Context: an optimization exercise on an open-source flow, tuned for small area. The choices shown serve that exercise and are no tape-out recipe.
Only simulation tests tie the RTL to the original design; equivalence was not proved.
Not every run is shown, and edits may drop behaviour that the tests do not exercise.

Run 1, metal 1:
Scale: 1 px per um. Supply wires on this layer in gray.
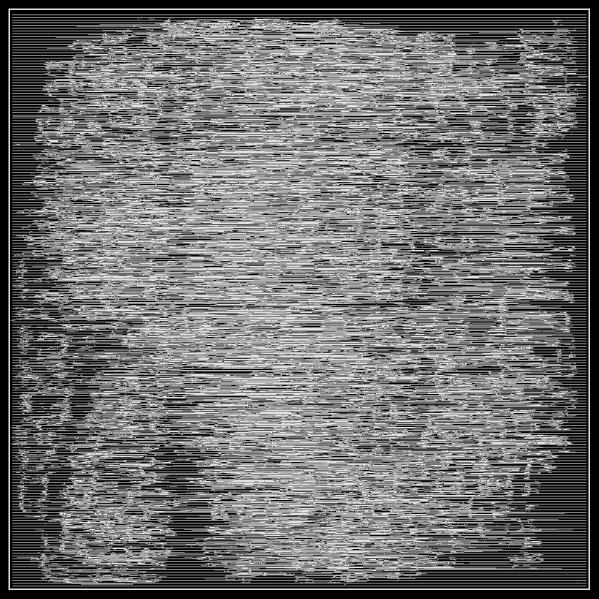
Run 1, metal 2:
Scale: 1 px per um. Cells faint in the background.
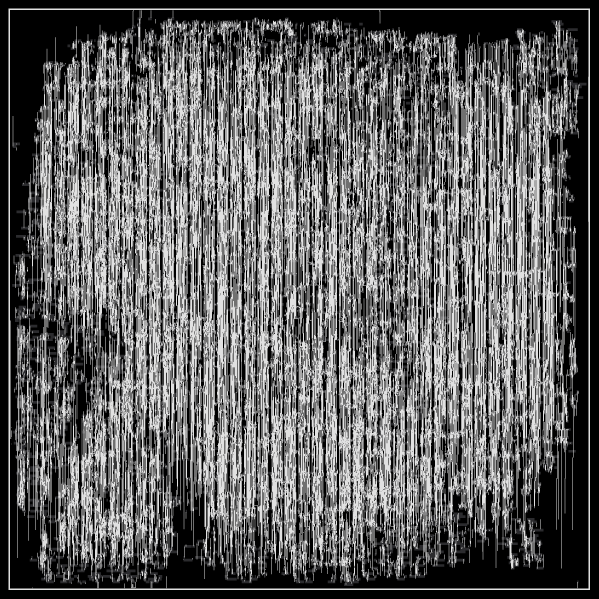
Run 1, met3 routing:
Scale: 1 px per um.
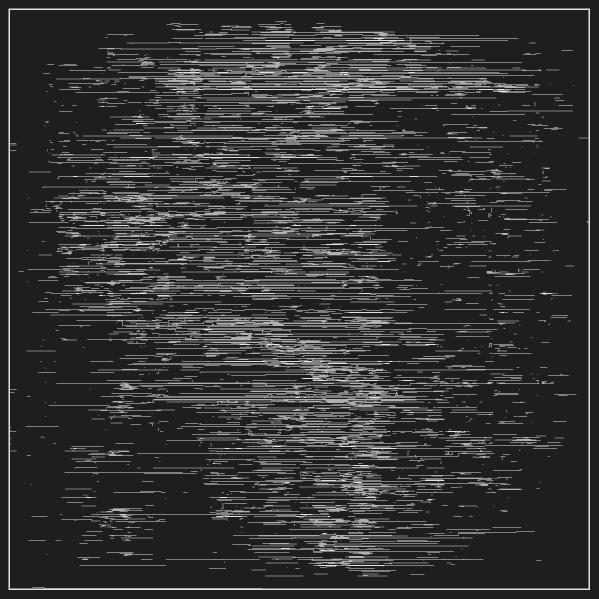
File: flow/config.mk
export PLATFORM = sky130hd
export DESIGN_NAME = NERP_demo_top
export DESIGN_NICKNAME = NERP_demo_top
export VERILOG_FILES = /design/flow/design.v
export SDC_FILE = /design/flow/constraint.sdc
export NUM_CORES = 8
export LEC_CHECK = 0
export CAP_MARGIN = 40
export CORE_MARGIN = 2
export CORE_UTILIZATION = 20
export PLACE_DENSITY = 0.35
export SLEW_MARGIN = 50
File: flow/constraint.sdc
create_clock -name core_clock -period 15.0 [get_ports {clk}]
set_input_delay 3.0000 -clock core_clock [delete_from_list [all_inputs] [get_ports {clk}]]
set_output_delay 3.0000 -clock core_clock [all_outputs]
set_load 0.01 [all_outputs]
File: flow/design.v
`timescale 1ns / 1ps
module clockdiv #(
	parameter SEG_BIT = 3,		 
	parameter SEC_MAX = 200		 
	)(
	input wire clk,			 
	input wire rst,			 
	input wire clr,			 
	output wire segclk,		 
	output wire seg_tick,	 
	output wire clk1hz
	);
localparam SEC_W = $clog2(SEC_MAX);
reg [SEG_BIT:0] q;
reg [SEC_W-1:0] sec;
reg clk1hz_reg;
always @(posedge clk)
begin
	if (rst == 1) begin
		q <= 0;
		sec <= 0;
		clk1hz_reg <= 0;
	end
	else if (clr == 1) begin
		q <= 0;
		sec <= 0;
	end
	else begin
		q <= q + 1'b1;
		if (sec != SEC_MAX-1) begin
			sec <= sec + 1'b1;
			clk1hz_reg <= clk1hz;
		end
		else begin
			sec <= 0;
			clk1hz_reg <= ~clk1hz;
		end
	end
end
assign segclk = q[SEG_BIT];
assign seg_tick = (q == {1'b0, {SEG_BIT{1'b1}}});
assign clk1hz = clk1hz_reg;
endmodule
`timescale 1ns / 1ps
module edge_debouncer(
	input clk,
	input rst,
	input low_freq_clk,
	input btn,
	output btn_out
    );
reg [2:0] btn_history;
always @(posedge clk) begin
	if(rst) begin
		btn_history <= 3'b000;
	end
	else if(low_freq_clk) begin
		btn_history <= { btn, btn_history[2:1] };
	end
end
assign btn_out = ~btn_history[0] & btn_history[1] & low_freq_clk;
endmodule
`timescale 1ns / 1ps
module seven_segment(
		digit, seven_seg);
input [3:0] digit;
output [7:0] seven_seg;		
reg[7:0] SevenSeg;
always @ (*) begin
case(digit)    
	 4'h0: SevenSeg = 8'b11000000;
    4'h1: SevenSeg = 8'b11111001;
    4'h2: SevenSeg = 8'b10100100;
    4'h3: SevenSeg = 8'b10110000;
    4'h4: SevenSeg = 8'b10011001;
    4'h5: SevenSeg = 8'b10010010;
    4'h6: SevenSeg = 8'b10000010;
    4'h7: SevenSeg = 8'b11111000;
    4'h8: SevenSeg = 8'b10000000;
    4'h9: SevenSeg = 8'b10010000;
    default: SevenSeg = 8'b11111111;
endcase
end
assign seven_seg = SevenSeg;
endmodule
`timescale 1ns / 1ps
module timer(
	clk_high, rst, clk, clr, win_flag, lose_flag, sec_u, sec_t, sec_h, h_sec_u, h_sec_t, h_sec_h
    );
	input clk_high; 
	input rst;
	input clk;
   input clr;
	input win_flag;
	output lose_flag; 
	output [3:0] sec_u;
	output [3:0] sec_t; 
	output [3:0] sec_h; 
   output [3:0] h_sec_u;
	output [3:0] h_sec_t; 
	output [3:0] h_sec_h; 
	reg o_lose;
	reg [3:0] high_units;
   reg [3:0] high_tens;
   reg [3:0] high_hundreds;
	reg [3:0] units;
	reg [3:0] tens;
	reg [3:0] hundreds;
	always@(posedge clk_high) begin
        if (rst) begin
            units <= 4'b1001;
            tens <= 4'b1001;
            hundreds <= 4'b1001;
            o_lose <= 0;
            high_units <= 4'b0010;
            high_tens <= 4'b0;
            high_hundreds <= 4'b0;
        end
        else if (clr) begin 
            units <= 4'b1001;
            tens <= 4'b1001;
            hundreds <= 4'b1001;
            o_lose <= 0;
        end
        else if (clk) begin
            if (win_flag == 1) begin
                o_lose <= 0;
                if (high_hundreds < hundreds) begin
                    high_units <= units;
                    high_tens <= tens;
                    high_hundreds <= hundreds;
                end
                else if (high_hundreds == hundreds) begin
                    if (high_tens < tens) begin
                        high_units <= units;
                        high_tens <= tens;
                        high_hundreds <= hundreds;
                    end
                    else if (high_tens == tens) begin
                        if (high_units < units) begin
                            high_units <= units;
                            high_tens <= tens;
                            high_hundreds <= hundreds;
                        end
                        else begin
                        end
                    end
                    else begin
                    end
                end
                else begin
                end
            end
            else begin
                if (units == 4'b0 && tens == 4'b0 && hundreds == 4'b0) begin
                    o_lose <= 1;
                end
                else begin
                    if(units == 4'b0 && tens == 4'b0) begin
                        hundreds <= hundreds -1;
                        units <= 4'b1001;
                        tens <= 4'b1001;	
                    end
                    else if (units == 4'b0) begin
                        tens <= tens -1;
                        units <= 4'b1001;
                    end
                    else begin
                        units <= units -1;
                    end
                end
            end
		end
	end
	assign lose_flag = o_lose;
	assign sec_u = units;
	assign sec_t = tens;
	assign sec_h = hundreds;
    assign h_sec_u = high_units;
    assign h_sec_t = high_tens;
    assign h_sec_h = high_hundreds;
endmodule
`timescale 1ns / 1ps
module board_logic(
	input wire clk,
	input wire rst,
	input wire up,
	input wire left,
	input wire down,
	input wire right,
	input wire choose,
    input wire clr,
    input wire win_flag,
    input wire lose_flag,
	output reg [323:0] flat_grid,
	output wire[31:0] select_out
    );
	localparam [323:0] PUZZLE = 324'h000810307630050040470003900820300050009206400040001028005400091090070086107062000;
	reg [3:0] old_value;
	integer select;
	reg [323:0] grid_n;
	reg [3:0] old_n;
	integer sel_n;
	always @(posedge clk) begin
		grid_n = flat_grid;
		old_n = old_value;
		sel_n = select;
		if (rst || clr) begin
            grid_n = PUZZLE;
            old_n = 4'd0;
            sel_n = 0;
        end
        else if (!win_flag && !lose_flag) begin
            grid_n[sel_n*4 +: 4] = old_n;
            if(choose == 1) begin
                if (sel_n==3 || sel_n==4 || sel_n==6 || sel_n==8 || sel_n==9 || sel_n==10 ||
                sel_n==13 || sel_n==16 || sel_n==18 || sel_n==19 || sel_n==23 || sel_n==24 ||
                sel_n==27 || sel_n==28 || sel_n==30 || sel_n==34 || sel_n==38 || sel_n==39 ||
                sel_n==41 || sel_n==42 || sel_n==46 || sel_n==50 || sel_n==52 || sel_n==53 ||
                sel_n==56 || sel_n==57 || sel_n==61 || sel_n==62 || sel_n==64 || sel_n==67 ||
                sel_n==70 || sel_n==71 || sel_n==72 || sel_n==74 || sel_n==76 || sel_n==77) begin
                end
                else begin
                    if(grid_n[sel_n*4 +: 4] == 4'd9) begin
                        grid_n[sel_n*4 +: 4] = 4'd0;
                    end
                    else begin
                        grid_n[sel_n*4 +: 4] = old_n + 1;
                    end
                end
                old_n = grid_n[sel_n*4 +: 4];
            end
            else begin
                if(up == 1) begin
                    if (0 <= sel_n && sel_n < 9) begin
                        sel_n = sel_n + 72;
                    end
                    else begin
                        sel_n = sel_n - 9;
                    end
                end
                else if(right == 1) begin
                    if(sel_n == 8 || sel_n == 17 || sel_n == 26 || sel_n == 35 || sel_n == 44 || sel_n == 53 || sel_n == 62 || sel_n == 71 || sel_n == 80) begin
                        sel_n = sel_n - 8;
                    end
                    else begin
                        sel_n = sel_n + 1;
                    end
                end
                else if(down == 1) begin
                    if(72 <= sel_n && sel_n < 81) begin
                        sel_n = sel_n - 72;
                    end
                    else begin
                        sel_n = sel_n + 9;
                    end
                end
                else if(left == 1) begin
                    if(sel_n == 0 || sel_n == 9 || sel_n == 18 || sel_n == 27 || sel_n == 36 || sel_n == 45 || sel_n == 54 || sel_n == 63 || sel_n == 72) begin
                        sel_n = sel_n + 8;
                    end
                    else begin
                        sel_n = sel_n - 1;
                    end
                end
                else begin
                end
                old_n = grid_n[sel_n*4 +: 4];
            end
        end
        else begin
        end
		flat_grid <= grid_n;
		old_value <= old_n;
		select <= sel_n;
	end
	assign select_out = select;
endmodule
`timescale 1ns / 1ps
module vga640x480(
	input wire clk,			 
	input wire rst,			 
	input wire clr,			 
	input wire [323:0] flat_grid,
	output wire hsync,		 
	output wire vsync,		 
	output reg [2:0] red,	 
	output reg [2:0] green,  
	output reg [1:0] blue,	 
	input wire [31:0] select
	);
parameter hpixels = 800; 
parameter vlines = 521;  
parameter hpulse = 96; 	 
parameter vpulse = 2; 	 
parameter hbp = 144; 	 
parameter hfp = 784; 	 
parameter vbp = 31; 		 
parameter vfp = 511; 	 
parameter BLINK_BIT = 17;	 
reg [9:0] hc;
reg [9:0] vc;
integer i;
integer j;
reg [BLINK_BIT:0] counter;
always @(posedge clk)
begin
	if (rst == 1 || clr == 1)
	begin
		hc <= 0;
		vc <= 0;
		counter <= 0;
	end
	else
	begin
		counter <= counter + 1;
		if (hc < hpixels - 1)
			hc <= hc + 1;
		else
		begin
			hc <= 0;
			if (vc < vlines - 1)
				vc <= vc + 1;
			else
				vc <= 0;
		end
	end
end
assign hsync = (hc < hpulse) ? 0:1;
assign vsync = (vc < vpulse) ? 0:1;
always @(*)
begin
	red = 0;
	blue = 0;
	green = 0;
	for(i = 0; i < 9; i=i+1) begin
		for(j = 0; j < 9; j=j+1) begin
			if(i != 0 && ((vbp + i*55 - 10 <= vc && vc < vbp + i*55) || (hbp + j*72 - 10 <= hc && hc < hbp + j*72))) begin
				red = 3'b111;
				green = 3'b111;
				blue = 2'b11;
			end
			else if(vbp+i*55 <= vc && vc < vbp+(i+1)*55-10 && hbp+j*72 <= hc && hc < hbp+(j+1)*72-10) begin
				if(i*9+j == select) begin
					if(counter[BLINK_BIT] == 1) begin
						red = 3'b111;
						green = 3'b111;
						blue = 2'b11;
					end
					else if(counter[BLINK_BIT] == 0) begin
						if(flat_grid[(i*9+j)*4 +: 4] == 1) begin
							red = 3'b111;
							green = 3'b000;
							blue = 2'b00;
						end
						else if(flat_grid[(i*9+j)*4 +: 4] == 2) begin
							red = 3'b111;
							green = 3'b100;
							blue = 2'b00;
						end
						else if(flat_grid[(i*9+j)*4 +: 4] == 3) begin
							red = 3'b111;
							green = 3'b111;
							blue = 2'b00;
						end
						else if(flat_grid[(i*9+j)*4 +: 4] == 4) begin
							red = 3'b000;
							green = 3'b111;
							blue = 2'b00;
						end
						else if(flat_grid[(i*9+j)*4 +: 4] == 5) begin
							red = 3'b000;
							green = 3'b111;
							blue = 2'b11;
						end
						else if(flat_grid[(i*9+j)*4 +: 4] == 6) begin
							red = 3'b000;
							green = 3'b000;
							blue = 2'b11;
						end
						else if(flat_grid[(i*9+j)*4 +: 4] == 7) begin
							red = 3'b111;
							green = 3'b000;
							blue = 2'b11;
						end
						else if(flat_grid[(i*9+j)*4 +: 4] == 8) begin
							red = 3'b100;
							green = 3'b001;
							blue = 2'b01;
						end
						else if(flat_grid[(i*9+j)*4 +: 4] == 9) begin
							red = 3'b111;
							green = 3'b001;
							blue = 2'b10;
						end
						else begin
						end
					end
					else begin
					end
				end
				else begin
					if(flat_grid[(i*9+j)*4 +: 4] == 1) begin
						red = 3'b111;
						green = 3'b000;
						blue = 2'b00;
					end
					else if(flat_grid[(i*9+j)*4 +: 4] == 2) begin
						red = 3'b111;
						green = 3'b100;
						blue = 2'b00;
					end
					else if(flat_grid[(i*9+j)*4 +: 4] == 3) begin
						red = 3'b111;
						green = 3'b111;
						blue = 2'b00;
					end
					else if(flat_grid[(i*9+j)*4 +: 4] == 4) begin
						red = 3'b000;
						green = 3'b111;
						blue = 2'b00;
					end
					else if(flat_grid[(i*9+j)*4 +: 4] == 5) begin
						red = 3'b000;
						green = 3'b111;
						blue = 2'b11;
					end
					else if(flat_grid[(i*9+j)*4 +: 4] == 6) begin
						red = 3'b000;
						green = 3'b000;
						blue = 2'b11;
					end
					else if(flat_grid[(i*9+j)*4 +: 4] == 7) begin
						red = 3'b111;
						green = 3'b000;
						blue = 2'b11;
					end
					else if(flat_grid[(i*9+j)*4 +: 4] == 8) begin
						red = 3'b100;
						green = 3'b001;
						blue = 2'b01;
					end
					else if(flat_grid[(i*9+j)*4 +: 4] == 9) begin
						red = 3'b111;
						green = 3'b001;
						blue = 2'b10;
					end
					else begin
					end
				end
			end
			else begin
			end
		end
	end
end
endmodule
`timescale 1ns / 1ps
module NERP_demo_top(
	input wire clk,			 
	input wire rst,			 
	input wire clr,			 
	input wire btns,			 
	input wire btnu,			 
	input wire btnl,			 
	input wire btnd,			 
	input wire btnr,			 
	output reg [7:0] seg,	 
	output reg [3:0] an,	 
	output wire [2:0] red,	 
	output wire [2:0] green, 
	output wire [1:0] blue,	 
	output wire hsync,		 
	output wire vsync,			 
	output wire led
	);
wire segclk;
wire seg_tick;
wire clk_1hz;
wire clk_1hz_d;
wire up, down, left, right, choose;
wire [323:0] flat_grid;
clockdiv U1(
	.clk(clk),
	.rst(rst),
	.clr(clr),
	.segclk(segclk),
	.seg_tick(seg_tick),
	.clk1hz(clk_1hz)
);
edge_debouncer btn_sel(
	.clk(clk),
	.rst(rst),
	.low_freq_clk(segclk),
	.btn(btns),
	.btn_out(choose)
);
edge_debouncer btn_up(
	.clk(clk),
	.rst(rst),
	.low_freq_clk(segclk),
	.btn(btnu),
	.btn_out(up)
);
edge_debouncer btn_down(
	.clk(clk),
	.rst(rst),
	.low_freq_clk(segclk),
	.btn(btnd),
	.btn_out(down)
);
edge_debouncer btn_left(
	.clk(clk),
	.rst(rst),
	.low_freq_clk(segclk),
	.btn(btnl),
	.btn_out(left)
);
edge_debouncer btn_right(
	.clk(clk),
	.rst(rst),
	.low_freq_clk(segclk),
	.btn(btnr),
	.btn_out(right)
);
edge_debouncer debounce_clock(
    .clk(clk),
    .rst(rst),
    .low_freq_clk(segclk),
    .btn(clk_1hz),
    .btn_out(clk_1hz_d)
);
localparam [323:0] TEMPLATE = 324'h952814367631759842478623915826347159519286473743591628265438791394175286187962534;
wire win_flag;
wire lose_flag;
wire [3:0] ones;
wire [3:0] tens;
wire [3:0] hundreds;
wire [3:0] h_ones;
wire [3:0] h_tens;
wire [3:0] h_hundreds;
reg [1:0] cycle;
assign led = choose;
wire [31:0] select;
board_logic board(
	.clk(clk),
	.rst(rst),
	.up(up),
	.left(left),
	.down(down),
	.right(right),
	.choose(choose),
    .clr(clr),
    .win_flag(win_flag),
    .lose_flag(lose_flag),
	.flat_grid(flat_grid),
	.select_out(select)
);
vga640x480 U3(
	.clk(clk),
	.rst(rst),
	.clr(clr),
	.flat_grid(flat_grid),
	.hsync(hsync),
	.vsync(vsync),
	.red(red),
	.green(green),
	.blue(blue),
	.select(select)
	);
reg has_won;
always@(posedge clk) begin
    if (rst || clr) begin
        has_won <= 0;
    end
	else if (flat_grid == TEMPLATE) begin
			has_won <= 1;
	end	
	else begin
		has_won <= 0;
	end
end
assign win_flag = has_won;
timer time_left(.clk_high(clk), .rst(rst), .clk(clk_1hz_d), .clr(clr), .win_flag(win_flag), .lose_flag(lose_flag), .sec_u(ones), .sec_t(tens), 
    .sec_h(hundreds), .h_sec_u(h_ones), .h_sec_t(h_tens), .h_sec_h(h_hundreds));
wire [7:0] segMin10;
wire [7:0] segMin1;
wire [7:0] segSec10;
wire [7:0] segSec1;
wire [7:0] h_segSec1;
wire [7:0] h_segSec10;
wire [7:0] h_segMin1;
seven_segment get_Unit_Seconds(.digit(ones),.seven_seg(segSec1));
seven_segment get_Tens_Seconds(.digit(tens),.seven_seg(segSec10));
seven_segment get_Hundred_Seconds(.digit(hundreds),.seven_seg(segMin1));
seven_segment get_Thousand_Seconds(.digit(4'b1111),.seven_seg(segMin10));
seven_segment get_High_Units(.digit(h_ones),.seven_seg(h_segSec1));
seven_segment get_High_Tens(.digit(h_tens),.seven_seg(h_segSec10));
seven_segment get_High_Hundreds(.digit(h_hundreds),.seven_seg(h_segMin1));
always@(posedge clk) begin
    if (rst) begin
        cycle <= 2'b00;
        an <= 4'b1111;
        seg <= 8'b11111111;
    end
    else if (!seg_tick) begin
    end
    else if (win_flag || lose_flag) begin
        if(cycle == 2'b00) begin
            an <= 4'b1110;
            if(clk_1hz) begin
                seg <= segSec1;
            end
            else begin
                seg <= h_segSec1;
            end
            cycle<=cycle+2'b01;
        end
        else if (cycle == 1) begin
            an <= 4'b1101;
            if(clk_1hz) begin
                seg <= segSec10;
            end
            else begin
                seg <= h_segSec10;
            end
            cycle<=cycle+2'b01;
        end
        else if (cycle == 2) begin
            an <= 4'b1011;
            if(clk_1hz) begin
                seg <= segMin1;
            end
            else begin
                seg <= h_segMin1;
            end
            cycle<=cycle+2'b01;
        end
        else begin
            cycle <= 2'b00;
            an <= 4'b0111;
            seg<=segMin10;
        end
    end
    else begin
        if(cycle == 2'b00) begin
            an <= 4'b1110;
            seg <= segSec1;
            cycle<=cycle+2'b01;
        end
        else if(cycle == 1) begin
            an <= 4'b1101;
            seg <= segSec10;
            cycle<=cycle+2'b01;
        end
        else if(cycle == 2) begin
            an <= 4'b1011;
            seg <= segMin1;
            cycle<=cycle+2'b01;
        end 
        else begin
            cycle <= 2'b00;
            an <= 4'b0111;
            seg<=segMin10;
        end
    end
end
endmodule
File: flow/run.sh
#!/bin/bash
# synth_recipe.tcl (not shown) runs the flow's synth.tcl, then flattens the netlist and writes it again
# the make line also repeats each setting of config.mk as NAME=value (left out here)
make -C /OpenROAD-flow-scripts/flow DESIGN_CONFIG=/design/flow/config.mk WORK_HOME=/design/flow/orfs CLKGATE_MAP_FILE= SYNTH_SCRIPT=/design/flow/synth_recipe.tcl finish
==> results list, run 1 <==
- Outcome: finished clean
- Die boundary height: 579 um
- The worst hold path terminates at U3.counter[0]$_SDFF_PP0_.
* Clock buffer count from CTS: 82
- Counting distinct cell types in the post-synthesis netlist gives 115.
- STA classifies the critical path startpoint as a register.
- Average detailed-routed wire length per instance: 49.2 um
- For this run, design rule violations remaining after detail routing come to 0.
* Max reg flops: 324
- Final core occ: 0.240
- Classification of the worst setup path: register to primary output
- Share of flip-flops with an asynchronous set or reset after synthesis: 0
- The net count of the finished layout is 10,494.
- The smallest clock period supported by the final layout is computed as 12.27 ns.
* Proportion of netlist area held by the largest area contributor: 0.155
- For this run, the top clock speed supported by timing is 0.0815 GHz.
- Largest stage delay on the critical path: 1.03 ns
* Crit path launch: U3.hc[0]$_SDFF_PP0_
- The via count of the first global-routing pass was between 80,000 and 90,000.
* Area fraction in compound gates after synthesis: 0.338
- The cell sitting at the root of the clock tree is a sky130_fd_sc_hd__clkbuf_16.
* Leading post-synthesis cells by instance count: sky130_fd_sc_hd__nand2_1 (1,479), sky130_fd_sc_hd__nor2_1 (1,447), sky130_fd_sc_hd__a21oi_1 (914)
- The later pin in the worst-skew pair is clocked with a latency of 0.88 ns.
- Total global routing track utilization: 0.420
* YS warnings: 7
- met2 is the most crowded layer.
- Setup repair after global routing missed its margin: no
- Placeable core region: 0.328 mm2
* Final WL: 732,000 um
- Die footprint: about 0.33 mm2
* Startpoint of the tightest hold check path: U3.counter[0]$_SDFF_PP0_
- After clock tree synthesis, the clock-pin slew on the worst setup and hold paths is 0.06 ns.
* Worst setup path endpoint: green[0]
* Number of fill cells in the layout: 37,162
- Number of nets in the synthesized netlist: 10,647
About 'metal 1':
main direction: horizontal
longest straight run: 173 um

About 'metal 2':
longest straight run: 229 um
nets with wire on the layer: 8,412
main direction: vertical
wire length on this layer: 299 mm

About 'met3 routing':
longest straight run: 300 um
wire length on this layer: 76.3 mm
nets with wire on the layer: 1,866
main direction: horizontal

## run 1: cell type report
cell class / count / area [um2] / share of cell area
multi-input cells: 8904 / 53300 / 0.678
flip-flops and latches: 510 / 10300 / 0.131
clock buffers: 115 / 2380 / 0.0302
inverters: 159 / 601 / 0.00763
repair buffers: 754 / 6150 / 0.0782
clock inverters: 25 / 312 / 0.00396
diodes: 69 / 173 / 0.00219
well taps: 4346 / 5440 / 0.0691
## run 1: routing by layer
layer  share of wire  vias up
li1                -    38673
met1            0.39    48366
met2            0.41     7130
met3            0.10     1855
met4           0.094       34
met5         0.00030        -
## run 1: worst max-delay path, delay by kind of cell (launching register included)
family | cells | cell delay, ns
compound gates | 16 | 4.34
fa+ha+maj | 1 | 0.26
buf+inv | 7 | 1.71
flops | 1 | 0.39
simple gates | 4 | 1.70
Run 1, the clock network:
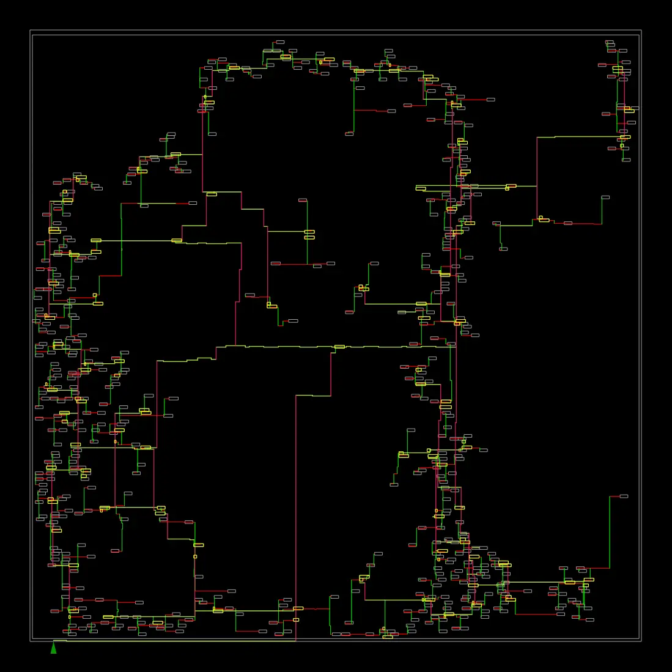

--- run 2 (changed files replaced; the others as in run 1) ---
==> flow/design.v <==
`timescale 1ns / 1ps
module clockdiv(
	input wire clk,
	input wire rst,
	input wire clr,
	input wire wrap,
	output reg clk1hz
	);
always @(posedge clk) begin
	if (rst)
		clk1hz <= 1'b0;
	else if (!clr && wrap)
		clk1hz <= ~clk1hz;
end
endmodule
`timescale 1ns / 1ps
module edge_debouncer(
	input clk,
	input rst,
	input low_freq_clk,
	input btn,
	output btn_out
	);
reg [2:0] btn_history;
always @(posedge clk) begin
	if (rst)
		btn_history <= 3'b000;
	else if (low_freq_clk)
		btn_history <= {btn, btn_history[2:1]};
end
assign btn_out = ~btn_history[0] & btn_history[1] & low_freq_clk;
endmodule
`timescale 1ns / 1ps
module seven_segment(digit, seven_seg);
input [3:0] digit;
output reg [6:0] seven_seg;
always @(*) begin
	case (digit)
	4'h0: seven_seg = 7'b1000000;
	4'h1: seven_seg = 7'b1111001;
	4'h2: seven_seg = 7'b0100100;
	4'h3: seven_seg = 7'b0110000;
	4'h4: seven_seg = 7'b0011001;
	4'h5: seven_seg = 7'b0010010;
	4'h6: seven_seg = 7'b0000010;
	4'h7: seven_seg = 7'b1111000;
	4'h8: seven_seg = 7'b0000000;
	4'h9: seven_seg = 7'b0010000;
	default: seven_seg = 7'b1111111;
	endcase
end
endmodule
`timescale 1ns / 1ps
module timer(
	input wire clk_high,
	input wire rst,
	input wire clk,		 
	input wire clr,
	input wire win_flag,
	output reg lose_flag,
	output reg [3:0] sec_u,
	output reg [3:0] sec_t,
	output reg [3:0] sec_h,
	output reg [3:0] h_sec_u,
	output reg [3:0] h_sec_t,
	output reg [3:0] h_sec_h
	);
wire u0 = (sec_u == 4'd0);
wire t0 = (sec_t == 4'd0);
wire h0 = (sec_h == 4'd0);
wire better = {h_sec_h, h_sec_t, h_sec_u} < {sec_h, sec_t, sec_u};
always @(posedge clk_high) begin
	if (rst) begin
		sec_u <= 4'd9;
		sec_t <= 4'd9;
		sec_h <= 4'd9;
		lose_flag <= 1'b0;
		h_sec_u <= 4'd2;
		h_sec_t <= 4'd0;
		h_sec_h <= 4'd0;
	end
	else if (clr) begin
		sec_u <= 4'd9;
		sec_t <= 4'd9;
		sec_h <= 4'd9;
		lose_flag <= 1'b0;
	end
	else if (clk) begin
		if (win_flag) begin
			lose_flag <= 1'b0;
			if (better) begin
				h_sec_u <= sec_u;
				h_sec_t <= sec_t;
				h_sec_h <= sec_h;
			end
		end
		else if (u0 && t0 && h0)
			lose_flag <= 1'b1;
		else begin
			sec_u <= u0 ? 4'd9 : sec_u - 4'd1;
			if (u0) begin
				sec_t <= t0 ? 4'd9 : sec_t - 4'd1;
				if (t0)
					sec_h <= sec_h - 4'd1;
			end
		end
	end
end
endmodule
`timescale 1ns / 1ps
module board_logic(
	input wire clk,
	input wire rst,
	input wire up,
	input wire left,
	input wire down,
	input wire right,
	input wire choose,
	input wire clr,
	input wire win_flag,
	input wire lose_flag,
	input wire [3:0] hp,
	input wire [6:0] hx,
	input wire [3:0] vp,
	input wire [5:0] vy,
	input wire blink,
	input wire segclk,
	output reg [2:0] red,
	output reg [2:0] green,
	output reg [1:0] blue,
	output wire solved
	);
localparam [323:0] PUZZLE = 324'h000810307630050040470003900820300050009206400040001028005400091090070086107062000;
localparam [323:0] TEMPLATE = 324'h952814367631759842478623915826347159519286473743591628265438791394175286187962534;
reg [3:0] srow, scol;
wire rclr = rst || clr;
wire act = !win_flag && !lose_flag;
wire [3:0] ar = segclk ? srow : vp;
wire [3:0] ac = segclk ? scol : hp;
wire [8:0] rsel, csel;
genvar g;
generate
	for (g = 0; g < 9; g = g + 1) begin : dec
		assign rsel[g] = (ar == g);
		assign csel[g] = (ac == g);
	end
endgenerate
wire [323:0] grid;
reg [3:0] rd;
reg isvar;	 
integer k;
always @(*) begin
	rd = 4'd0;
	isvar = 1'b0;
	for (k = 0; k < 81; k = k + 1) begin
		rd = rd | ({4{rsel[k/9] & csel[k%9]}} & grid[k*4 +: 4]);
		if (PUZZLE[k*4 +: 4] == 4'd0)
			isvar = isvar | (rsel[k/9] & csel[k%9]);
	end
end
wire wr = act && choose;
wire [3:0] nxt = rclr ? 4'd0 : (rd == 4'd9) ? 4'd0 : rd + 4'd1;
wire here = (vp == srow) && (hp == scol);
reg [3:0] val;
always @(posedge clk)
	if ((!segclk && hx < 7'd10) || (wr && here && isvar))
		val <= segclk ? nxt : rd;
wire [80:0] ok;
generate
	for (g = 0; g < 81; g = g + 1) begin : cl
		if (PUZZLE[g*4 +: 4] == 4'd0) begin : v
			reg [3:0] c;
			always @(posedge clk)
				if (((rsel[g/9] && wr) || rclr) && (csel[g%9] || rclr))
					c <= nxt;
			assign grid[g*4 +: 4] = c;
			assign ok[g] = (c == TEMPLATE[g*4 +: 4]);
		end
		else begin : f
			assign grid[g*4 +: 4] = PUZZLE[g*4 +: 4];
			assign ok[g] = 1'b1;
		end
	end
endgenerate
assign solved = &ok;
always @(posedge clk) begin
	if (rclr) begin
		srow <= 4'd0;
		scol <= 4'd0;
	end
	else if (act && !choose) begin
		if (up)
			srow <= (srow == 4'd0) ? 4'd8 : srow - 4'd1;
		else if (right)
			scol <= (scol == 4'd8) ? 4'd0 : scol + 4'd1;
		else if (down)
			srow <= (srow == 4'd8) ? 4'd0 : srow + 4'd1;
		else if (left)
			scol <= (scol == 4'd0) ? 4'd8 : scol - 4'd1;
	end
end
wire vband = (hx < 7'd10) && (hp <= 4'd8);		 
wire hband = (vy < 6'd10) && (vp != 4'd0) && (vp <= 4'd8);	 
wire incell = (hx >= 7'd10) && (hp <= 4'd8) && (vy >= 6'd10) && (vp <= 4'd8);
always @(*) begin
	{red, green, blue} = 8'h00;
	if (vband || hband)
		{red, green, blue} = 8'hff;
	else if (incell) begin
		if (here && blink)
			{red, green, blue} = 8'hff;
		else case (val)
			4'd1: {red, green, blue} = {3'b111, 3'b000, 2'b00};
			4'd2: {red, green, blue} = {3'b111, 3'b100, 2'b00};
			4'd3: {red, green, blue} = {3'b111, 3'b111, 2'b00};
			4'd4: {red, green, blue} = {3'b000, 3'b111, 2'b00};
			4'd5: {red, green, blue} = {3'b000, 3'b111, 2'b11};
			4'd6: {red, green, blue} = {3'b000, 3'b000, 2'b11};
			4'd7: {red, green, blue} = {3'b111, 3'b000, 2'b11};
			4'd8: {red, green, blue} = {3'b100, 3'b001, 2'b01};
			4'd9: {red, green, blue} = {3'b111, 3'b001, 2'b10};
			default: {red, green, blue} = 8'h00;
		endcase
	end
end
endmodule
`timescale 1ns / 1ps
module vga640x480(
	input wire clk,
	input wire rst,
	input wire clr,
	output reg [3:0] hp,
	output reg [6:0] hx,
	output reg [3:0] vp,
	output reg [5:0] vy,
	output wire segclk,		 
	output wire seg_tick,	 
	output wire sec_wrap,	 
	output wire blink,		 
	output wire hsync,
	output wire vsync
	);
reg [12:0] cnt;
wire hend = (hp == 4'd11) && (hx == 7'd7);		 
wire hnext = (hx == 7'd71);
wire lend = (hp == 4'd9) && (hx == 7'd17);		 
wire vend = (vp == 4'd9) && (vy == 6'd25);		 
wire vnext = (vy == 6'd54);
wire ctick = (hx[2:0] == 3'd1) && (hx[4:3] == ~hp[1:0]);
always @(posedge clk) begin
	if (rst || clr) begin
		hp <= 4'd9;
		hx <= 7'd18;
		vp <= 4'd9;
		vy <= 6'd5;
		cnt <= 13'd0;
	end
	else begin
		if (ctick)
			cnt <= cnt + 13'd1;
		if (hend) begin
			hp <= 4'd0;
			hx <= 7'd0;
		end
		else if (hnext) begin
			hp <= hp + 4'd1;
			hx <= 7'd0;
		end
		else
			hx <= hx + 7'd1;
		if (lend) begin
			if (vend) begin
				vp <= 4'd0;
				vy <= 6'd0;
			end
			else if (vnext) begin
				vp <= vp + 4'd1;
				vy <= 6'd0;
			end
			else
				vy <= vy + 6'd1;
		end
	end
end
assign segclk = hp[0] ^ (hx[3:0] >= 4'd2 && hx[3:0] <= 4'd9);
assign seg_tick = (hx[3:0] == (hp[0] ? 4'd9 : 4'd1));
assign sec_wrap = (hp == 4'd0 && hx == 7'd65) || (hp == 4'd3 && hx == 7'd49) ||
                  (hp == 4'd6 && hx == 7'd33) || lend;
assign blink = cnt[12];
assign hsync = !((hp == 4'd9 && hx >= 7'd18) || (hp == 4'd10 && hx < 7'd42));
assign vsync = !(vp == 4'd9 && (vy == 6'd5 || vy == 6'd6));
endmodule
`timescale 1ns / 1ps
module NERP_demo_top(
	input wire clk,			 
	input wire rst,			 
	input wire clr,			 
	input wire btns,		 
	input wire btnu,		 
	input wire btnl,		 
	input wire btnd,		 
	input wire btnr,		 
	output wire [7:0] seg,	 
	output reg [3:0] an,	 
	output wire [2:0] red,
	output wire [2:0] green,
	output wire [1:0] blue,
	output wire hsync,
	output wire vsync,
	output wire led
	);
wire segclk, seg_tick, sec_wrap, blink;
wire [3:0] hp, vp;
wire [6:0] hx;
wire [5:0] vy;
wire clk_1hz, clk_1hz_d;
wire up, down, left, right, choose;
wire win_flag, lose_flag, solved;
wire [3:0] ones, tens, hundreds, h_ones, h_tens, h_hundreds;
vga640x480 U3(
	.clk(clk), .rst(rst), .clr(clr),
	.hp(hp), .hx(hx), .vp(vp), .vy(vy),
	.segclk(segclk), .seg_tick(seg_tick), .sec_wrap(sec_wrap), .blink(blink),
	.hsync(hsync), .vsync(vsync)
);
clockdiv U1(.clk(clk), .rst(rst), .clr(clr), .wrap(sec_wrap), .clk1hz(clk_1hz));
edge_debouncer btn_sel  (.clk(clk), .rst(rst), .low_freq_clk(segclk), .btn(btns), .btn_out(choose));
edge_debouncer btn_up   (.clk(clk), .rst(rst), .low_freq_clk(segclk), .btn(btnu), .btn_out(up));
edge_debouncer btn_down (.clk(clk), .rst(rst), .low_freq_clk(segclk), .btn(btnd), .btn_out(down));
edge_debouncer btn_left (.clk(clk), .rst(rst), .low_freq_clk(segclk), .btn(btnl), .btn_out(left));
edge_debouncer btn_right(.clk(clk), .rst(rst), .low_freq_clk(segclk), .btn(btnr), .btn_out(right));
edge_debouncer debounce_clock(.clk(clk), .rst(rst), .low_freq_clk(segclk), .btn(clk_1hz), .btn_out(clk_1hz_d));
assign led = choose;
board_logic board(
	.clk(clk), .rst(rst), .clr(clr),
	.up(up), .left(left), .down(down), .right(right), .choose(choose),
	.win_flag(win_flag), .lose_flag(lose_flag),
	.hp(hp), .hx(hx), .vp(vp), .vy(vy), .blink(blink), .segclk(segclk),
	.red(red), .green(green), .blue(blue), .solved(solved)
);
reg has_won;
always @(posedge clk) begin
	if (rst || clr)
		has_won <= 1'b0;
	else
		has_won <= solved;
end
assign win_flag = has_won;
timer time_left(.clk_high(clk), .rst(rst), .clk(clk_1hz_d), .clr(clr), .win_flag(win_flag),
	.lose_flag(lose_flag), .sec_u(ones), .sec_t(tens), .sec_h(hundreds),
	.h_sec_u(h_ones), .h_sec_t(h_tens), .h_sec_h(h_hundreds));
reg [3:0] dig;
wire hs = (win_flag || lose_flag) && !clk_1hz;
always @(posedge clk) begin
	if (rst) begin
		an <= 4'b1111;
		dig <= 4'hf;
	end
	else if (seg_tick) begin
		an <= {an[2:0], ~(an[2] & an[1] & an[0])};
		if (!an[0])
			dig <= hs ? h_tens : tens;
		else if (!an[1])
			dig <= hs ? h_hundreds : hundreds;
		else if (!an[2])
			dig <= 4'hf;
		else
			dig <= hs ? h_ones : ones;
	end
end
wire [6:0] seg7;
seven_segment dec(.digit(dig), .seven_seg(seg7));
assign seg = {1'b1, seg7};
endmodule
==> flow/config.mk <==
export PLATFORM = sky130hd
export DESIGN_NAME = NERP_demo_top
export DESIGN_NICKNAME = NERP_demo_top
export VERILOG_FILES = /design/flow/design.v
export SDC_FILE = /design/flow/constraint.sdc
export NUM_CORES = 8
export LEC_CHECK = 0
export CAP_MARGIN = 20
export CORE_MARGIN = 2
export CORE_UTILIZATION = 55
export PLACE_DENSITY = 0.65
export SLEW_MARGIN = 20
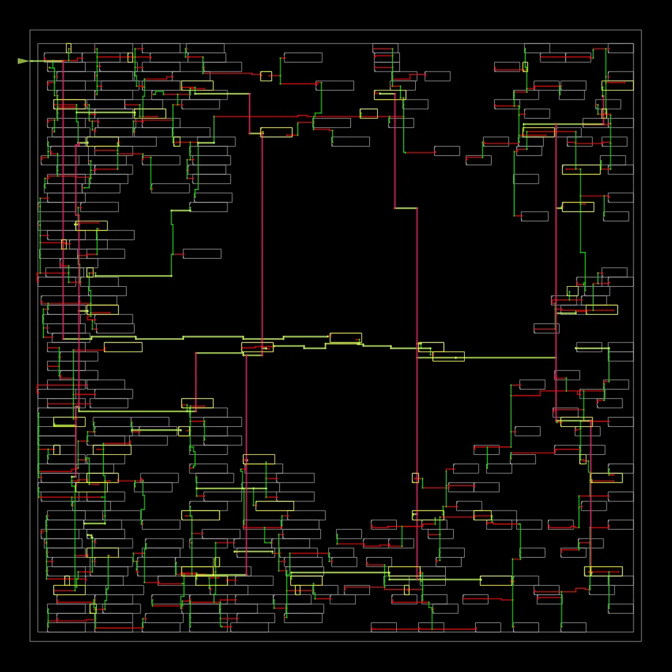
Run 2: the clock network
clock buffer count from CTS: 31
CTS sink count: 293

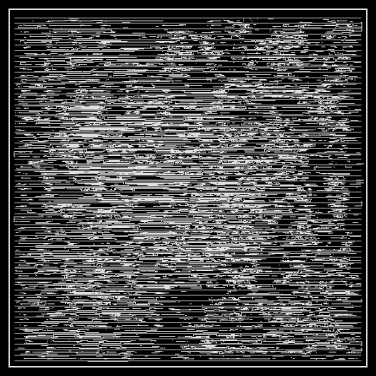
Run 2: metal 1
Scale: 2 px per um. Supply wires on this layer in gray.
wire length on this layer: 23.2 mm
nets with wire on the layer: 1,647
main direction: horizontal
share of all routed wire: 38%
longest straight run: 56.3 um

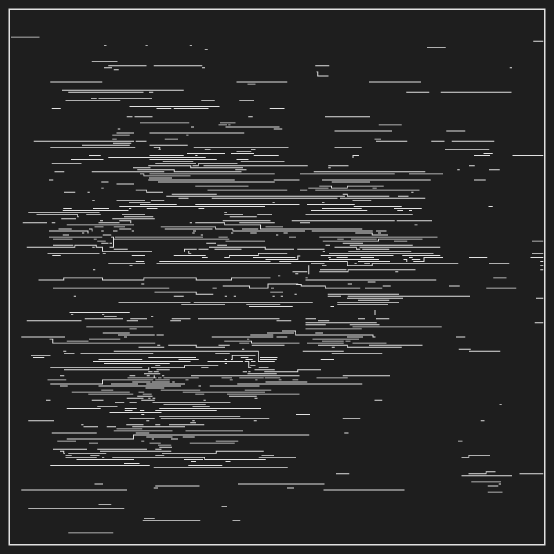
Run 2: met3 routing
Scale: 3 px per um.
longest straight run: 59.3 um
share of all routed wire: 9.9%

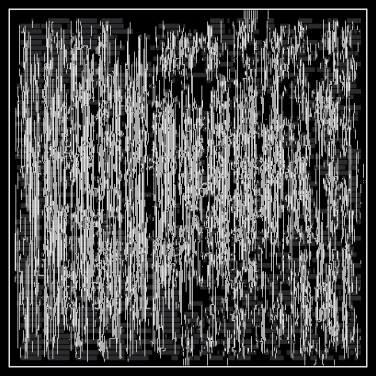
Run 2: metal 2
Scale: 2 px per um. Cells faint in the background.
wire length on this layer: 27.4 mm
main direction: vertical
share of all routed wire: 44%
nets with wire on the layer: 1,473
longest straight run: 81.3 um

==> results list, run 2 <==
* Outcome: finished clean (unchanged)
* DRC Markers: 0 (unchanged)
* Largest stage delay on the critical path: 0.58 ns (was 1.03 ns)
- Classification of the worst setup path: register to primary output (unchanged)
- Leading cell kind: multi-input gates (unchanged)
- Diodes inserted: 2 (was 69)
- Post-layout minimum cycle time: 6.85 ns (was 12.27 ns)
* Kind of cell adding the most delay to the critical path: buffers and inverters (was compound AO/OA/AOI/OAI gates)
- The multi-input combinational cell count is 1,268 (was 8,904).
- The clock-cell share of area came to 0.0582 (was 0.0342).
* Number of nets in the synthesized netlist: 1,776 (was 10,647)
* Non-clock buffering overhead: 0.0315 (was 0.0782)
* Highest achievable clock rate: 0.146 GHz (was 0.0815 GHz)
* Setup repair after global routing missed its margin: no (unchanged)
- Bufs and invs on worst path: 4 (was 7)
- The register area was 0.00771 mm2 (was 0.0103 mm2).
- The later-pin clock latency in the skew report is 0.59 ns (was 0.88 ns).
* Signal buffers: 68 (was 754)
- Final WL: 61,600 um (was 732,000 um)
- In this design, the critical path's most frequently occurring cell is sky130_fd_sc_hd__buf_4.
* Number of fill cells in the layout: 2,466 (was 37,162)
- Total global routing track utilization: 0.387 (was 0.420)
- The type of element launching the critical path was a register (unchanged).
- Flip-flop and latch share of the layout cell area: 0.420 (was 0.131)
* Die boundary height: 178 um (was 579 um)
- The via count of the first global-routing pass was 13,756 (was 85,535).
- Placeable core region: 0.0297 mm2 (was 0.328 mm2)
- The tap cell count was 390 (was 4,346).
* Leading post-synthesis cells by instance count: sky130_fd_sc_hd__edfxtp_1 (184), sky130_fd_sc_hd__nand2_1 (176), sky130_fd_sc_hd__o21ai_0 (126) (was sky130_fd_sc_hd__nand2_1 (1,479), sky130_fd_sc_hd__nor2_1 (1,447), sky130_fd_sc_hd__a21oi_1 (914))
- The average wire per standard cell is 28.8 um (was 49.2 um).
- Cell at the root of the clock tree: sky130_fd_sc_hd__clkbuf_16 (unchanged)
- The number of inverters outside the clock class in the layout was 55 (was 159).
- Area fraction in compound gates after synthesis: 0.175 (was 0.338)
- The sequential cell count of the final layout is 293 (was 510).
- Clock buffer count in the final layout: 39 (was 115)
- Die footprint: 0.0317 mm2 (was 0.335 mm2)
- The total stage count of the critical path was 9 (was 28).
- Clock slew at reported path FFs: 0.06 ns (about the same)
* Share of flip-flops with an asynchronous set or reset after synthesis: 0 (unchanged)
run 2: cell types whose count changed in the layout (fill, tap and decap cells not counted), sizes merged, moves of 301 or more:
cell / change
a21oi: -839
buf: -681
dfxtp: -401
nand2: -1304
nand3: -301
nor2: -1326
o21ai: -771
run 2: worst paths after layout:
path	start	endpoint	slack (ns)
worst max-delay path	U3.hx[1]$_SDFF_PN1_	led	8.15
worst min-delay path	btn_down.btn_history[2]$_SDFFE_PP0N_	btn_down.btn_history[1]$_SDFFE_PP0N_	0.45
worst max register to register	U3.hp[0]$_SDFFE_PN1P_	register	8.80
worst min register to register	btn_down.btn_history[2]$_SDFFE_PP0N_	btn_down.btn_history[1]$_SDFFE_PP0N_	0.45
run 2: metal layers:
metal  share of wire  wire length [um]
met1            0.38             23200
met4           0.079              4880
met2            0.44             27400
met5               0                 0
met3           0.099              6110
run 2: metrics by stage:
step	setup WS (ns)	std cells	instance area, um2	utilization
6_report	8.15	2134	18400	0.618
5_1_grt	8.04	2132	18400	0.618
4_1_cts	8.22	2132	18400	0.618
3_5_place_dp	8.84	2074	17300	0.582
3_3_place_gp	8.93	2074	17300	0.582
2_1_floorplan	9.41	1729	16700	-
Run 2, M4 wires:
Scale: 3 px per um. Supply wires on this layer in gray. Cells faint in the background.
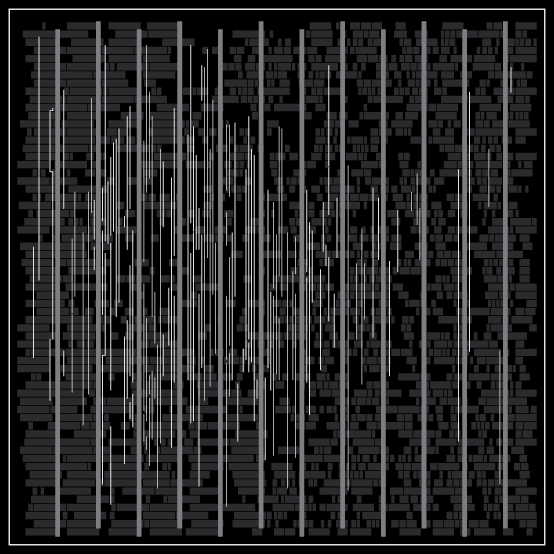

==> run 3, diff against run 2 <==
--- a/flow/config.mk
+++ b/flow/config.mk
@@ -5,6 +5,7 @@
 export SDC_FILE = /design/flow/constraint.sdc
 export NUM_CORES = 8
 export LEC_CHECK = 0
+export ABC_AREA = 1
 export CAP_MARGIN = 20
 export CORE_MARGIN = 2
 export CORE_UTILIZATION = 55
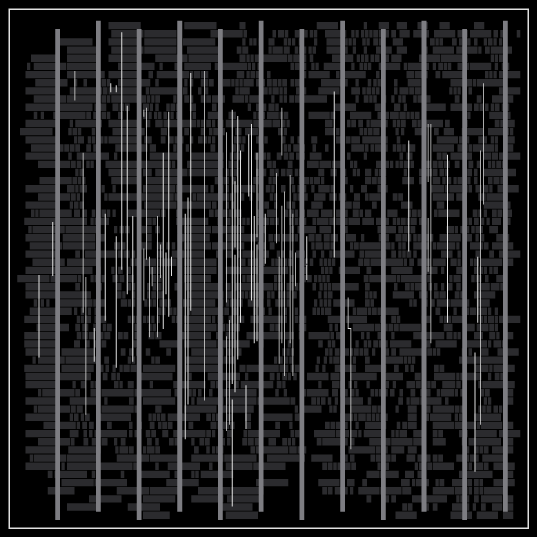
Run 3: M4 wires
Scale: 3 px per um. Supply wires on this layer in gray. Cells faint in the background.
share of all routed wire: 5.8%
main direction: vertical
nets with wire on the layer: 54
wire length on this layer: 2,550 um

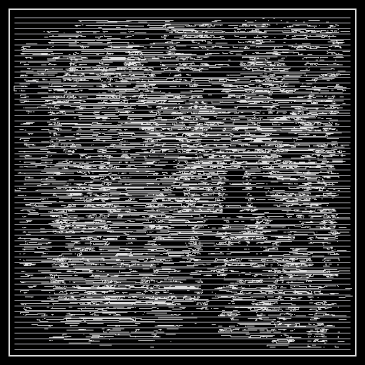
Run 3: metal 1
Scale: 2 px per um. Supply wires on this layer in gray.
wire length on this layer: 17,900 um
longest straight run: 45.5 um
main direction: horizontal
nets with wire on the layer: 1,804
share of all routed wire: 41%

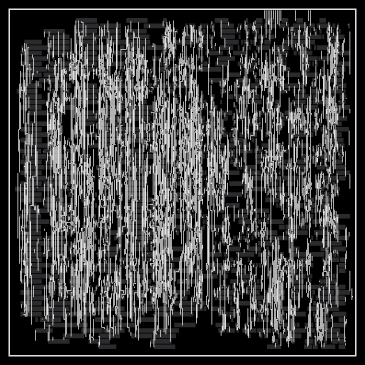
Run 3: metal 2
Scale: 2 px per um. Cells faint in the background.
nets with wire on the layer: 1,511
share of all routed wire: 46%
wire length on this layer: 20.1 mm
longest straight run: 66.0 um

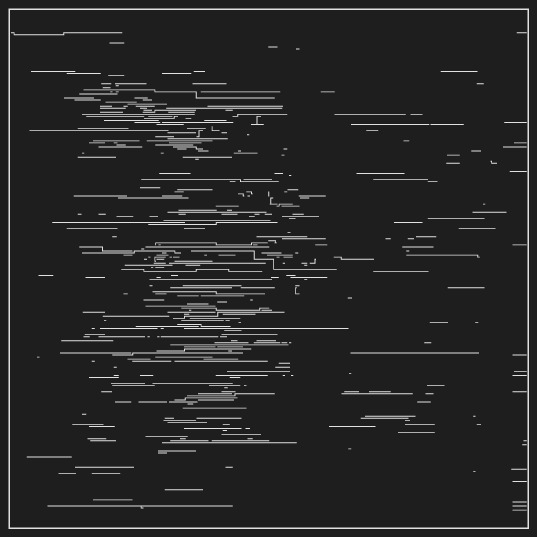
Run 3: met3 routing
Scale: 3 px per um.
nets with wire on the layer: 207
wire length on this layer: 3,630 um
main direction: horizontal
longest straight run: 61.4 um
share of all routed wire: 8.2%

==> results list, run 3 <==
* Setup repair after global routing missed its margin: no (unchanged)
- Routed length on met2: 20,100 um (was 27,400 um)
* Final WL: 44,200 um (was 61,600 um)
- The number of unique standard cell types used by synthesis was 51 (was 91).
* Placeable core region: 0.0279 mm2 (was 0.0297 mm2)
- The register area is 0.00771 mm2 (about the same).
- Most Crowded Layer GR: met2 (unchanged)
- The minimum clock period is 6.36 ns (was 6.85 ns).
- The die footprint came to 0.0297 mm2 (was 0.0317 mm2).
- The number of placed cells counting well taps came to 2,224 (was 2,074).
- Outcome: finished clean (unchanged)
- Number of nets in the synthesized netlist: 1,920 (was 1,776)
- Average detailed-routed wire length per instance: 19.4 um (was 28.8 um)
* Cell at the root of the clock tree: sky130_fd_sc_hd__clkbuf_16 (unchanged)
* Share of flip-flops with an asynchronous set or reset after synthesis: 0 (unchanged)
- Clock latency (worst-skew pair): 0.59 ns (about the same)
* Total global routing track utilization: 0.295 (was 0.387)
- The compound-cell area share of the yosys netlist was 0.0746 (was 0.175).
- Post-placement cell area: 0.0160 mm2 (was 0.0173 mm2)
* Clock slew at reported path FFs: 0.06 ns (about the same)
- The launch instance of the worst register-to-register path was U3.hx[0]$_SDFF_PP0_ (was U3.hp[0]$_SDFFE_PN1P_).
- Routed length on met1: 17,900 um (was 23,200 um)
- Largest stage delay on the critical path: 0.57 ns (was 0.58 ns)
- The worst hold path endpoint was dig[0]$_SDFFE_PP1N_ (was btn_down.btn_history[1]$_SDFFE_PP0N_).
- The family of cells with the greatest summed delay on the critical path is buffers and inverters (unchanged).
- Footprint of the multi-input gates: 0.00679 mm2 (was 0.00832 mm2)
- The worst setup margin came to 8.64 ns (was 8.15 ns).
- The number of nets in the layout is 1,926 (was 1,764).
- Slack of the worst reg-to-reg path: 9.71 ns (was 8.80 ns)
* Critical path startpoint category: register (unchanged)
* Leading post-synthesis cells by instance count: sky130_fd_sc_hd__nand2_1 (378), sky130_fd_sc_hd__nor2_1 (283), sky130_fd_sc_hd__nand3_1 (230) (was sky130_fd_sc_hd__edfxtp_1 (184), sky130_fd_sc_hd__nand2_1 (176), sky130_fd_sc_hd__o21ai_0 (126))
- The post-route core utilization is 0.615 (was 0.618).
* Classification of the worst setup path: register to primary output (unchanged)
- The setup slack after placement came to 9.00 ns (was 8.84 ns).
- The detailed-routed wire length on met3 is 3630 um (was 6110 um).
- Highest achievable clock rate: 0.157 GHz (was 0.146 GHz)
- The start point of the worst hold path is dig[0]$_SDFFE_PP1N_ (was btn_down.btn_history[2]$_SDFFE_PP0N_).
- DRC Markers: 0 (unchanged)
* Diodes inserted: 0 (was 2)
- Clock buffer count from CTS: 31 (unchanged)
==> run 3: how the worst max path moves through the flow <==
stage | start | end | slack [ns] | depth (start not counted)
final | U3.hx[0]$_SDFF_PP0_ | led | 8.64 | 10
after global routing | U3.hx[0]$_SDFF_PP0_ | led | 8.40 | 10
after CTS | U3.hx[0]$_SDFF_PP0_ | led | 8.63 | 10
after detailed placement | rst | board.cl[29].v.c[2]$_DFFE_PP_ | 9.00 | 7
after global placement | rst | board.cl[11].v.c[0]$_DFFE_PP_ | 9.03 | 7
after floorplan | U3.vp[2]$_SDFFE_PN0P_ | red[1] | 10.07 | 10
==> run 3: cell type report <==
| cell class | instances | area share |
|---|---|---|
| Multi-Input combinational cell | 1338 | 0.396 |
| Clock buffer | 34 | 0.0472 |
| Timing Repair Buffer | 41 | 0.0222 |
| Tap cell | 378 | 0.0276 |
| Clock inverter | 24 | 0.0185 |
| Sequential cell | 293 | 0.450 |
| Inverter | 174 | 0.0381 |
Run 3, the clock network:
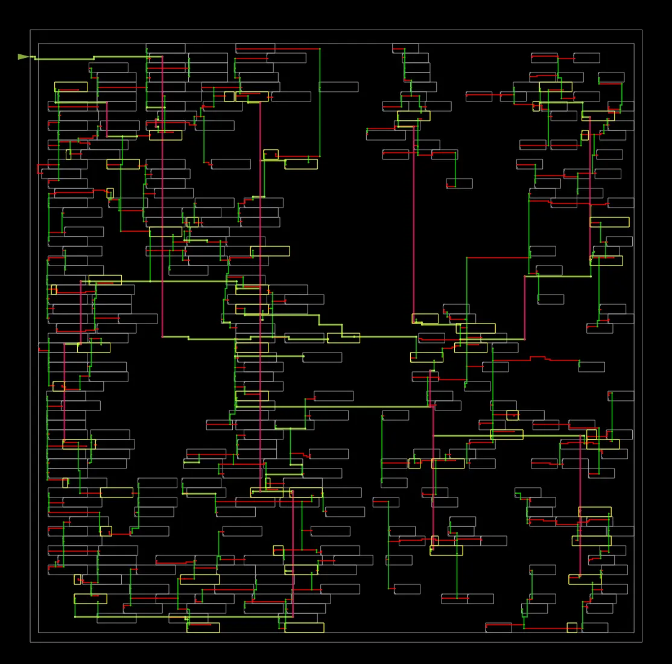

==> run 4, diff against run 3 <==
--- a/flow/config.mk
+++ b/flow/config.mk
@@ -9,5 +9,8 @@
 export CAP_MARGIN = 20
 export CORE_MARGIN = 2
 export CORE_UTILIZATION = 55
+export CTS_BUF_LIST = sky130_fd_sc_hd__clkbuf_8
+export CTS_CLUSTER_DIAMETER = 60
+export CTS_CLUSTER_SIZE = 18
 export PLACE_DENSITY = 0.65
 export SLEW_MARGIN = 20
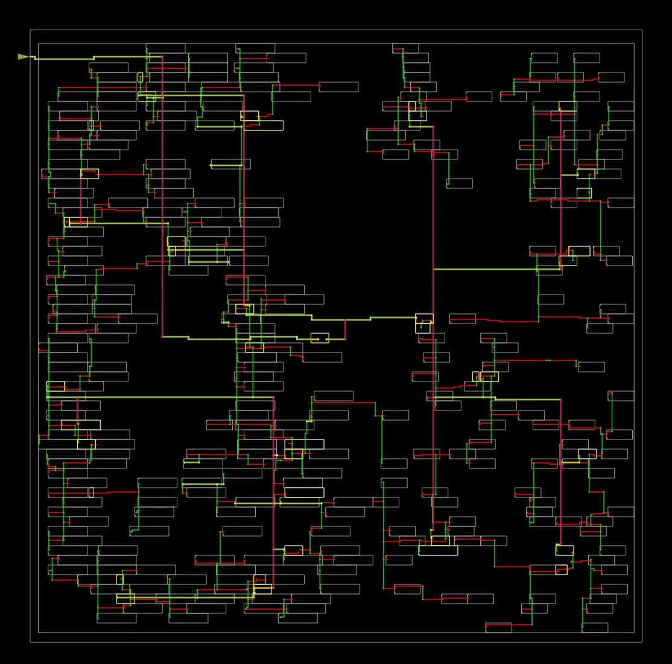
Run 4: the clock network
Worst Skew: 0.0439 ns
clock buffer count in the final layout: 23
sequential cells: 293
clock buffer count from CTS: 23

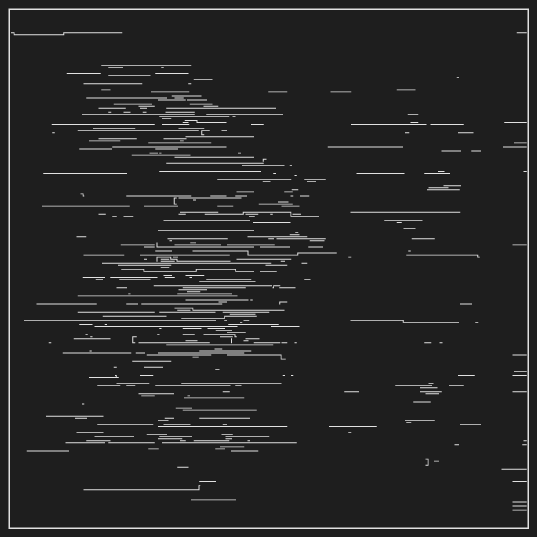
Run 4: met3 routing
Scale: 3 px per um.
nets with wire on the layer: 199
wire length on this layer: 3,430 um
share of all routed wire: 7.9%

==> results list, run 4 <==
- The clock tree root driver cell is sky130_fd_sc_hd__clkbuf_8 (was sky130_fd_sc_hd__clkbuf_16).
* Routed length on met2: 19,800 um (was 20,100 um)
* Most Crowded Layer GR: met2 (unchanged)
* DRC Markers: 0 (unchanged)
- The launch instance of the worst register-to-register path is U3.hx[1]$_SDFF_PN1_ (was U3.hx[0]$_SDFF_PP0_).
- Setup repair after global routing missed its margin: no (unchanged).
- Outcome: finished clean (unchanged)
* Routed length on met1: 18,000 um (was 17,900 um)
- The number of inserted filler cells in the final layout is 2,564 (was 2,489).
* Final core occ: 0.595 (was 0.615)
* Startpoint of the tightest hold check path: btn_up.btn_history[0]$_SDFFE_PP0N_ (was dig[0]$_SDFFE_PP1N_)
* CTS sink count: 293 (unchanged)
- Number of nets in the synthesized netlist: 1,920 (unchanged)
* Post-layout minimum cycle time: 6.36 ns (about the same)
* Leading post-synthesis cells by instance count: sky130_fd_sc_hd__nand2_1 (378), sky130_fd_sc_hd__nor2_1 (283), sky130_fd_sc_hd__nand3_1 (230) (unchanged)
- Worst path depth: 10 (unchanged)
- Routed wl met3: 3430 um (was 3630 um)
- Worst-case setup slack after placement: 9.00 ns (unchanged)
- The area share of the largest cell type after synthesis came to 0.354 (unchanged).
* Top layer reached by signal wires: met4 (unchanged)
- Clock slew at reported path FFs: 0.11 ns (was 0.06 ns)
- Net count, final: 1,918 (was 1,926)
- The launching instance or port of the critical path is U3.hx[1]$_SDFF_PN1_ (was U3.hx[0]$_SDFF_PP0_).
* Placeable core region: 0.0279 mm2 (unchanged)
* Diodes inserted: 0 (unchanged)
* Kind of cell adding the most delay to the critical path: buffers and inverters (unchanged)
- Die footprint: 0.0297 mm2 (unchanged)
* Post-layout instance count excluding filler cells: 2,265 (was 2,282)
- Number of distinct standard cells referenced by the synthesized netlist: 51 (unchanged)
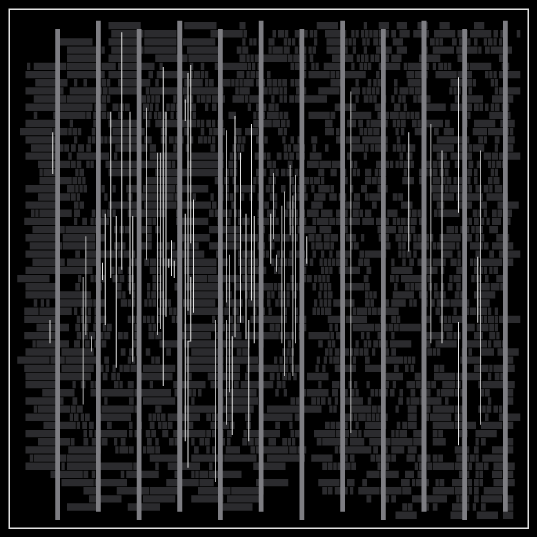
Run 4: M4 wires
Scale: 3 px per um. Supply wires on this layer in gray. Cells faint in the background.
share of all routed wire: 5.6%
nets with wire on the layer: 48
longest straight run: 114 um

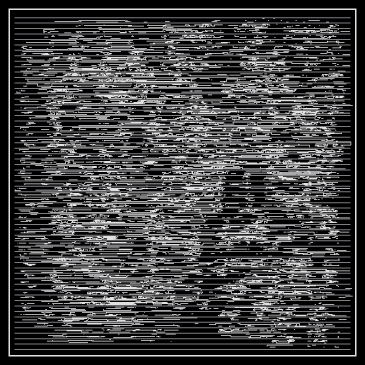
Run 4: metal 1
Scale: 2 px per um. Supply wires on this layer in gray.
nets with wire on the layer: 1,789
share of all routed wire: 41%
longest straight run: 51.5 um
main direction: horizontal

-- run 4: final cells by class --
type	count	area, um2	share of cell area
clock buffers	23	317	0.0191
clock inverters	18	241	0.0146
inverters	174	653	0.0394
multi-input cells	1338	6790	0.410
flip-flops and latches	293	7710	0.465
well taps	378	473	0.0286
repair buffers	41	380	0.0230
-- run 4: tightest hold or removal path, stage by stage (launching register included) --
cell	delay [ns]
sky130_fd_sc_hd__dfxtp_1	0.32
sky130_fd_sc_hd__nand2_1	0.06
sky130_fd_sc_hd__a21oi_1	0.05
-- run 4: logic make-up after synthesis --
| kind of cell | synth area share |
|---|---|
| compound gates | 0.0746 |
| xor+xnor | 0.00617 |
| fa+ha+maj | 0.0313 |
| buf+inv | 0.0716 |
| flops | 0.494 |
| mux | 0.000721 |
| other cells | 0.000240 |
| simple gates | 0.322 |
Run 4, metal 2:
Scale: 2 px per um. Cells faint in the background.
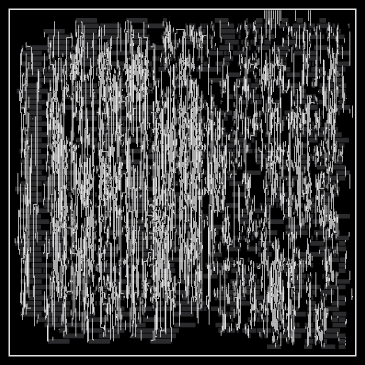

==> run 5, diff against run 4 <==
--- a/flow/config.mk
+++ b/flow/config.mk
@@ -9,8 +9,8 @@
 export CAP_MARGIN = 20
 export CORE_MARGIN = 2
 export CORE_UTILIZATION = 55
-export CTS_BUF_LIST = sky130_fd_sc_hd__clkbuf_8
-export CTS_CLUSTER_DIAMETER = 60
-export CTS_CLUSTER_SIZE = 18
+export CTS_BUF_LIST = sky130_fd_sc_hd__clkbuf_4 sky130_fd_sc_hd__clkbuf_8 sky130_fd_sc_hd__clkbuf_16
+export CTS_CLUSTER_DIAMETER = 50
+export CTS_CLUSTER_SIZE = 20
 export PLACE_DENSITY = 0.65
 export SLEW_MARGIN = 20
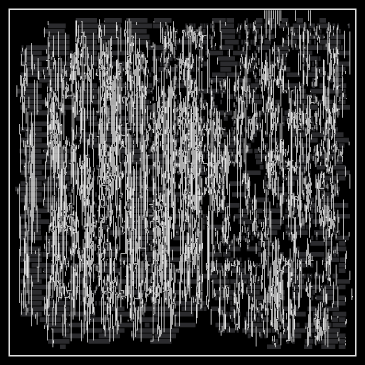
Run 5: metal 2
Scale: 2 px per um. Cells faint in the background.
nets with wire on the layer: 1,506
wire length on this layer: 20.0 mm
main direction: vertical
longest straight run: 71.7 um
share of all routed wire: 46%

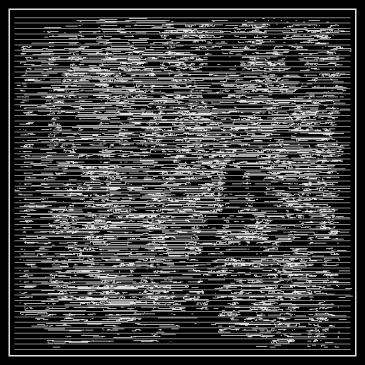
Run 5: metal 1
Scale: 2 px per um. Supply wires on this layer in gray.
nets with wire on the layer: 1,801
longest straight run: 49.7 um
wire length on this layer: 18,100 um
share of all routed wire: 41%
main direction: horizontal

==> results list, run 5 <==
- Leading post-synthesis cells by instance count: sky130_fd_sc_hd__nand2_1 (378), sky130_fd_sc_hd__nor2_1 (283), sky130_fd_sc_hd__nand3_1 (230) (unchanged).
- Post-layout minimum cycle time: 6.34 ns (was 6.36 ns)
* Routed wl met3: 3480 um (was 3430 um)
* Worst Hold Endpoint: an[3]$_SDFFE_PP1N_ (was btn_up.btn_history[0]$_SDFFE_PP0N_)
* Most Crowded Layer GR: met2 (unchanged)
- The number of placed cells counting well taps was 2,224 (unchanged).
- Max reg flops: 180 (unchanged)
- The worst setup margin came to 8.66 ns (was 8.64 ns).
* Number of nets in the synthesized netlist: 1,920 (unchanged)
- The cell area after placement is 0.0160 mm2 (unchanged).
* Worst path depth: 10 (unchanged)
- Post-layout instance count excluding filler cells: 2,277 (was 2,265)
- The Yosys warning count is 7 (unchanged).
- Routed vias/inst: 5.81 (about the same)
- The number of clock sinks came to 293 (unchanged).
* Startpoint of the tightest hold check path: an[3]$_SDFFE_PP1N_ (was btn_up.btn_history[0]$_SDFFE_PP0N_)
* Critical path startpoint category: register (unchanged)
- The setup slack of the worst register-to-register path was 9.81 ns (was 9.82 ns).
- Kind of cell adding the most delay to the critical path: buffers and inverters (unchanged)
- The count of buffering cells on the critical path with inverters included came to 3 (unchanged).
* Via count of the first global-routing pass: 12,110 (was 12,061)
* Average detailed-routed wire length per instance: 19.3 um (about the same)
- Outcome: finished clean (unchanged).
- Top layer reached by signal wires: met4 (unchanged)
- The total routing resource utilization after global routing is 0.294 (was 0.292).
- Share of flip-flops with an asynchronous set or reset after synthesis: 0 (unchanged)
- The post-route core utilization was 0.611 (was 0.595).
* Diodes inserted: 0 (unchanged)
- The capture point of the critical path was led (unchanged).
- Final WL: 44,000 um (was 43,800 um)
- Startpoint of the lowest-slack register-to-register path: U3.hx[1]$_SDFF_PN1_ (unchanged)
- Setup repair after global routing missed its margin: no (unchanged)
- The area of all placed cells without fillers is 0.0170 mm2 (was 0.0166 mm2).
- DRC Markers: 0 (unchanged)
* Cell at the root of the clock tree: sky130_fd_sc_hd__clkbuf_16 (was sky130_fd_sc_hd__clkbuf_8)
- Clock latency (worst-skew pair): 0.57 ns (was 0.61 ns)
* Number of distinct standard cells referenced by the synthesized netlist: 51 (unchanged)
* Crit path launch: U3.hx[1]$_SDFF_PN1_ (unchanged)
- The type of the worst setup path was register to primary output (unchanged).
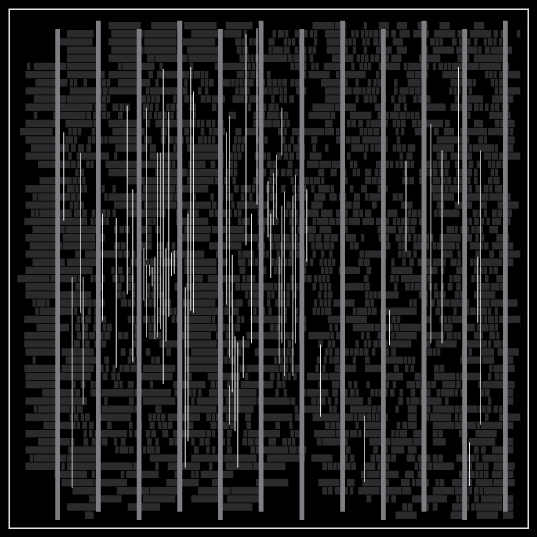
Run 5: M4 wires
Scale: 3 px per um. Supply wires on this layer in gray. Cells faint in the background.
share of all routed wire: 5.4%
longest straight run: 105 um
wire length on this layer: 2,380 um

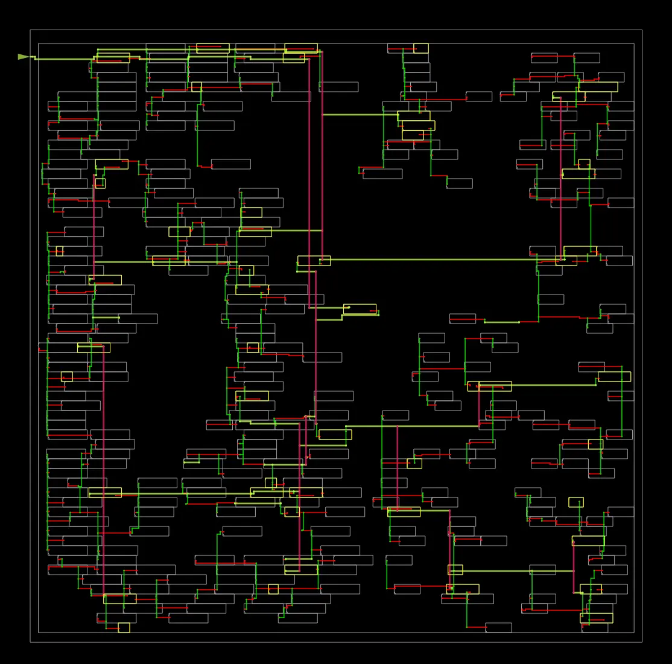
Run 5: the clock network
clock buffer count from CTS: 29
Worst Skew: 0.0289 ns
clock buffer count in the final layout: 29

==> run 5: worst reg2reg max path, delay by kind of cell, from the launching register on <==
| kind | cells | cell delay (ns) |
|---|---|---|
| flops | 1 | 0.38 |
| buf+inv | 4 | 0.68 |
| fa+ha+maj | 3 | 0.72 |
| simple gates | 22 | 3.28 |
==> run 5: logic make-up (layout without fill, tap and decap cells) <==
logic type	after synthesis	count (layout)	synth area share
AOI/OAI and AO/OA	205	205	0.0746
buffers and inverters	242	268	0.0716
and+or+nand+nor	1081	1081	0.322
other	1	1	0.000240
DFF	293	293	0.494
adders and majority gates	39	39	0.0313
muxes	1	1	0.000721
xor gates and xnor gates	11	11	0.00617
==> run 5: area by class of cell <==
class	count	area [um2]	area share
well taps	378	473	0.0278
clock inverters	24	287	0.0168
multi-input cells	1338	6790	0.399
flip-flops and latches	293	7710	0.453
clock buffers	29	726	0.0426
repair buffers	41	380	0.0223
inverters	174	653	0.0384

==> static timing again, ports no longer ideal <==
How much do the figures lean on ideal ports? The routed layouts below were timed once more, with nothing changed but the port constraints. Step 1, drivers: a clkbuf_16 drives clk and a buf_2 each remaining input, both assumed. Step 2 moves the port delays by t, midway between the first and last clock arrival at a register: inputs arrive t later, outputs are due t later. That takes back most of the time a late clock gives input paths. Three values: no drivers, after step 1, after step 2; two values: the first two.
run | t, ns | setup WS [ns] | hold slack, ns | worst setup path at the end
run 1 | 0.948 | 2.735 / 2.631 / 3.578 | 0.445 / 0.445 / 0.445 | register to output
run 2 | 0.644 | 8.151 / 8.093 / 8.737 | 0.451 / 0.451 / 0.451 | register to output
run 3 | 0.633 | 8.639 / 8.585 / 8.962 | 0.460 / 0.460 / 0.460 | input to register
run 4 | 0.634 | 8.641 / 8.592 / 8.974 | 0.470 / 0.470 / 0.470 | input to register
run 5 | 0.607 | 8.663 / 8.611 / 8.959 | 0.461 / 0.461 / 0.461 | input to register
After both steps setup and hold are still met in every run listed.
